This is an optimization exercise on Yosys and OpenROAD, whose aim is small area and a short achievable clock period, not a production implementation. RTL that was checked went through simulation tests only; none was proved equivalent to the original. Some runs may be left out. An edit can pass the tests and still lose a function that they never use. For runs 2 and 3, only the layout was checked, not whether the RTL still works. No activity file was given, so power comes from the tool's default toggle rates.

$ cat flow/config.mk
export PLATFORM = sky130hd
export DESIGN_NAME = fullHashDES
export DESIGN_NICKNAME = fullHashDES
export VERILOG_FILES = /design/flow/design.v
export SDC_FILE = /design/flow/constraint.sdc
export NUM_CORES = 4
export LEC_CHECK = 0
export CAP_MARGIN = 20
export CORE_MARGIN = 2
export CORE_UTILIZATION = 40
export SLEW_MARGIN = 20
$ cat flow/constraint.sdc
create_clock -name core_clock -period 3.3 [get_ports {clk}]
set_input_delay 0.6600 -clock core_clock [delete_from_list [all_inputs] [get_ports {clk}]]
set_output_delay 0.6600 -clock core_clock [all_outputs]
set_load 0.01 [all_outputs]
$ cat flow/design.v
    module fullHashDES(
        input clk,
        input M_valid,
        input rst_n,
        input [63 : 0] C_in, 
        input [7 : 0] M,
        output reg hash_ready,
        output reg [31 : 0] digest_out
    );
    localparam h0_value = 4'h4;
    localparam h1_value = 4'hB;
    localparam h2_value = 4'h7;
    localparam h3_value = 4'h1;
    localparam h4_value = 4'hD;
    localparam h5_value = 4'hF;
    localparam h6_value = 4'h0;
    localparam h7_value = 4'h3;
    reg [15 : 0] counter;
    reg [15 : 0] C;
    reg state;
    reg [7 : 0] M_r;
    wire [7 : 0] [3 : 0] H_main_w_o;
    reg [7 : 0] [3 : 0]  H_main;
    wire [31 : 0] digest;
    reg M_valid_r;
    wire compute_state, init_state, final_state;
    assign compute_state = counter > 0 && state == 1;
    assign init_state = state == 0 && M_valid;
    assign final_state = state == 1 && counter == 0;  
    mainHashIteration main(
        .M(M_r), 
        .h(H_main),
        .h_out(H_main_w_o)
    );
    hashRound_final hashRound_f(
        .C ({48'd0, C}), 
        .h(H_main), 
        .digest(digest)
    );
    always @(posedge clk or negedge rst_n) begin
        if (!rst_n) begin  
            hash_ready <= 0;
            state <= 0;
        end else if(init_state) begin  
            state <= 1;
            hash_ready <= 0;
        end else if(final_state) begin  
            hash_ready <= 1; 
            state <= 0;
        end
    end
    always @(posedge clk) begin
        if (rst_n) begin
            if(init_state) begin  
                counter <= C_in[15 : 0];
                C <= C_in[15 : 0];
                M_r <= M;
                M_valid_r <= M_valid;
                H_main[0] <= h0_value;
                H_main[1] <= h1_value;
                H_main[2] <= h2_value;
                H_main[3] <= h3_value;
                H_main[4] <= h4_value;
                H_main[5] <= h5_value;
                H_main[6] <= h6_value;
                H_main[7] <= h7_value;
            end else if(compute_state) begin 
                if(M_valid_r == 1)begin  
                    counter <= counter - 1; 
                    H_main <= H_main_w_o;
                end
                M_r <= M;  
                M_valid_r <= M_valid;
            end else if(final_state) begin  
                digest_out <= digest;
            end
        end
    end
endmodule
module Sbox (
    input [5 : 0] in,
    output reg [3 : 0] out
);
    reg [1 : 0] row ;
    reg [3 : 0] colum;
    always @(*) begin
        row = {in[5], in[0]};
        colum = in[4 : 1];
        case (colum)
            4'b0000 : case (row)
                        2'b00 :  out = 4'b0010; 
                        2'b01 :  out = 4'b1110;
                        2'b10 :  out = 4'b0100;
                        2'b11 :  out = 4'b1011;
                    endcase
            4'b0001 : case (row)
                        2'b00 :  out = 4'b1100; 
                        2'b01 :  out = 4'b1011;
                        2'b10 :  out = 4'b0010;
                        2'b11 :  out = 4'b1000;
                    endcase
            4'b0010 : case (row)
                        2'b00 :  out = 4'b0100; 
                        2'b01 :  out = 4'b0010;
                        2'b10 :  out = 4'b0001;
                        2'b11 :  out = 4'b1100;
                    endcase
            4'b0011 : case (row)
                        2'b00 :  out = 4'b0001; 
                        2'b01 :  out = 4'b1100;
                        2'b10 :  out = 4'b1011;
                        2'b11 :  out = 4'b0111;
                    endcase
            4'b0100 : case (row)
                        2'b00 :  out = 4'b0111;
                        2'b01 :  out = 4'b0100;
                        2'b10 :  out = 4'b1100;
                        2'b11 :  out = 4'b0001;
                    endcase
            4'b0101 : case (row)
                        2'b00 :  out = 4'b1010; 
                        2'b01 :  out = 4'b0111;
                        2'b10 :  out = 4'b1101;
                        2'b11 :  out = 4'b1110;
                    endcase
            4'b0110 : case (row)
                        2'b00 :  out = 4'b1011;
                        2'b01 :  out = 4'b1101;
                        2'b10 :  out = 4'b0111;
                        2'b11 :  out = 4'b0010;
                    endcase
            4'b0111 : case (row)
                        2'b00 :  out = 4'b0110;
                        2'b01 :  out = 4'b0001;
                        2'b10 :  out = 4'b1000;
                        2'b11 :  out = 4'b1101;
                    endcase
            4'b1000 : case (row)
                        2'b00 :  out = 4'b1000; 
                        2'b01 :  out = 4'b0101;
                        2'b10 :  out = 4'b1111;
                        2'b11 :  out = 4'b0110;
                    endcase
            4'b1001 : case (row)
                        2'b00 :  out = 4'b0101;
                        2'b01 :  out = 4'b0000;
                        2'b10 :  out = 4'b1001;
                        2'b11 :  out = 4'b1111;
                    endcase
            4'b1010 : case (row)
                        2'b00 :  out = 4'b0011;
                        2'b01 :  out = 4'b1111;
                        2'b10 :  out = 4'b1100;
                        2'b11 :  out = 4'b0000;
                    endcase
            4'b1011 : case (row)
                        2'b00 :  out = 4'b1111; 
                        2'b01 :  out = 4'b1100;
                        2'b10 :  out = 4'b0101;
                        2'b11 :  out = 4'b1001;
                    endcase
            4'b1100 :  case (row)
                        2'b00 :  out = 4'b1101;
                        2'b01 :  out = 4'b0011;
                        2'b10 :  out = 4'b0110;
                        2'b11 :  out = 4'b1100;
                    endcase
            4'b1101 :  case (row)
                        2'b00 :  out = 4'b0000; 
                        2'b01 :  out = 4'b1001;
                        2'b10 :  out = 4'b0011;
                        2'b11 :  out = 4'b0100;
                    endcase
            4'b1110 : case (row)
                        2'b00 :  out = 4'b1110; 
                        2'b01 :  out = 4'b1000;
                        2'b10 :  out = 4'b0000;
                        2'b11 :  out = 4'b0101;
                    endcase
            4'b1111 : case (row)
                        2'b00 :  out = 4'b1001;
                        2'b01 :  out = 4'b0110;
                        2'b10 :  out = 4'b1110;
                        2'b11 :  out = 4'b0011;
                    endcase 
        endcase
    end
endmodule
module hashRound (
    input [3 : 0] s_value,  
    input [7 : 0] [3 : 0] h,  
    output reg [7 : 0] [3 : 0]  h_out  
);
reg [3 : 0] tmp; 
    always @(*) begin
        tmp = h[1] ^ s_value;
        h_out[0] = tmp;
        tmp = h[2] ^ s_value;
        h_out[1] = tmp;
        tmp = h[3] ^ s_value;
        h_out[2] = (tmp << 1) | (tmp >> 3);
        tmp = h[4] ^ s_value;
        h_out[3] = (tmp << 1) | (tmp >> 3);
        tmp = h[5] ^ s_value;
        h_out[4] = (tmp << 2) | (tmp >> 2);
        tmp = h[6] ^ s_value;
        h_out[5] = (tmp << 2) | (tmp >> 2);
        tmp = h[7] ^ s_value;
        h_out[6] = (tmp << 3) | (tmp >> 1);
        tmp = h[0] ^ s_value;
        h_out[7] = (tmp << 3) | (tmp >> 1);
    end
endmodule
module hashRound_final (
    input [63 : 0] C,  
    input [7 : 0] [3 : 0] h,  
    output reg [31 : 0] digest  
);
reg [7 : 0] [3 : 0]  s_value;
reg [7 : 0] Ci;
reg [7 : 0] [5 : 0] idx ;
reg [3 : 0] tmp;
reg [7 : 0] [3 : 0] h_out;
Sbox sbox1 (
    .in (idx[0]),
    .out(s_value[0])
);
Sbox sbox2 (
    .in (idx[1]),
    .out(s_value[1])
);
Sbox sbox3 (
    .in (idx[2]),
    .out(s_value[2])
);
Sbox sbox4 (
    .in (idx[3]),
    .out(s_value[3])
);
Sbox sbox5 (
    .in (idx[4]),
    .out(s_value[4])
);
Sbox sbox6 (
    .in (idx[5]),
    .out(s_value[5])
);
Sbox sbox7 (
    .in (idx[6]),
    .out(s_value[6])
);
Sbox sbox8 (
    .in (idx[7]),
    .out(s_value[7])
);
    always @(*) begin
        Ci = C[63 : 56];
        idx[0] = {Ci[7] ^ Ci[1], Ci[3], Ci[2], Ci[5] ^ Ci[0], Ci[4], Ci[6]};
        tmp = h[1] ^ s_value[0];
        h_out[0] = tmp;
        Ci = C[55 : 48];
        idx[1] = {Ci[7] ^ Ci[1], Ci[3], Ci[2], Ci[5] ^ Ci[0], Ci[4], Ci[6]};
        tmp = h[2] ^ s_value[1];
        h_out[1] = tmp;
        Ci = C[47 : 40];
        idx[2] = {Ci[7] ^ Ci[1], Ci[3], Ci[2], Ci[5] ^ Ci[0], Ci[4], Ci[6]};
        tmp = h[3] ^ s_value[2];
        h_out[2] = (tmp << 1) | (tmp >> 3);
        Ci = C[39 : 32];
        idx[3] = {Ci[7] ^ Ci[1], Ci[3], Ci[2], Ci[5] ^ Ci[0], Ci[4], Ci[6]};
        tmp = h[4] ^ s_value[3];
        h_out[3] = (tmp << 1) | (tmp >> 3);
        Ci = C[31 : 24];
        idx[4] = {Ci[7] ^ Ci[1], Ci[3], Ci[2], Ci[5] ^ Ci[0], Ci[4], Ci[6]};
        tmp = h[5] ^ s_value[4];
        h_out[4] = (tmp << 2) | (tmp >> 2);
        Ci = C[23 : 16];
        idx[5] = {Ci[7] ^ Ci[1], Ci[3], Ci[2], Ci[5] ^ Ci[0], Ci[4], Ci[6]};
        tmp = h[6] ^ s_value[5];
        h_out[5] = (tmp << 2) | (tmp >> 2);
        Ci = C[15 : 8];
        idx[6] = {Ci[7] ^ Ci[1], Ci[3], Ci[2], Ci[5] ^ Ci[0], Ci[4], Ci[6]};
        tmp = h[7] ^ s_value[6];
        h_out[6] = (tmp << 3) | (tmp >> 1);
        Ci = C[7 : 0];
        idx[7] = {Ci[7] ^ Ci[1], Ci[3], Ci[2], Ci[5] ^ Ci[0], Ci[4], Ci[6]};     
        tmp = h[0] ^ s_value[7];
        h_out[7] = (tmp << 3) | (tmp >> 1);
        digest = {h_out[0], h_out[1], h_out[2], h_out[3], h_out[4], h_out[5], h_out[6], h_out[7]};
    end
endmodule
module mainHashIteration (
    input [7 : 0] M,
    input [7 : 0] [3 : 0] h,
    output [7 : 0] [3 : 0] h_out
);
reg [3 : 0] s_value;
wire [5 : 0] M6;
assign M6 = {M[3] ^ M[2], M[1], M[0], M[7], M[6], M[5] ^ M[4]};
Sbox sbox(
    .in (M6),
    .out (s_value)
);
wire [7 : 0] [3 : 0] h1_out;
hashRound round1 (
    .s_value(s_value),
    .h(h),
    .h_out(h1_out)
);
wire [7 : 0] [3 : 0] h2_out;
hashRound round2 (
    .s_value(s_value),
    .h(h1_out),
    .h_out(h2_out)
);
wire [7 : 0] [3 : 0] h3_out;
hashRound round3 (
    .s_value(s_value),
    .h(h2_out),
    .h_out(h3_out)
);
hashRound round4 (
    .s_value(s_value),
    .h(h3_out),
    .h_out(h_out)
);
endmodule
$ cat flow/run.sh
#!/bin/bash
# synth_recipe.tcl (not shown) runs the flow's synth.tcl, then flattens the netlist and writes it again
# the make line also repeats each setting of config.mk as NAME=value (left out here)
make -C /OpenROAD-flow-scripts/flow DESIGN_CONFIG=/design/flow/config.mk WORK_HOME=/design/flow/orfs CLKGATE_MAP_FILE= SYNTH_SCRIPT=/design/flow/synth_recipe.tcl finish
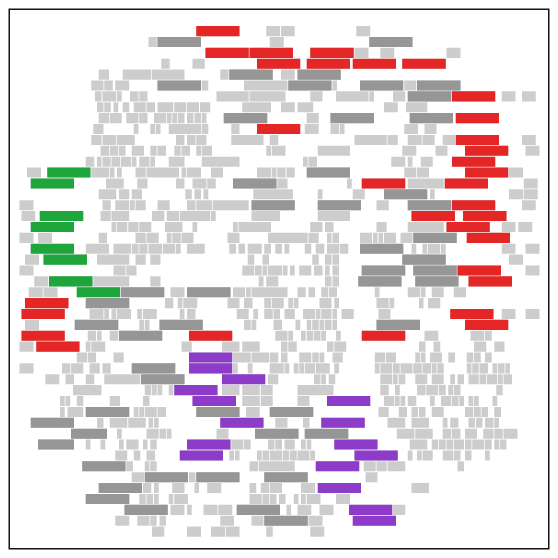
Run 1: sequential cells coloured by netlist name
Scale: 4 px per µm. Other sequential cells in the stronger grey, the rest of the logic in the fainter grey.
purple -> C  # sequential cells 16, where south
green -> M_r  # sequential cells 8, where west
red -> digest_out  # sequential cells 32
not coloured = 51

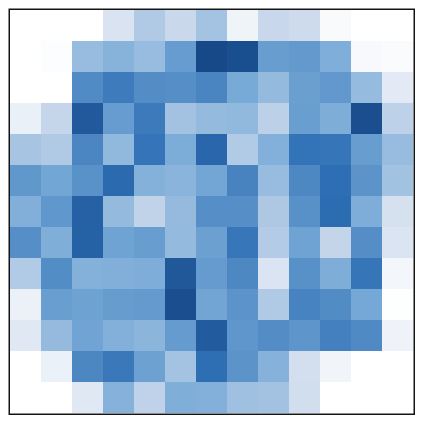
Run 1: local utilization
Scale: 3 px per µm. 13 x 13 tiles, from white (low) to dark blue (high), 0 to 100% covered.
tiles over 75% full = 7.7%
nearly empty tiles = 11%
mean over tiles = 43%
fullest tile = 90%
Initial Util: 0.409
final core utilization: 0.484

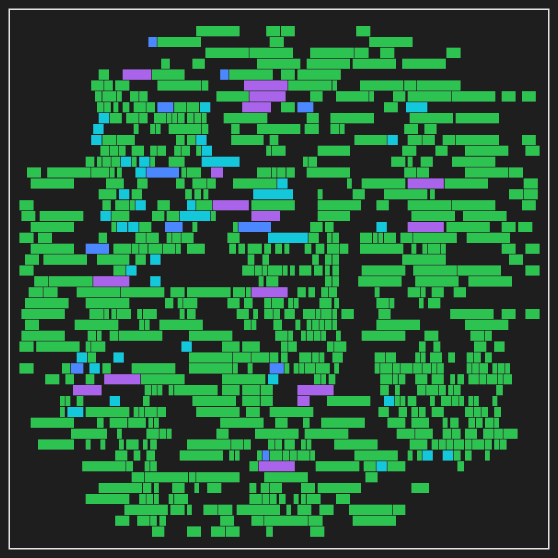
Run 1: sizing map
Scale: 4 px per µm.
cyan -> _3 and _4 cells  # cells 37
blue -> _2 cells  # cells 11
purple -> _6 and larger  # cells 16
green -> _0 and _1 cells  # cells 642
number of non-clock buffers: 92
Area growth syn-to-layout: 18.4%
Finished Cell Area: 8060 µm²
worst setup margin: 212 ps

==> flow_summary.ini, run 1 <==
[placed_design]
dp_slack_ps = 153
portBuffers = 59

[run_status]
status = complete, no violations

[detailed_routing]
drt-met1-wl_um = 6920
wl_um = 15100
drt_pass1_iterations = 5
wl_met2_um = 7090
viasPerCell = 5.48

[critical_path]
critical-path-slowest-cell = mux4_2
r2r_end = H_main[21]
reg2reg_depth = 9
reg2reg_slack_ps = 210

[floorplanning]
pin_count = 108
num_rows = 47

[layout]
drive_above_1_share = 0.0907
largest_class = multi-input combinational cells

[clocking]
clock_latency_ps = 350
post_cts_buffers = 0
clk_path_buf_depth = 2

[grt]
grtUsageMet3 = 0.0267
grt_pass1_wl_um = 24500

[logic_synthesis]
synth_compound_area_frac = 0.145
synth_edf_count = 105
yosys.area_share.simple = 0.150

[pwr]
clock_net_power_mw = 1.08
peakVddDrop_mv = 0.304

[min_path]
hold_path_depth = 0
--- run 2 (changed files replaced; the others as in run 1) ---
==> flow/design.v <==
module fullHashDES(
    input clk,
    input M_valid,
    input rst_n,
    input [63 : 0] C_in,
    input [7 : 0] M,
    output reg hash_ready,
    output [31 : 0] digest_out
);
    localparam [31:0] H_INIT = {4'h3, 4'h0, 4'hF, 4'hD, 4'h1, 4'h7, 4'hB, 4'h4};
    function automatic [3:0] sbox(input [5:0] i);
        case (i)
            6'd0: sbox = 4'd2;
            6'd1: sbox = 4'd14;
            6'd2: sbox = 4'd12;
            6'd3: sbox = 4'd11;
            6'd4: sbox = 4'd4;
            6'd5: sbox = 4'd2;
            6'd6: sbox = 4'd1;
            6'd7: sbox = 4'd12;
            6'd8: sbox = 4'd7;
            6'd9: sbox = 4'd4;
            6'd10: sbox = 4'd10;
            6'd11: sbox = 4'd7;
            6'd12: sbox = 4'd11;
            6'd13: sbox = 4'd13;
            6'd14: sbox = 4'd6;
            6'd15: sbox = 4'd1;
            6'd16: sbox = 4'd8;
            6'd17: sbox = 4'd5;
            6'd18: sbox = 4'd5;
            6'd19: sbox = 4'd0;
            6'd20: sbox = 4'd3;
            6'd21: sbox = 4'd15;
            6'd22: sbox = 4'd15;
            6'd23: sbox = 4'd12;
            6'd24: sbox = 4'd13;
            6'd25: sbox = 4'd3;
            6'd26: sbox = 4'd0;
            6'd27: sbox = 4'd9;
            6'd28: sbox = 4'd14;
            6'd29: sbox = 4'd8;
            6'd30: sbox = 4'd9;
            6'd31: sbox = 4'd6;
            6'd32: sbox = 4'd4;
            6'd33: sbox = 4'd11;
            6'd34: sbox = 4'd2;
            6'd35: sbox = 4'd8;
            6'd36: sbox = 4'd1;
            6'd37: sbox = 4'd12;
            6'd38: sbox = 4'd11;
            6'd39: sbox = 4'd7;
            6'd40: sbox = 4'd12;
            6'd41: sbox = 4'd1;
            6'd42: sbox = 4'd13;
            6'd43: sbox = 4'd14;
            6'd44: sbox = 4'd7;
            6'd45: sbox = 4'd2;
            6'd46: sbox = 4'd8;
            6'd47: sbox = 4'd13;
            6'd48: sbox = 4'd15;
            6'd49: sbox = 4'd6;
            6'd50: sbox = 4'd9;
            6'd51: sbox = 4'd15;
            6'd52: sbox = 4'd12;
            6'd53: sbox = 4'd0;
            6'd54: sbox = 4'd5;
            6'd55: sbox = 4'd9;
            6'd56: sbox = 4'd6;
            6'd57: sbox = 4'd12;
            6'd58: sbox = 4'd3;
            6'd59: sbox = 4'd4;
            6'd60: sbox = 4'd0;
            6'd61: sbox = 4'd5;
            6'd62: sbox = 4'd14;
            6'd63: sbox = 4'd3;
            default: sbox = 4'd0;
        endcase
    endfunction
    function automatic [3:0] rotl(input [3:0] x, input integer r);
        rotl = (r == 0) ? x : ((x << r) | (x >> (4 - r)));
    endfunction
    function automatic [31:0] perm(input [31:0] h);
        integer i;
        for (i = 0; i < 8; i = i + 1)
            perm[4*i +: 4] = rotl(h[4*((i+1)%8) +: 4], i/2);
    endfunction
    function automatic [31:0] perm2(input [31:0] h);
        perm2 = perm(perm(h));
    endfunction
    function automatic [31:0] perm3(input [31:0] h);
        perm3 = perm(perm2(h));
    endfunction
    function automatic [31:0] perm4(input [31:0] h);
        perm4 = perm2(perm2(h));
    endfunction
    function automatic [31:0] perm7(input [31:0] h);
        perm7 = perm3(perm4(h));
    endfunction
    function automatic [31:0] tmap(input [3:0] u);
        tmap = {rotl(u, 2), rotl(u, 1), u, rotl(u, 2), rotl(u, 2), rotl(u, 3), u, u};
    endfunction
    function automatic [3:0] ubits(input [3:0] s);
        ubits = {s[1]^s[2], s[0]^s[1], s[0]^s[3], s[2]^s[3]};
    endfunction
    function automatic [31:0] absorb(input [31:0] h, input [3:0] u);
        absorb = perm4(h) ^ tmap(u);
    endfunction
    function automatic [31:0] kfin(input [15:0] l);
        reg [3:0] s6, s7;
        begin
            s6 = sbox({l[15]^l[9], l[11], l[10], l[13]^l[8], l[12], l[14]});
            s7 = sbox({l[7]^l[1], l[3], l[2], l[5]^l[0], l[4], l[6]});
            kfin = {rotl(s7, 3), rotl(s6, 3), rotl(4'd2, 2), rotl(4'd2, 2),
                    rotl(4'd2, 1), rotl(4'd2, 1), 4'd2, 4'd2};
        end
    endfunction
    reg busy;
    reg pend;
    reg [15:0] q;
    reg [31:0] g;
    wire [15:0] L = C_in[15:0];
    wire lz = (L == 16'd0);
    wire start = !busy && M_valid;
    wire q_gt1 = |q[15:1];
    wire recv = busy && M_valid && q_gt1;
    wire done = busy && !q_gt1 && !pend;
    wire [3:0] u_m = ubits(sbox({M[3]^M[2], M[1], M[0], M[7], M[6], M[5]^M[4]}));
    wire [31:0] g_base = lz ? perm4(H_INIT ^ perm7(kfin(16'd0)))
                            : (H_INIT ^ (L[0] ? perm3(kfin(L)) : perm7(kfin(L))));
    wire [31:0] g_src = start ? g_base : g;
    wire [3:0] u_g = (start && lz) ? 4'd0 : u_m;
    wire [31:0] g_next = absorb(g_src, u_g);
    always @(posedge clk or negedge rst_n) begin
        if (!rst_n) begin
            busy <= 1'b0;
            hash_ready <= 1'b0;
        end else if (start) begin
            busy <= 1'b1;
            hash_ready <= 1'b0;
        end else if (done) begin
            busy <= 1'b0;
            hash_ready <= 1'b1;
        end
    end
    always @(posedge clk) begin
        if (!busy) begin
            q <= L;
            pend <= !lz;
        end else begin
            if (recv) q <= q - 16'd1;
            pend <= recv;
        end
        if (start || recv) g <= g_next;
    end
    wire [31:0] dg = perm(g);
    assign digest_out = {dg[3:0], dg[7:4], dg[11:8], dg[15:12],
                         dg[19:16], dg[23:20], dg[27:24], dg[31:28]};
endmodule
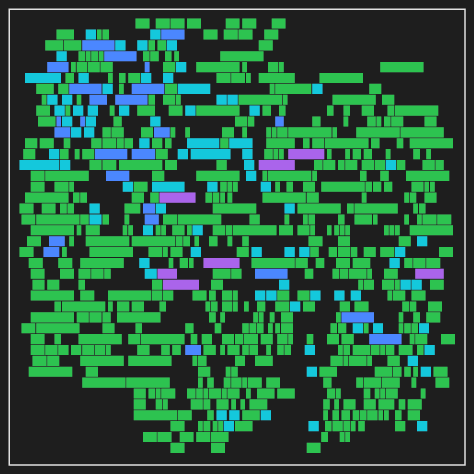
Run 2: sizing map
Scale: 4 px per µm.
green -> _0 and _1 cells  # cells 528
purple -> _6 and larger  # cells 7
cyan -> _3 and _4 cells  # cells 83
blue -> _2 cells  # cells 25

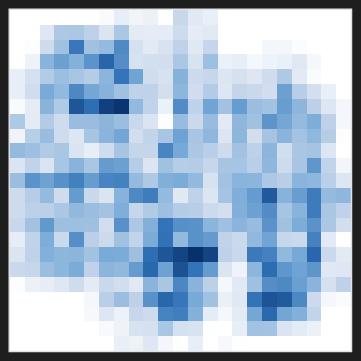
Run 2: signal metal coverage by tile
Scale: 3 px per µm. 23 x 23 tiles, from white (low) to dark blue (high), scaled to the fullest tile. Values are wire area over tile area, all layers added.
fullest tile = 0.55
emptiest ninth of the die = north-east
nearly empty tiles = 16%
tiles over half the peak = 18%
mean over tiles = 0.16

==> flow_summary.ini, run 2 <==
[min_path]
hold_path_depth = 1
min_from = hash_ready

[pwr]
peakVddDrop_mv = 0.353
clock_net_power_mw = 0.548

[critical_path]
reg2reg_slack_ps = 1100
crit_family = multiplexers
r2r_end = g[7]
critical-path-slowest-cell = mux4_2
reg2reg_depth = 7

[detailed_routing]
drt-met1-wl_um = 6110
wl_um = 13400
wl_met2_um = 6510
drt_pass1_iterations = 5
viasPerCell = 5.71

[timing]
worst_slack_ps = 102

[floorplanning]
pin_count = 108
num_rows = 40

[layout]
n_all_buffers = 133
design_area_um2 = 6200
drive_above_1_share = 0.179
syn2layout_area_growth_pct = 29.1
largest_class = multi-input combinational cells

[run_status]
status = complete, no violations

[logic_synthesis]
yosys.area_share.simple = 0.173
synth_common_cells = nor2_1, nand2_1, a21oi_1, edfxtp_1, xnor2_1
synth_edf_count = 48

[placed_design]
portBuffers = 59
dp_slack_ps = -530

[clocking]
post_cts_buffers = 0
clk_path_buf_depth = 2

[grt]
grt_pass1_wl_um = 22100
grtUsageMet3 = 0.0340
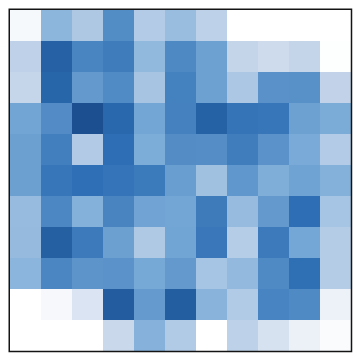
Run 2: local utilization
Scale: 3 px per µm. 11 x 11 tiles, from white (low) to dark blue (high), 0 to 100% covered.
Initial Util: 0.405
final core utilization: 0.522

## Run 3: what changed since run 2
--- a/flow/config.mk
+++ b/flow/config.mk
@@ -8,4 +8,5 @@
 export CAP_MARGIN = 20
 export CORE_MARGIN = 2
 export CORE_UTILIZATION = 40
+export SETUP_SLACK_MARGIN = 1.5
 export SLEW_MARGIN = 20
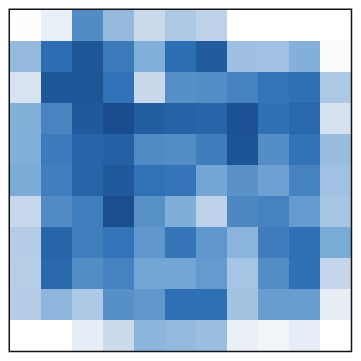
Run 3: local utilization
Scale: 3 px per µm. 11 x 11 tiles, from white (low) to dark blue (high), 0 to 100% covered.
mean over tiles = 52%
nearly empty tiles = 6.6%
tiles over 75% full = 17%
fullest tile = 89%
final core utilization: 0.578
area of the core: 11,900 µm²

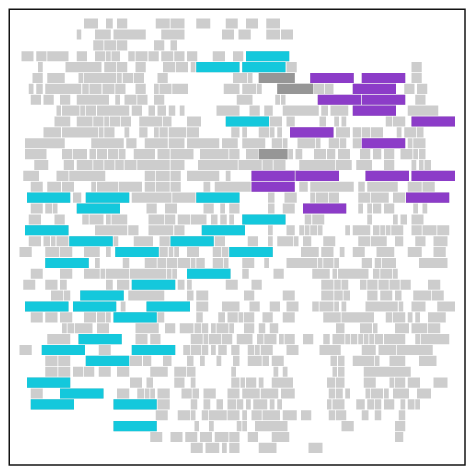
Run 3: sequential cells coloured by netlist name
Scale: 4 px per µm. Other sequential cells in the stronger grey, the rest of the logic in the fainter grey.
P_seq: 1.10 mW
register area: 1510 µm²
Seq area share: 0.221

==> flow_summary.ini, run 3 <==
[run_status]
status = complete, no violations

[layout]
syn2layout_area_growth_pct = 42.8
largest_class = multi-input combinational cells
n_all_buffers = 161
regMostFlops = g
nonClockInverterCount = 21
insertedDiodeCount = 0
drive_above_1_share = 0.298
top_regs = g x32, q x16

[detailed_routing]
drt-met1-wl_um = 6550
drt_pass1_iterations = 5
viasPerCell = 5.75
wl_met2_um = 7520
wl_um = 15200
drcViolationCount = 0

[logic_synthesis]
synthFlopType = edfxtp_1
synth_edf_count = 48
yosysTopAreaCellShare = 0.300
yosys.area_share.simple = 0.173
synth_common_cells = nor2_1, nand2_1, a21oi_1, edfxtp_1, xnor2_1

[grt]
grtUsageMet3 = 0.0414
grt_pass1_vias = 4606
grt_pass1_wl_um = 23200

[placed_design]
dp_slack_ps = -620
portBuffers = 59

[timing]
whs_ps = 486
finalHoldViolCount = 0
worst_slack_ps = 341

[critical_path]
crit_path_max_incr_delay_ps = 530
r2r_end = g[29]
critical-path-slowest-cell = mux4_2
reg2reg_depth = 8
crit_family = multiplexers
crit_type = input port to register
reg2reg_slack_ps = 1230

[min_path]
min_from = hash_ready
hold_path_depth = 1

[pwr]
switching_share = 0.347
clock_net_power_mw = 0.597
peakVddDrop_mv = 0.358

[clocking]
post_cts_buffers = 11
clk_path_buf_depth = 2

[floorplanning]
initial_core_util = 0.405
num_rows = 40
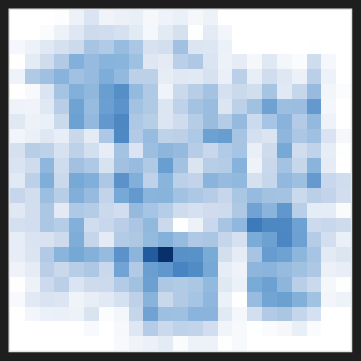
Run 3: signal metal coverage by tile
Scale: 3 px per µm. 23 x 23 tiles, from white (low) to dark blue (high), scaled to the fullest tile. Values are wire area over tile area, all layers added.
total number of vias: 4,720
post-DR wirelength/cell: 18.5 µm

## Run 4: what changed since run 3
--- a/flow/design.v
+++ b/flow/design.v
@@ -126,11 +126,8 @@
     wire recv = busy && M_valid && q_gt1;
     wire done = busy && !q_gt1 && !pend;
     wire [3:0] u_m = ubits(sbox({M[3]^M[2], M[1], M[0], M[7], M[6], M[5]^M[4]}));
-    wire [31:0] g_base = lz ? perm4(H_INIT ^ perm7(kfin(16'd0)))
-                            : (H_INIT ^ (L[0] ? perm3(kfin(L)) : perm7(kfin(L))));
-    wire [31:0] g_src = start ? g_base : g;
-    wire [3:0] u_g = (start && lz) ? 4'd0 : u_m;
-    wire [31:0] g_next = absorb(g_src, u_g);
+    wire [31:0] g_base = H_INIT ^ (L[0] ? perm3(kfin(L)) : perm7(kfin(L)));
+    wire [31:0] g_start = lz ? (H_INIT ^ perm7(kfin(16'd0))) : absorb(g_base, u_m);
     always @(posedge clk or negedge rst_n) begin
         if (!rst_n) begin
             busy <= 1'b0;
@@ -151,7 +148,8 @@
             if (recv) q <= q - 16'd1;
             pend <= recv;
         end
-        if (start || recv) g <= g_next;
+        if (start) g <= g_start;
+        else if (recv) g <= absorb(g, u_m);
     end
     wire [31:0] dg = perm(g);
     assign digest_out = {dg[3:0], dg[7:4], dg[11:8], dg[15:12],
--- a/flow/config.mk
+++ b/flow/config.mk
@@ -8,5 +8,4 @@
 export CAP_MARGIN = 20
 export CORE_MARGIN = 2
 export CORE_UTILIZATION = 40
-export SETUP_SLACK_MARGIN = 1.5
 export SLEW_MARGIN = 20
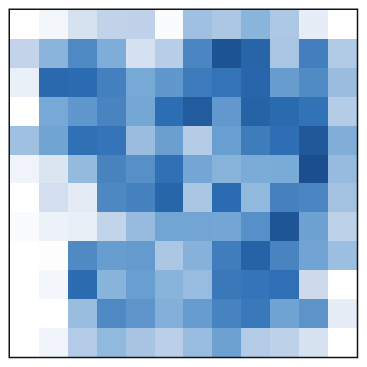
Run 4: local utilization
Scale: 3 px per µm. 12 x 12 tiles, from white (low) to dark blue (high), 0 to 100% covered.
densest ninth of the die = east
emptiest ninth of the die = south-west
tiles over 75% full = 12%
fullest tile = 88%
final core utilization: 0.516
area of the core: 12,100 µm²
Initial Util: 0.413

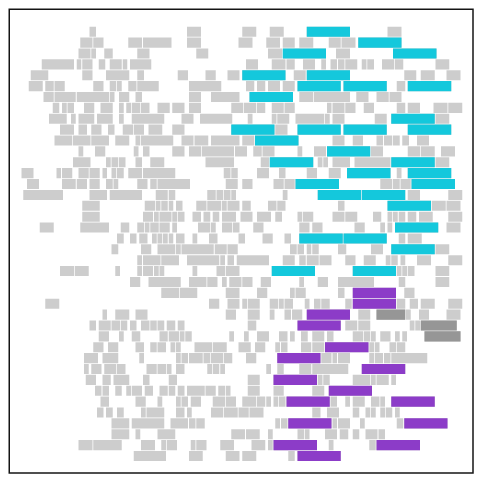
Run 4: sequential cells coloured by netlist name
Scale: 4 px per µm. Other sequential cells in the stronger grey, the rest of the logic in the fainter grey.
purple -> q  # sequential cells 16
cyan -> g  # sequential cells 32
P_seq: 1.11 mW
Seq area share: 0.243

==> flow_summary.ini, run 4 <==
[detailed_routing]
wl_um = 12700
drcViolationCount = 0
wl_met2_um = 5940
wl_per_cell_um = 15.8
drtIter0Drc = 329
drt-met1-wl_um = 6130
viasPerCell = 5.41
num_vias = 4345
drt_pass1_iterations = 5

[grt]
grtUsageMet3 = 0.0173
grt_pass1_wl_um = 20800
grt_pass1_vias = 4202

[critical_path]
crit_family = multiplexers
crit_type = input port to register
critical-path-slowest-cell = mux4_2
crit_path_max_incr_delay_ps = 520
reg2reg_depth = 6
reg2reg_slack_ps = 830
cp_cell_sequence = dlygate4sd2_1 > xnor2_4 > inv_1 > ha_1 > inv_1 > mux2_4 > mux4_2 > xor2_1 > mux2i_4 > buf_12 > xor2_1 > a22oi_1
crit_start = M[4]

[timing]
fmax_mhz = 317
finalHoldViolCount = 0
worst_slack_ps = 145
whs_ps = 485
slew_headroom = 0.501

[logic_synthesis]
synth_common_cells = nor2_1, edfxtp_1, a21oi_1, nand2_1, xor2_1
yosysTopAreaCellShare = 0.289
synth_edf_count = 48
synthFlopType = edfxtp_1
yosys.area_share.simple = 0.167

[placed_design]
dp_slack_ps = -409
portBuffers = 59

[job]
drv_cap = 0

[clocking]
clkTransAtPathRegs_ps = 70
post_cts_buffers = 0
clk_path_buf_depth = 2

[layout]
drive_above_1_share = 0.143
insertedDiodeCount = 0
n_all_buffers = 113
regMostFlops = g
multi_input_cells = 442
top_regs = g x32, q x16
nonClockInverterCount = 21
largest_class = multi-input combinational cells
syn2layout_area_growth_pct = 25.0

[pwr]
peakVddDrop_mv = 0.241
switching_share = 0.343
clock_net_power_mw = 0.518

[run_status]
status = complete, no violations

[min_path]
hold_path_depth = 2
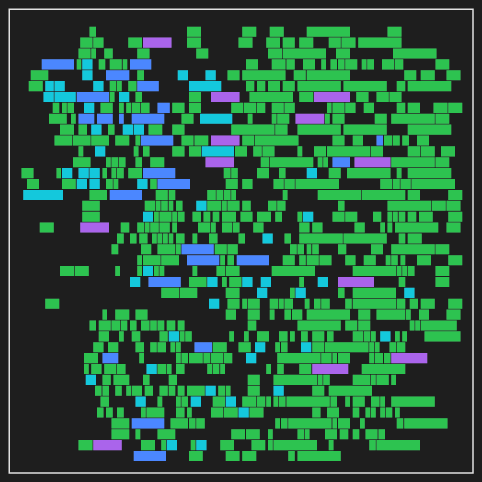
Run 4: sizing map
Scale: 4 px per µm.
blue -> _2 cells  # cells 24
cyan -> _3 and _4 cells  # cells 55
green -> _0 and _1 cells  # cells 544
purple -> _6 and larger  # cells 12

## Run 5: what changed since run 4
--- a/flow/design.v
+++ b/flow/design.v
@@ -103,6 +103,75 @@
     function automatic [3:0] ubits(input [3:0] s);
         ubits = {s[1]^s[2], s[0]^s[1], s[0]^s[3], s[2]^s[3]};
     endfunction
+    function automatic [3:0] ubox(input [5:0] i);
+        case (i)
+            6'd0: ubox = 4'd12;
+            6'd1: ubox = 4'd6;
+            6'd2: ubox = 4'd10;
+            6'd3: ubox = 4'd9;
+            6'd4: ubox = 4'd9;
+            6'd5: ubox = 4'd12;
+            6'd6: ubox = 4'd6;
+            6'd7: ubox = 4'd10;
+            6'd8: ubox = 4'd3;
+            6'd9: ubox = 4'd9;
+            6'd10: ubox = 4'd15;
+            6'd11: ubox = 4'd3;
+            6'd12: ubox = 4'd9;
+            6'd13: ubox = 4'd12;
+            6'd14: ubox = 4'd5;
+            6'd15: ubox = 4'd6;
+            6'd16: ubox = 4'd3;
+            6'd17: ubox = 4'd15;
+            6'd18: ubox = 4'd15;
+            6'd19: ubox = 4'd0;
+            6'd20: ubox = 4'd10;
+            6'd21: ubox = 4'd0;
+            6'd22: ubox = 4'd0;
+            6'd23: ubox = 4'd10;
+            6'd24: ubox = 4'd12;
+            6'd25: ubox = 4'd10;
+            6'd26: ubox = 4'd0;
+            6'd27: ubox = 4'd5;
+            6'd28: ubox = 4'd6;
+            6'd29: ubox = 4'd3;
+            6'd30: ubox = 4'd5;
+            6'd31: ubox = 4'd5;
+            6'd32: ubox = 4'd9;
+            6'd33: ubox = 4'd9;
+            6'd34: ubox = 4'd12;
+            6'd35: ubox = 4'd3;
+            6'd36: ubox = 4'd6;
+            6'd37: ubox = 4'd10;
+            6'd38: ubox = 4'd9;
+            6'd39: ubox = 4'd3;
+            6'd40: ubox = 4'd10;
+            6'd41: ubox = 4'd6;
+            6'd42: ubox = 4'd12;
+            6'd43: ubox = 4'd6;
+            6'd44: ubox = 4'd3;
+            6'd45: ubox = 4'd12;
+            6'd46: ubox = 4'd3;
+            6'd47: ubox = 4'd12;
+            6'd48: ubox = 4'd0;
+            6'd49: ubox = 4'd5;
+            6'd50: ubox = 4'd5;
+            6'd51: ubox = 4'd0;
+            6'd52: ubox = 4'd10;
+            6'd53: ubox = 4'd0;
+            6'd54: ubox = 4'd15;
+            6'd55: ubox = 4'd5;
+            6'd56: ubox = 4'd5;
+            6'd57: ubox = 4'd10;
+            6'd58: ubox = 4'd10;
+            6'd59: ubox = 4'd9;
+            6'd60: ubox = 4'd0;
+            6'd61: ubox = 4'd15;
+            6'd62: ubox = 4'd6;
+            6'd63: ubox = 4'd10;
+            default: ubox = 4'd0;
+        endcase
+    endfunction
     function automatic [31:0] absorb(input [31:0] h, input [3:0] u);
         absorb = perm4(h) ^ tmap(u);
     endfunction
@@ -117,17 +186,15 @@
     endfunction
     reg busy;
     reg pend;
+    reg [3:0] u_r;
     reg [15:0] q;
     reg [31:0] g;
     wire [15:0] L = C_in[15:0];
-    wire lz = (L == 16'd0);
     wire start = !busy && M_valid;
     wire q_gt1 = |q[15:1];
     wire recv = busy && M_valid && q_gt1;
     wire done = busy && !q_gt1 && !pend;
-    wire [3:0] u_m = ubits(sbox({M[3]^M[2], M[1], M[0], M[7], M[6], M[5]^M[4]}));
     wire [31:0] g_base = H_INIT ^ (L[0] ? perm3(kfin(L)) : perm7(kfin(L)));
-    wire [31:0] g_start = lz ? (H_INIT ^ perm7(kfin(16'd0))) : absorb(g_base, u_m);
     always @(posedge clk or negedge rst_n) begin
         if (!rst_n) begin
             busy <= 1'b0;
@@ -141,15 +208,16 @@
         end
     end
     always @(posedge clk) begin
+        u_r <= ubox({M[3]^M[2], M[1], M[0], M[7], M[6], M[5]^M[4]});
         if (!busy) begin
             q <= L;
-            pend <= !lz;
+            pend <= M_valid && (L != 16'd0);
         end else begin
             if (recv) q <= q - 16'd1;
             pend <= recv;
         end
-        if (start) g <= g_start;
-        else if (recv) g <= absorb(g, u_m);
+        if (start) g <= g_base;
+        else if (pend) g <= absorb(g, u_r);
     end
     wire [31:0] dg = perm(g);
     assign digest_out = {dg[3:0], dg[7:4], dg[11:8], dg[15:12],
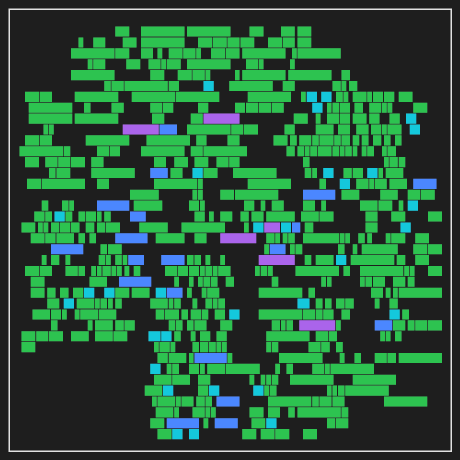
Run 5: sizing map
Scale: 4 px per µm.
cyan -> _3 and _4 cells  # cells 32
green -> _0 and _1 cells  # cells 499
purple -> _6 and larger  # cells 6
blue -> _2 cells  # cells 19
worst setup margin: 473 ps
Area growth syn-to-layout: 22.3%
number of non-clock buffers: 88
Finished Cell Area: 5510 µm²

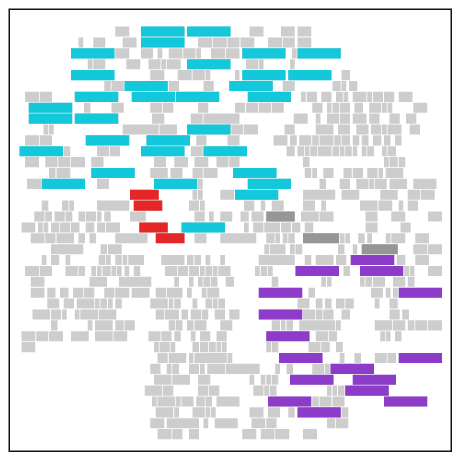
Run 5: sequential cells coloured by netlist name
Scale: 4 px per µm. Other sequential cells in the stronger grey, the rest of the logic in the fainter grey.
red -> u_r  # sequential cells 4
cyan -> g  # sequential cells 32
purple -> q  # sequential cells 16

==> flow_summary.ini, run 5 <==
[logic_synthesis]
muxShareOfSynthArea = 0.0625
yosys.area_share.simple = 0.166
synth_common_cells = nand2_1, edfxtp_1, nor2_1, xnor2_1, a21oi_1
synth_compound_area_frac = 0.185
synth_edf_count = 48
synthFlopType = edfxtp_1
yosysTopAreaCellShare = 0.320

[critical_path]
reg2reg_slack_ps = 940
crit_type = input port to register
critical-path-slowest-cell = clkdlybuf4s50_1
arrival_ps = 2940
crit_family = compound AO/OA/AOI/OAI gates
reg2reg_depth = 5
crit_path_max_incr_delay_ps = 470
crit_start = C_in[12]

[clocking]
ctsResizeCount = 0
clk_path_buf_depth = 2
post_cts_buffers = 0
clkTransAtPathRegs_ps = 80

[pwr]
power.group.top = sequential cells
switching_share = 0.321
p_per_area_nw_per_um2 = 469
peakVddDrop_mv = 0.252
clock_net_power_mw = 0.557
powerSeq_mw = 1.07

[detailed_routing]
viasPerCell = 5.63
drt-met1-wl_um = 5230
wl_met3_um = 443
num_vias = 3918
drt_pass1_iterations = 5
drcViolationCount = 0
wl_met2_um = 5580
wl_per_cell_um = 16.4

[layout]
top_regs = g x32, q x16, u_r x4
fin_util = 0.504
multi_input_cells = 388
insertedDiodeCount = 0
regMostFlops = g
drive_above_1_share = 0.103
largest_class = multi-input combinational cells
nonClockInverterCount = 17

[timing]
slew_headroom = 0.433
post-route-period-util = 0.857
fmax_mhz = 354
finalHoldViolCount = 0
setup_tns_ps = 0

[placed_design]
dp_slack_ps = 185
dpl_cell_area_um2 = 5360

[floorplanning]
core_area_um2 = 10900
initial_core_util = 0.412

[run_status]
status = complete, no violations

[job]
drv_cap = 0

[grt]
grt_pass1_vias = 3736
grtUsageMet3 = 0.0188
grt_overflow = 0
grt_pass1_wl_um = 18400
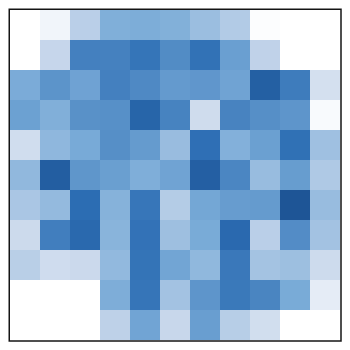
Run 5: local utilization
Scale: 3 px per µm. 11 x 11 tiles, from white (low) to dark blue (high), 0 to 100% covered.
emptiest ninth of the die = south-west
mean over tiles = 44%
fullest tile = 85%
tiles over 75% full = 6.6%

## Run 6: what changed since run 5
--- a/flow/design.v
+++ b/flow/design.v
@@ -185,15 +185,15 @@
         end
     endfunction
     reg busy;
+    reg take;        
     reg pend;
     reg [3:0] u_r;
     reg [15:0] q;
     reg [31:0] g;
     wire [15:0] L = C_in[15:0];
     wire start = !busy && M_valid;
-    wire q_gt1 = |q[15:1];
-    wire recv = busy && M_valid && q_gt1;
-    wire done = busy && !q_gt1 && !pend;
+    wire recv = take && M_valid;
+    wire done = busy && !take && !pend;
     wire [31:0] g_base = H_INIT ^ (L[0] ? perm3(kfin(L)) : perm7(kfin(L)));
     always @(posedge clk or negedge rst_n) begin
         if (!rst_n) begin
@@ -206,6 +206,10 @@
             busy <= 1'b0;
             hash_ready <= 1'b1;
         end
+    end
+    always @(posedge clk) begin
+        if (!busy) take <= M_valid && (|L[15:1]);
+        else if (recv) take <= (|q[15:2]) || (q[1] && q[0]);
     end
     always @(posedge clk) begin
         u_r <= ubox({M[3]^M[2], M[1], M[0], M[7], M[6], M[5]^M[4]});
==> flow/flow/run.sh (new file) <==
#!/bin/bash
# Own layout flow: the standard ORFS flow (standard.sh), with two changes:
#  - synthesis: ORFS's synth.tcl with the extract_fa step skipped and
#    flow/abc.script as ABC's mapping script (registers are mapped exactly as
#    in the standard synthesis: same dfflibmap, names and cell types);
#  - port buffers: buf_1 cells (BUFFER_PORTS_ARGS) in place of ORFS's default.
# Every tool's output goes to a log file in this folder (and ORFS's own logs).
set -euo pipefail
W=$PWD
F=$W/flow

# synthesis script: a patched copy of ORFS's synth.tcl
python3 - "$FLOW_HOME/scripts/synth.tcl" "$W/own_synth.tcl" "$F/abc.script" > "$W/own_synth_patch.log" 2>&1 <<'PY'
import sys
src, dst, abc = sys.argv[1:4]
s = open(src).read()
pre = "source $::env(SCRIPTS_DIR)/synth_preamble.tcl"
fa = "  extract_fa {*}[dont_use_extract_fa_args]"
assert s.count(pre) == 1 and s.count(fa) == 1
s = s.replace(pre, pre + "\nset abc_args [lreplace $abc_args 1 1 {%s}]" % abc)
s = s.replace(fa, "  # extract_fa skipped")
open(dst, "w").write(s)
print("patched", src, "->", dst)
PY
sed "s#source \$::env(SCRIPTS_DIR)/synth.tcl#source $W/own_synth.tcl#" synth_recipe.tcl > "$W/own_synth_recipe.tcl"
grep -q "source $W/own_synth.tcl" "$W/own_synth_recipe.tcl"

bash standard.sh SYNTH_SCRIPT="$W/own_synth_recipe.tcl" \
  "BUFFER_PORTS_ARGS=-buffer_cell sky130_fd_sc_hd__buf_1" finish > "$W/own_flow_make.log" 2>&1
test -s out/final.def
==> flow/flow/abc.script (new file) <==
strash
&get -n
&fraig -x
&put
scorr
dc2
strash
&get -n
&dch -f
&nf -R 1000
&put
==> flow/standard.sh (new file) <==
#!/bin/bash
# synth_recipe.tcl (not shown) runs the flow's synth.tcl, then flattens the netlist and writes it again
# the make line also repeats each setting of config.mk as NAME=value (left out here)
make -C /OpenROAD-flow-scripts/flow DESIGN_CONFIG=/design/flow/config.mk WORK_HOME=/design/flow/orfs CLKGATE_MAP_FILE= SYNTH_SCRIPT=/design/flow/synth_recipe.tcl "${@:-finish}"
--- a/flow/config.mk
+++ b/flow/config.mk
@@ -8,4 +8,5 @@
 export CAP_MARGIN = 20
 export CORE_MARGIN = 2
 export CORE_UTILIZATION = 40
+export SETUP_SLACK_MARGIN = 1.0
 export SLEW_MARGIN = 20
removed: flow/run.sh
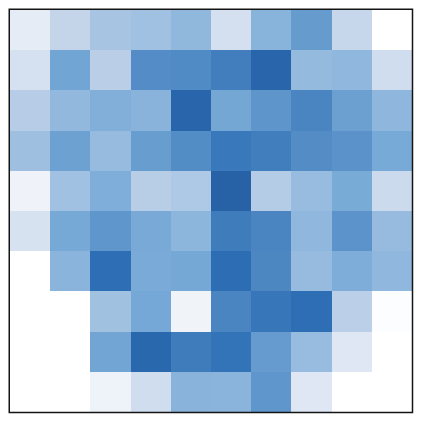
Run 6: local utilization
Scale: 4 px per µm. 10 x 10 tiles, from white (low) to dark blue (high), 0 to 100% covered.
tiles over 75% full = 6.0%
fullest tile = 80%
emptiest ninth of the die = south-west
nearly empty tiles = 12%
mean over tiles = 41%
area of the core: 9150 µm²
Initial Util: 0.407
final core utilization: 0.471

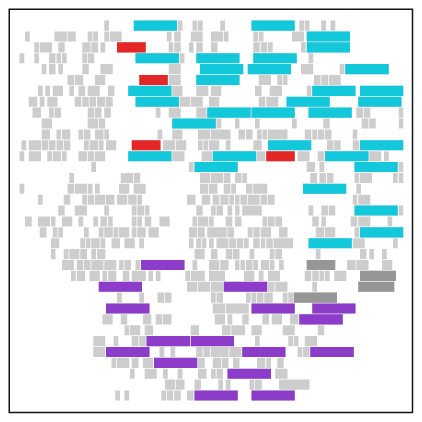
Run 6: sequential cells coloured by netlist name
Scale: 4 px per µm. Other sequential cells in the stronger grey, the rest of the logic in the fainter grey.
purple -> q  # sequential cells 16
cyan -> g  # sequential cells 32
red -> u_r  # sequential cells 4
not coloured = 4

==> flow_summary.ini, run 6 <==
[grt]
grtUsageMet3 = 0.0208
grt_pass1_wl_um = 16400
grt_overflow = 0
grt_pass1_vias = 3277

[pwr]
switching_share = 0.403
p_per_area_nw_per_um2 = 787
clock_net_power_mw = 0.405
power.group.top = sequential cells
powerSeq_mw = 1.65

[layout]
syn2layout_area_growth_pct = 15.8
largest_class = multi-input combinational cells
design_area_um2 = 4310
regMostFlops = g
insertedDiodeCount = 0
multi_input_cells = 380
n_all_buffers = 69
top_regs = g x32, q x16, u_r x4
nonClockInverterCount = 2

[critical_path]
crit_type = input port to register
arrival_ps = 2190
crit_family = simple AND/OR/NAND/NOR gates
critical-path-slowest-cell = a21oi_1
reg2reg_slack_ps = 1150
reg2reg_depth = 6

[logic_synthesis]
yosysTopAreaCellShare = 0.395
synth_compound_area_frac = 0.265
yosys.area_share.simple = 0.210
muxShareOfSynthArea = 0.00269
async_reset_ff_frac = 0.0357
synth_common_cells = nand2_1, nor2_1, a21oi_1, edfxtp_1, o21ai_0
synthFlopType = edfxtp_1

[placed_design]
dpl_cell_area_um2 = 4160
dp_hpwl_um = 7170

[timing]
slew_headroom = 0.458
setup_tns_ps = 0
post-route-period-util = 0.652
finalHoldViolCount = 0
worst_slack_ps = 1150
fmax_mhz = 465

[detailed_routing]
num_vias = 3605
viasPerCell = 5.76
wl_met3_um = 479
drt-met1-wl_um = 4540
wl_met2_um = 4650
wl_per_cell_um = 15.7
drcViolationCount = 0
drt_pass1_iterations = 5

[job]
drv_cap = 0

[clocking]
clk_path_buf_depth = 2
post_cts_buffers = 0
clkTransAtPathRegs_ps = 100
ctsResizeCount = 4

[run_status]
status = complete, no violations
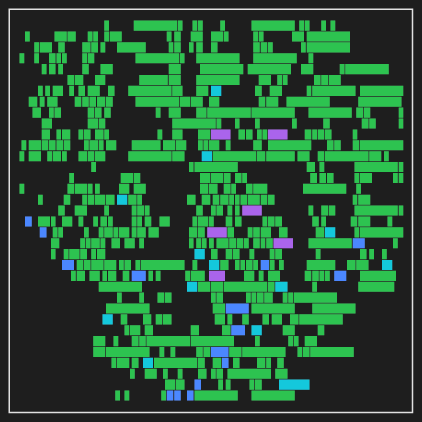
Run 6: sizing map
Scale: 4 px per µm.
cyan -> _3 and _4 cells  # cells 13
blue -> _2 cells  # cells 15
purple -> _6 and larger  # cells 6
green -> _0 and _1 cells  # cells 481

## Run 7: what changed since run 6
==> flow/flow/abc.script (replaced) <==
strash
dch
map
topo
buffer
upsize
dnsize
--- a/flow/config.mk
+++ b/flow/config.mk
@@ -8,5 +8,5 @@
 export CAP_MARGIN = 20
 export CORE_MARGIN = 2
 export CORE_UTILIZATION = 40
-export SETUP_SLACK_MARGIN = 1.0
+export SETUP_SLACK_MARGIN = 1.6
 export SLEW_MARGIN = 20
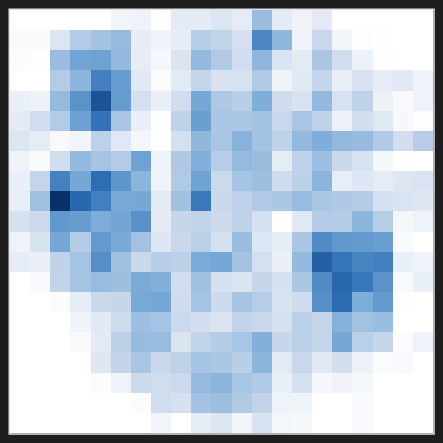
Run 7: signal metal coverage by tile
Scale: 4 px per µm. 21 x 21 tiles, from white (low) to dark blue (high), scaled to the fullest tile. Values are wire area over tile area, all layers added.
post-DR wirelength/cell: 15.6 µm
Post-Route WL: 11,800 µm
GR Util All Layers: 0.206

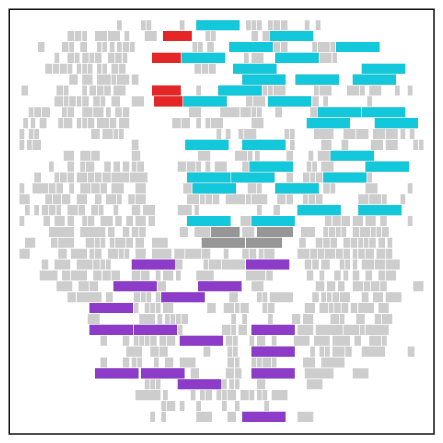
Run 7: sequential cells coloured by netlist name
Scale: 4 px per µm. Other sequential cells in the stronger grey, the rest of the logic in the fainter grey.
P_seq: 1.03 mW
Seq area share: 0.316
final core utilization: 0.504

==> flow_summary.ini, run 7 <==
[run_status]
status = complete, no violations

[timing]
post-route-period-util = 0.506
setup_tns_ps = 0
slew_headroom = 0.598
finalHoldViolCount = 0
fmax_mhz = 599

[detailed_routing]
drt_pass1_iterations = 5
num_vias = 4369
wl_met3_um = 759
viasPerCell = 5.76

[critical_path]
crit_type = input port to register
arrival_ps = 1770
reg2reg_depth = 8
critical-path-slowest-cell = buf_4
crit_family = buffers and inverters
reg2reg_slack_ps = 1650

[clocking]
ctsResizeCount = 37
clk_path_buf_depth = 2
clkTransAtPathRegs_ps = 120

[grt]
grt_pass1_wl_um = 18800
grt_overflow = 0
grtUsageMet3 = 0.0198

[layout]
largest_class = multi-input combinational cells
regMostFlops = g
nonClockInverterCount = 41

[pwr]
switching_share = 0.364
p_per_area_nw_per_um2 = 418
power.group.top = sequential cells

[floorplanning]
core_area_um2 = 10200
initial_core_util = 0.407

[job]
drv_cap = 0

[placed_design]
dpl_cell_area_um2 = 4500

[logic_synthesis]
synthFlopType = edfxtp_1
synth_common_cells = nand2_1, nand3_1, nor2_1, edfxtp_1, inv_1
yosysTopAreaCellShare = 0.355
yosys.area_share.simple = 0.293
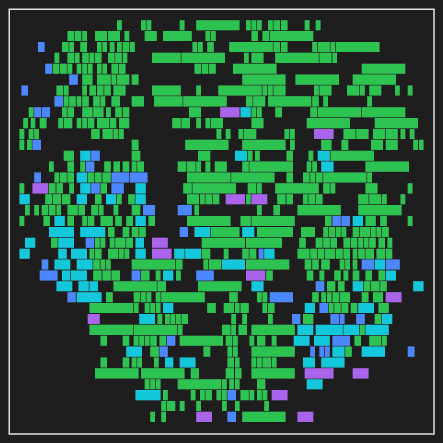
Run 7: sizing map
Scale: 4 px per µm.
cyan -> _3 and _4 cells  # cells 64
purple -> _6 and larger  # cells 15
green -> _0 and _1 cells  # cells 499
blue -> _2 cells  # cells 45
number of non-clock buffers: 83
worst setup margin: 1630 ps
Finished Cell Area: 5130 µm²
Area growth syn-to-layout: 23.8%

## Run 8: what changed since run 7
--- a/flow/design.v
+++ b/flow/design.v
@@ -103,73 +103,73 @@
     function automatic [3:0] ubits(input [3:0] s);
         ubits = {s[1]^s[2], s[0]^s[1], s[0]^s[3], s[2]^s[3]};
     endfunction
-    function automatic [3:0] ubox(input [5:0] i);
+    function automatic [2:0] ubox3(input [5:0] i);
         case (i)
-            6'd0: ubox = 4'd12;
-            6'd1: ubox = 4'd6;
-            6'd2: ubox = 4'd10;
-            6'd3: ubox = 4'd9;
-            6'd4: ubox = 4'd9;
-            6'd5: ubox = 4'd12;
-            6'd6: ubox = 4'd6;
-            6'd7: ubox = 4'd10;
-            6'd8: ubox = 4'd3;
-            6'd9: ubox = 4'd9;
-            6'd10: ubox = 4'd15;
-            6'd11: ubox = 4'd3;
-            6'd12: ubox = 4'd9;
-            6'd13: ubox = 4'd12;
-            6'd14: ubox = 4'd5;
-            6'd15: ubox = 4'd6;
-            6'd16: ubox = 4'd3;
-            6'd17: ubox = 4'd15;
-            6'd18: ubox = 4'd15;
-            6'd19: ubox = 4'd0;
-            6'd20: ubox = 4'd10;
-            6'd21: ubox = 4'd0;
-            6'd22: ubox = 4'd0;
-            6'd23: ubox = 4'd10;
-            6'd24: ubox = 4'd12;
-            6'd25: ubox = 4'd10;
-            6'd26: ubox = 4'd0;
-            6'd27: ubox = 4'd5;
-            6'd28: ubox = 4'd6;
-            6'd29: ubox = 4'd3;
-            6'd30: ubox = 4'd5;
-            6'd31: ubox = 4'd5;
-            6'd32: ubox = 4'd9;
-            6'd33: ubox = 4'd9;
-            6'd34: ubox = 4'd12;
-            6'd35: ubox = 4'd3;
-            6'd36: ubox = 4'd6;
-            6'd37: ubox = 4'd10;
-            6'd38: ubox = 4'd9;
-            6'd39: ubox = 4'd3;
-            6'd40: ubox = 4'd10;
-            6'd41: ubox = 4'd6;
-            6'd42: ubox = 4'd12;
-            6'd43: ubox = 4'd6;
-            6'd44: ubox = 4'd3;
-            6'd45: ubox = 4'd12;
-            6'd46: ubox = 4'd3;
-            6'd47: ubox = 4'd12;
-            6'd48: ubox = 4'd0;
-            6'd49: ubox = 4'd5;
-            6'd50: ubox = 4'd5;
-            6'd51: ubox = 4'd0;
-            6'd52: ubox = 4'd10;
-            6'd53: ubox = 4'd0;
-            6'd54: ubox = 4'd15;
-            6'd55: ubox = 4'd5;
-            6'd56: ubox = 4'd5;
-            6'd57: ubox = 4'd10;
-            6'd58: ubox = 4'd10;
-            6'd59: ubox = 4'd9;
-            6'd60: ubox = 4'd0;
-            6'd61: ubox = 4'd15;
-            6'd62: ubox = 4'd6;
-            6'd63: ubox = 4'd10;
-            default: ubox = 4'd0;
+            6'd0: ubox3 = 3'd4;
+            6'd1: ubox3 = 3'd6;
+            6'd2: ubox3 = 3'd2;
+            6'd3: ubox3 = 3'd1;
+            6'd4: ubox3 = 3'd1;
+            6'd5: ubox3 = 3'd4;
+            6'd6: ubox3 = 3'd6;
+            6'd7: ubox3 = 3'd2;
+            6'd8: ubox3 = 3'd3;
+            6'd9: ubox3 = 3'd1;
+            6'd10: ubox3 = 3'd7;
+            6'd11: ubox3 = 3'd3;
+            6'd12: ubox3 = 3'd1;
+            6'd13: ubox3 = 3'd4;
+            6'd14: ubox3 = 3'd5;
+            6'd15: ubox3 = 3'd6;
+            6'd16: ubox3 = 3'd3;
+            6'd17: ubox3 = 3'd7;
+            6'd18: ubox3 = 3'd7;
+            6'd19: ubox3 = 3'd0;
+            6'd20: ubox3 = 3'd2;
+            6'd21: ubox3 = 3'd0;
+            6'd22: ubox3 = 3'd0;
+            6'd23: ubox3 = 3'd2;
+            6'd24: ubox3 = 3'd4;
+            6'd25: ubox3 = 3'd2;
+            6'd26: ubox3 = 3'd0;
+            6'd27: ubox3 = 3'd5;
+            6'd28: ubox3 = 3'd6;
+            6'd29: ubox3 = 3'd3;
+            6'd30: ubox3 = 3'd5;
+            6'd31: ubox3 = 3'd5;
+            6'd32: ubox3 = 3'd1;
+            6'd33: ubox3 = 3'd1;
+            6'd34: ubox3 = 3'd4;
+            6'd35: ubox3 = 3'd3;
+            6'd36: ubox3 = 3'd6;
+            6'd37: ubox3 = 3'd2;
+            6'd38: ubox3 = 3'd1;
+            6'd39: ubox3 = 3'd3;
+            6'd40: ubox3 = 3'd2;
+            6'd41: ubox3 = 3'd6;
+            6'd42: ubox3 = 3'd4;
+            6'd43: ubox3 = 3'd6;
+            6'd44: ubox3 = 3'd3;
+            6'd45: ubox3 = 3'd4;
+            6'd46: ubox3 = 3'd3;
+            6'd47: ubox3 = 3'd4;
+            6'd48: ubox3 = 3'd0;
+            6'd49: ubox3 = 3'd5;
+            6'd50: ubox3 = 3'd5;
+            6'd51: ubox3 = 3'd0;
+            6'd52: ubox3 = 3'd2;
+            6'd53: ubox3 = 3'd0;
+            6'd54: ubox3 = 3'd7;
+            6'd55: ubox3 = 3'd5;
+            6'd56: ubox3 = 3'd5;
+            6'd57: ubox3 = 3'd2;
+            6'd58: ubox3 = 3'd2;
+            6'd59: ubox3 = 3'd1;
+            6'd60: ubox3 = 3'd0;
+            6'd61: ubox3 = 3'd7;
+            6'd62: ubox3 = 3'd6;
+            6'd63: ubox3 = 3'd2;
+            default: ubox3 = 3'd0;
         endcase
     endfunction
     function automatic [31:0] absorb(input [31:0] h, input [3:0] u);
@@ -187,7 +187,7 @@
     reg busy;
     reg take;        
     reg pend;
-    reg [3:0] u_r;
+    reg [2:0] u_r;
     reg [15:0] q;
     reg [31:0] g;
     wire [15:0] L = C_in[15:0];
@@ -212,16 +212,16 @@
         else if (recv) take <= (|q[15:2]) || (q[1] && q[0]);
     end
     always @(posedge clk) begin
-        u_r <= ubox({M[3]^M[2], M[1], M[0], M[7], M[6], M[5]^M[4]});
+        u_r <= ubox3({M[3]^M[2], M[1], M[0], M[7], M[6], M[5]^M[4]});
         if (!busy) begin
             q <= L;
             pend <= M_valid && (L != 16'd0);
         end else begin
-            if (recv) q <= q - 16'd1;
+            q <= q - {15'd0, recv};
             pend <= recv;
         end
         if (start) g <= g_base;
-        else if (pend) g <= absorb(g, u_r);
+        else if (pend) g <= absorb(g, {^u_r, u_r});
     end
     wire [31:0] dg = perm(g);
     assign digest_out = {dg[3:0], dg[7:4], dg[11:8], dg[15:12],
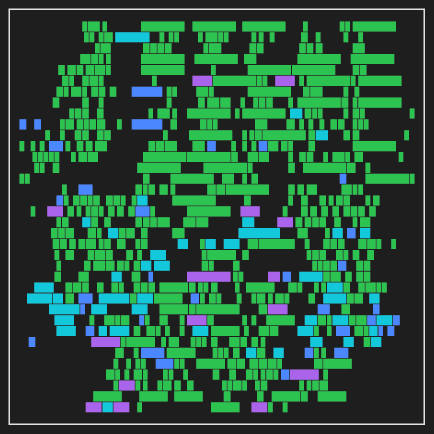
Run 8: sizing map
Scale: 4 px per µm.
green -> _0 and _1 cells  # cells 523
cyan -> _3 and _4 cells  # cells 45
blue -> _2 cells  # cells 33
purple -> _6 and larger  # cells 15
Finished Cell Area: 4790 µm²
worst setup margin: 1610 ps

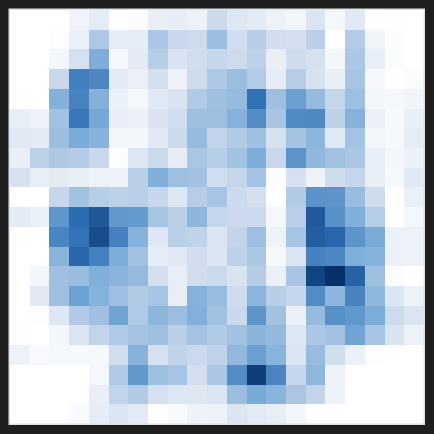
Run 8: signal metal coverage by tile
Scale: 4 px per µm. 21 x 21 tiles, from white (low) to dark blue (high), scaled to the fullest tile. Values are wire area over tile area, all layers added.
total number of vias: 4,320
Post-Route WL: 11,600 µm
GR Util All Layers: 0.220
post-DR wirelength/cell: 15.5 µm

==> flow_summary.ini, run 8 <==
[critical_path]
reg2reg_slack_ps = 1660
reg2reg_depth = 3
crit_family = simple AND/OR/NAND/NOR gates
critical-path-slowest-cell = or2_4
arrival_ps = 1770

[placed_design]
dpl_cell_area_um2 = 4320

[timing]
setup_tns_ps = 0
slew_headroom = 0.709
post-route-period-util = 0.513
finalHoldViolCount = 0
fmax_mhz = 591

[detailed_routing]
wl_met3_um = 693
viasPerCell = 5.77
drcViolationCount = 0
drt_pass1_iterations = 5

[grt]
grt_pass1_wl_um = 18800
grt_pass1_vias = 3838
antenna_found_initial = 0
grt_overflow = 0
grtUsageMet3 = 0.0215

[pwr]
switching_share = 0.417
clockPowerShare = 0.136
power.group.top = sequential cells
powerSeq_mw = 1.54
p_per_area_nw_per_um2 = 718

[run_status]
status = complete, no violations

[layout]
regMostFlops = g
n_all_buffers = 75
largest_class = multi-input combinational cells
design.seq.count = 55
syn2layout_area_growth_pct = 21.3
nonClockInverterCount = 42
seqAreaFraction = 0.303

[floorplanning]
taps = 133

[clocking]
clkTransAtPathRegs_ps = 110
clk_path_buf_depth = 2
ctsResizeCount = 40

[logic_synthesis]
yosys.area_share.simple = 0.341
synthFlopType = edfxtp_1
yosysTopAreaCellShare = 0.251
synth_common_cells = nand3_1, nand2_1, nor2_1, inv_1, edfxtp_1

[job]
drv_cap = 0
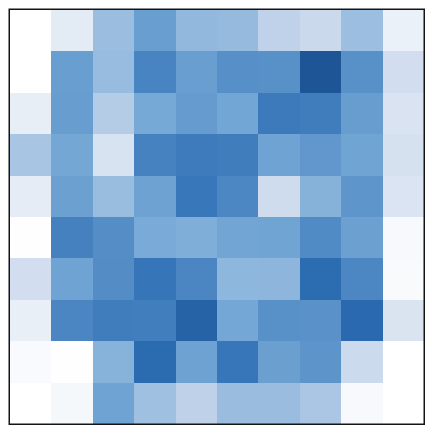
Run 8: local utilization
Scale: 4 px per µm. 10 x 10 tiles, from white (low) to dark blue (high), 0 to 100% covered.
area of the core: 9680 µm²
final core utilization: 0.495
Initial Util: 0.408

## Run 9: what changed since run 8
--- a/flow/config.mk
+++ b/flow/config.mk
@@ -8,5 +8,5 @@
 export CAP_MARGIN = 20
 export CORE_MARGIN = 2
 export CORE_UTILIZATION = 40
-export SETUP_SLACK_MARGIN = 1.6
+export SETUP_SLACK_MARGIN = 1.65
 export SLEW_MARGIN = 20
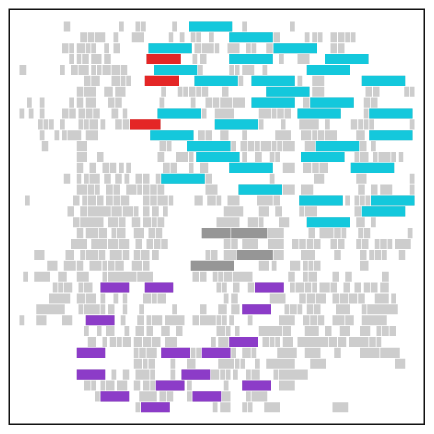
Run 9: sequential cells coloured by netlist name
Scale: 4 px per µm. Other sequential cells in the stronger grey, the rest of the logic in the fainter grey.
Seq area share: 0.296
P_seq: 1.51 mW
register area: 1450 µm²
final core utilization: 0.506

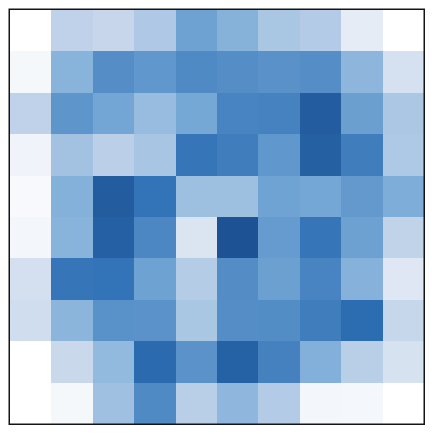
Run 9: local utilization
Scale: 4 px per µm. 10 x 10 tiles, from white (low) to dark blue (high), 0 to 100% covered.

==> flow_summary.ini, run 9 <==
[detailed_routing]
wl_met3_um = 518
viasPerCell = 5.63
drt_pass1_iterations = 5
drcViolationCount = 0
wl_per_cell_um = 14.7
num_vias = 4232

[run_status]
status = complete, no violations

[logic_synthesis]
synth_common_cells = nand3_1, nand2_1, nor2_1, inv_1, edfxtp_1
yosysTopAreaCellShare = 0.251

[layout]
design.seq.count = 55
regMostFlops = g

[timing]
post-route-period-util = 0.488
setup_tns_ps = 0

[pwr]
clockPowerShare = 0.117
switching_share = 0.424
power.group.top = sequential cells

[grt]
grt_pass1_wl_um = 18300
grtUsageMet3 = 0.0188
track_usage = 0.210
grt_pass1_vias = 3778
grt_overflow = 0

[job]
drv_cap = 0

[floorplanning]
initial_core_util = 0.408
taps = 133

[clocking]
clk_path_buf_depth = 2
clkTransAtPathRegs_ps = 100

[critical_path]
reg2reg_slack_ps = 1720
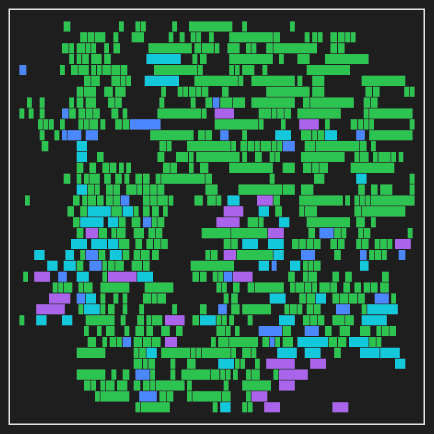
Run 9: sizing map
Scale: 4 px per µm.
Finished Cell Area: 4900 µm²
worst setup margin: 1690 ps
Area growth syn-to-layout: 24.1%
number of non-clock buffers: 78

## separate check: timing with driven ports
No port has a modelled driver above. Below, the same layouts with a new extraction and two added sets of constraints. Step 1 (the two cells are an assumption about what drives the block):
set clk [get_ports {clk}]
set_driving_cell -lib_cell sky130_fd_sc_hd__clkbuf_16 $clk
set_driving_cell -lib_cell sky130_fd_sc_hd__buf_2 [delete_from_list [all_inputs] $clk]
Step 2 also shifts input and output timing later by t, the mid clock arrival at the registers, as if the neighbouring blocks saw the same clock. a / b / c = no drivers / after step 1 / after step 2; a / b = the first two.
run | t, ns | setup slack, ns | worst slew at a driven data input, ns
run 1 | 0.391 | 0.212 / 0.212 / 0.212 | 0.04
run 2 | 0.326 | 0.102 / 0.118 / -0.208 | 0.04
run 3 | 0.330 | 0.341 / 0.341 / 0.011 | 0.05
run 4 | 0.328 | 0.145 / 0.161 / -0.166 | 0.04
run 5 | 0.326 | 0.473 / 0.484 / 0.158 | 0.03
run 6 | 0.344 | 1.148 / 1.154 / 0.816 | 0.04
run 7 | 0.350 | 1.630 / 1.635 / 1.285 | 0.05
run 8 | 0.343 | 1.609 / 1.586 / 1.243 | 0.06
run 9 | 0.346 | 1.689 / 1.669 / 1.324 | 0.06
Met with ideal ports but missed after step 2: setup timing in run 2 and run 4. For run 8, which loses most, drivers alone change the setup slack by -0.023 ns; drivers and shift together by -0.366 ns.
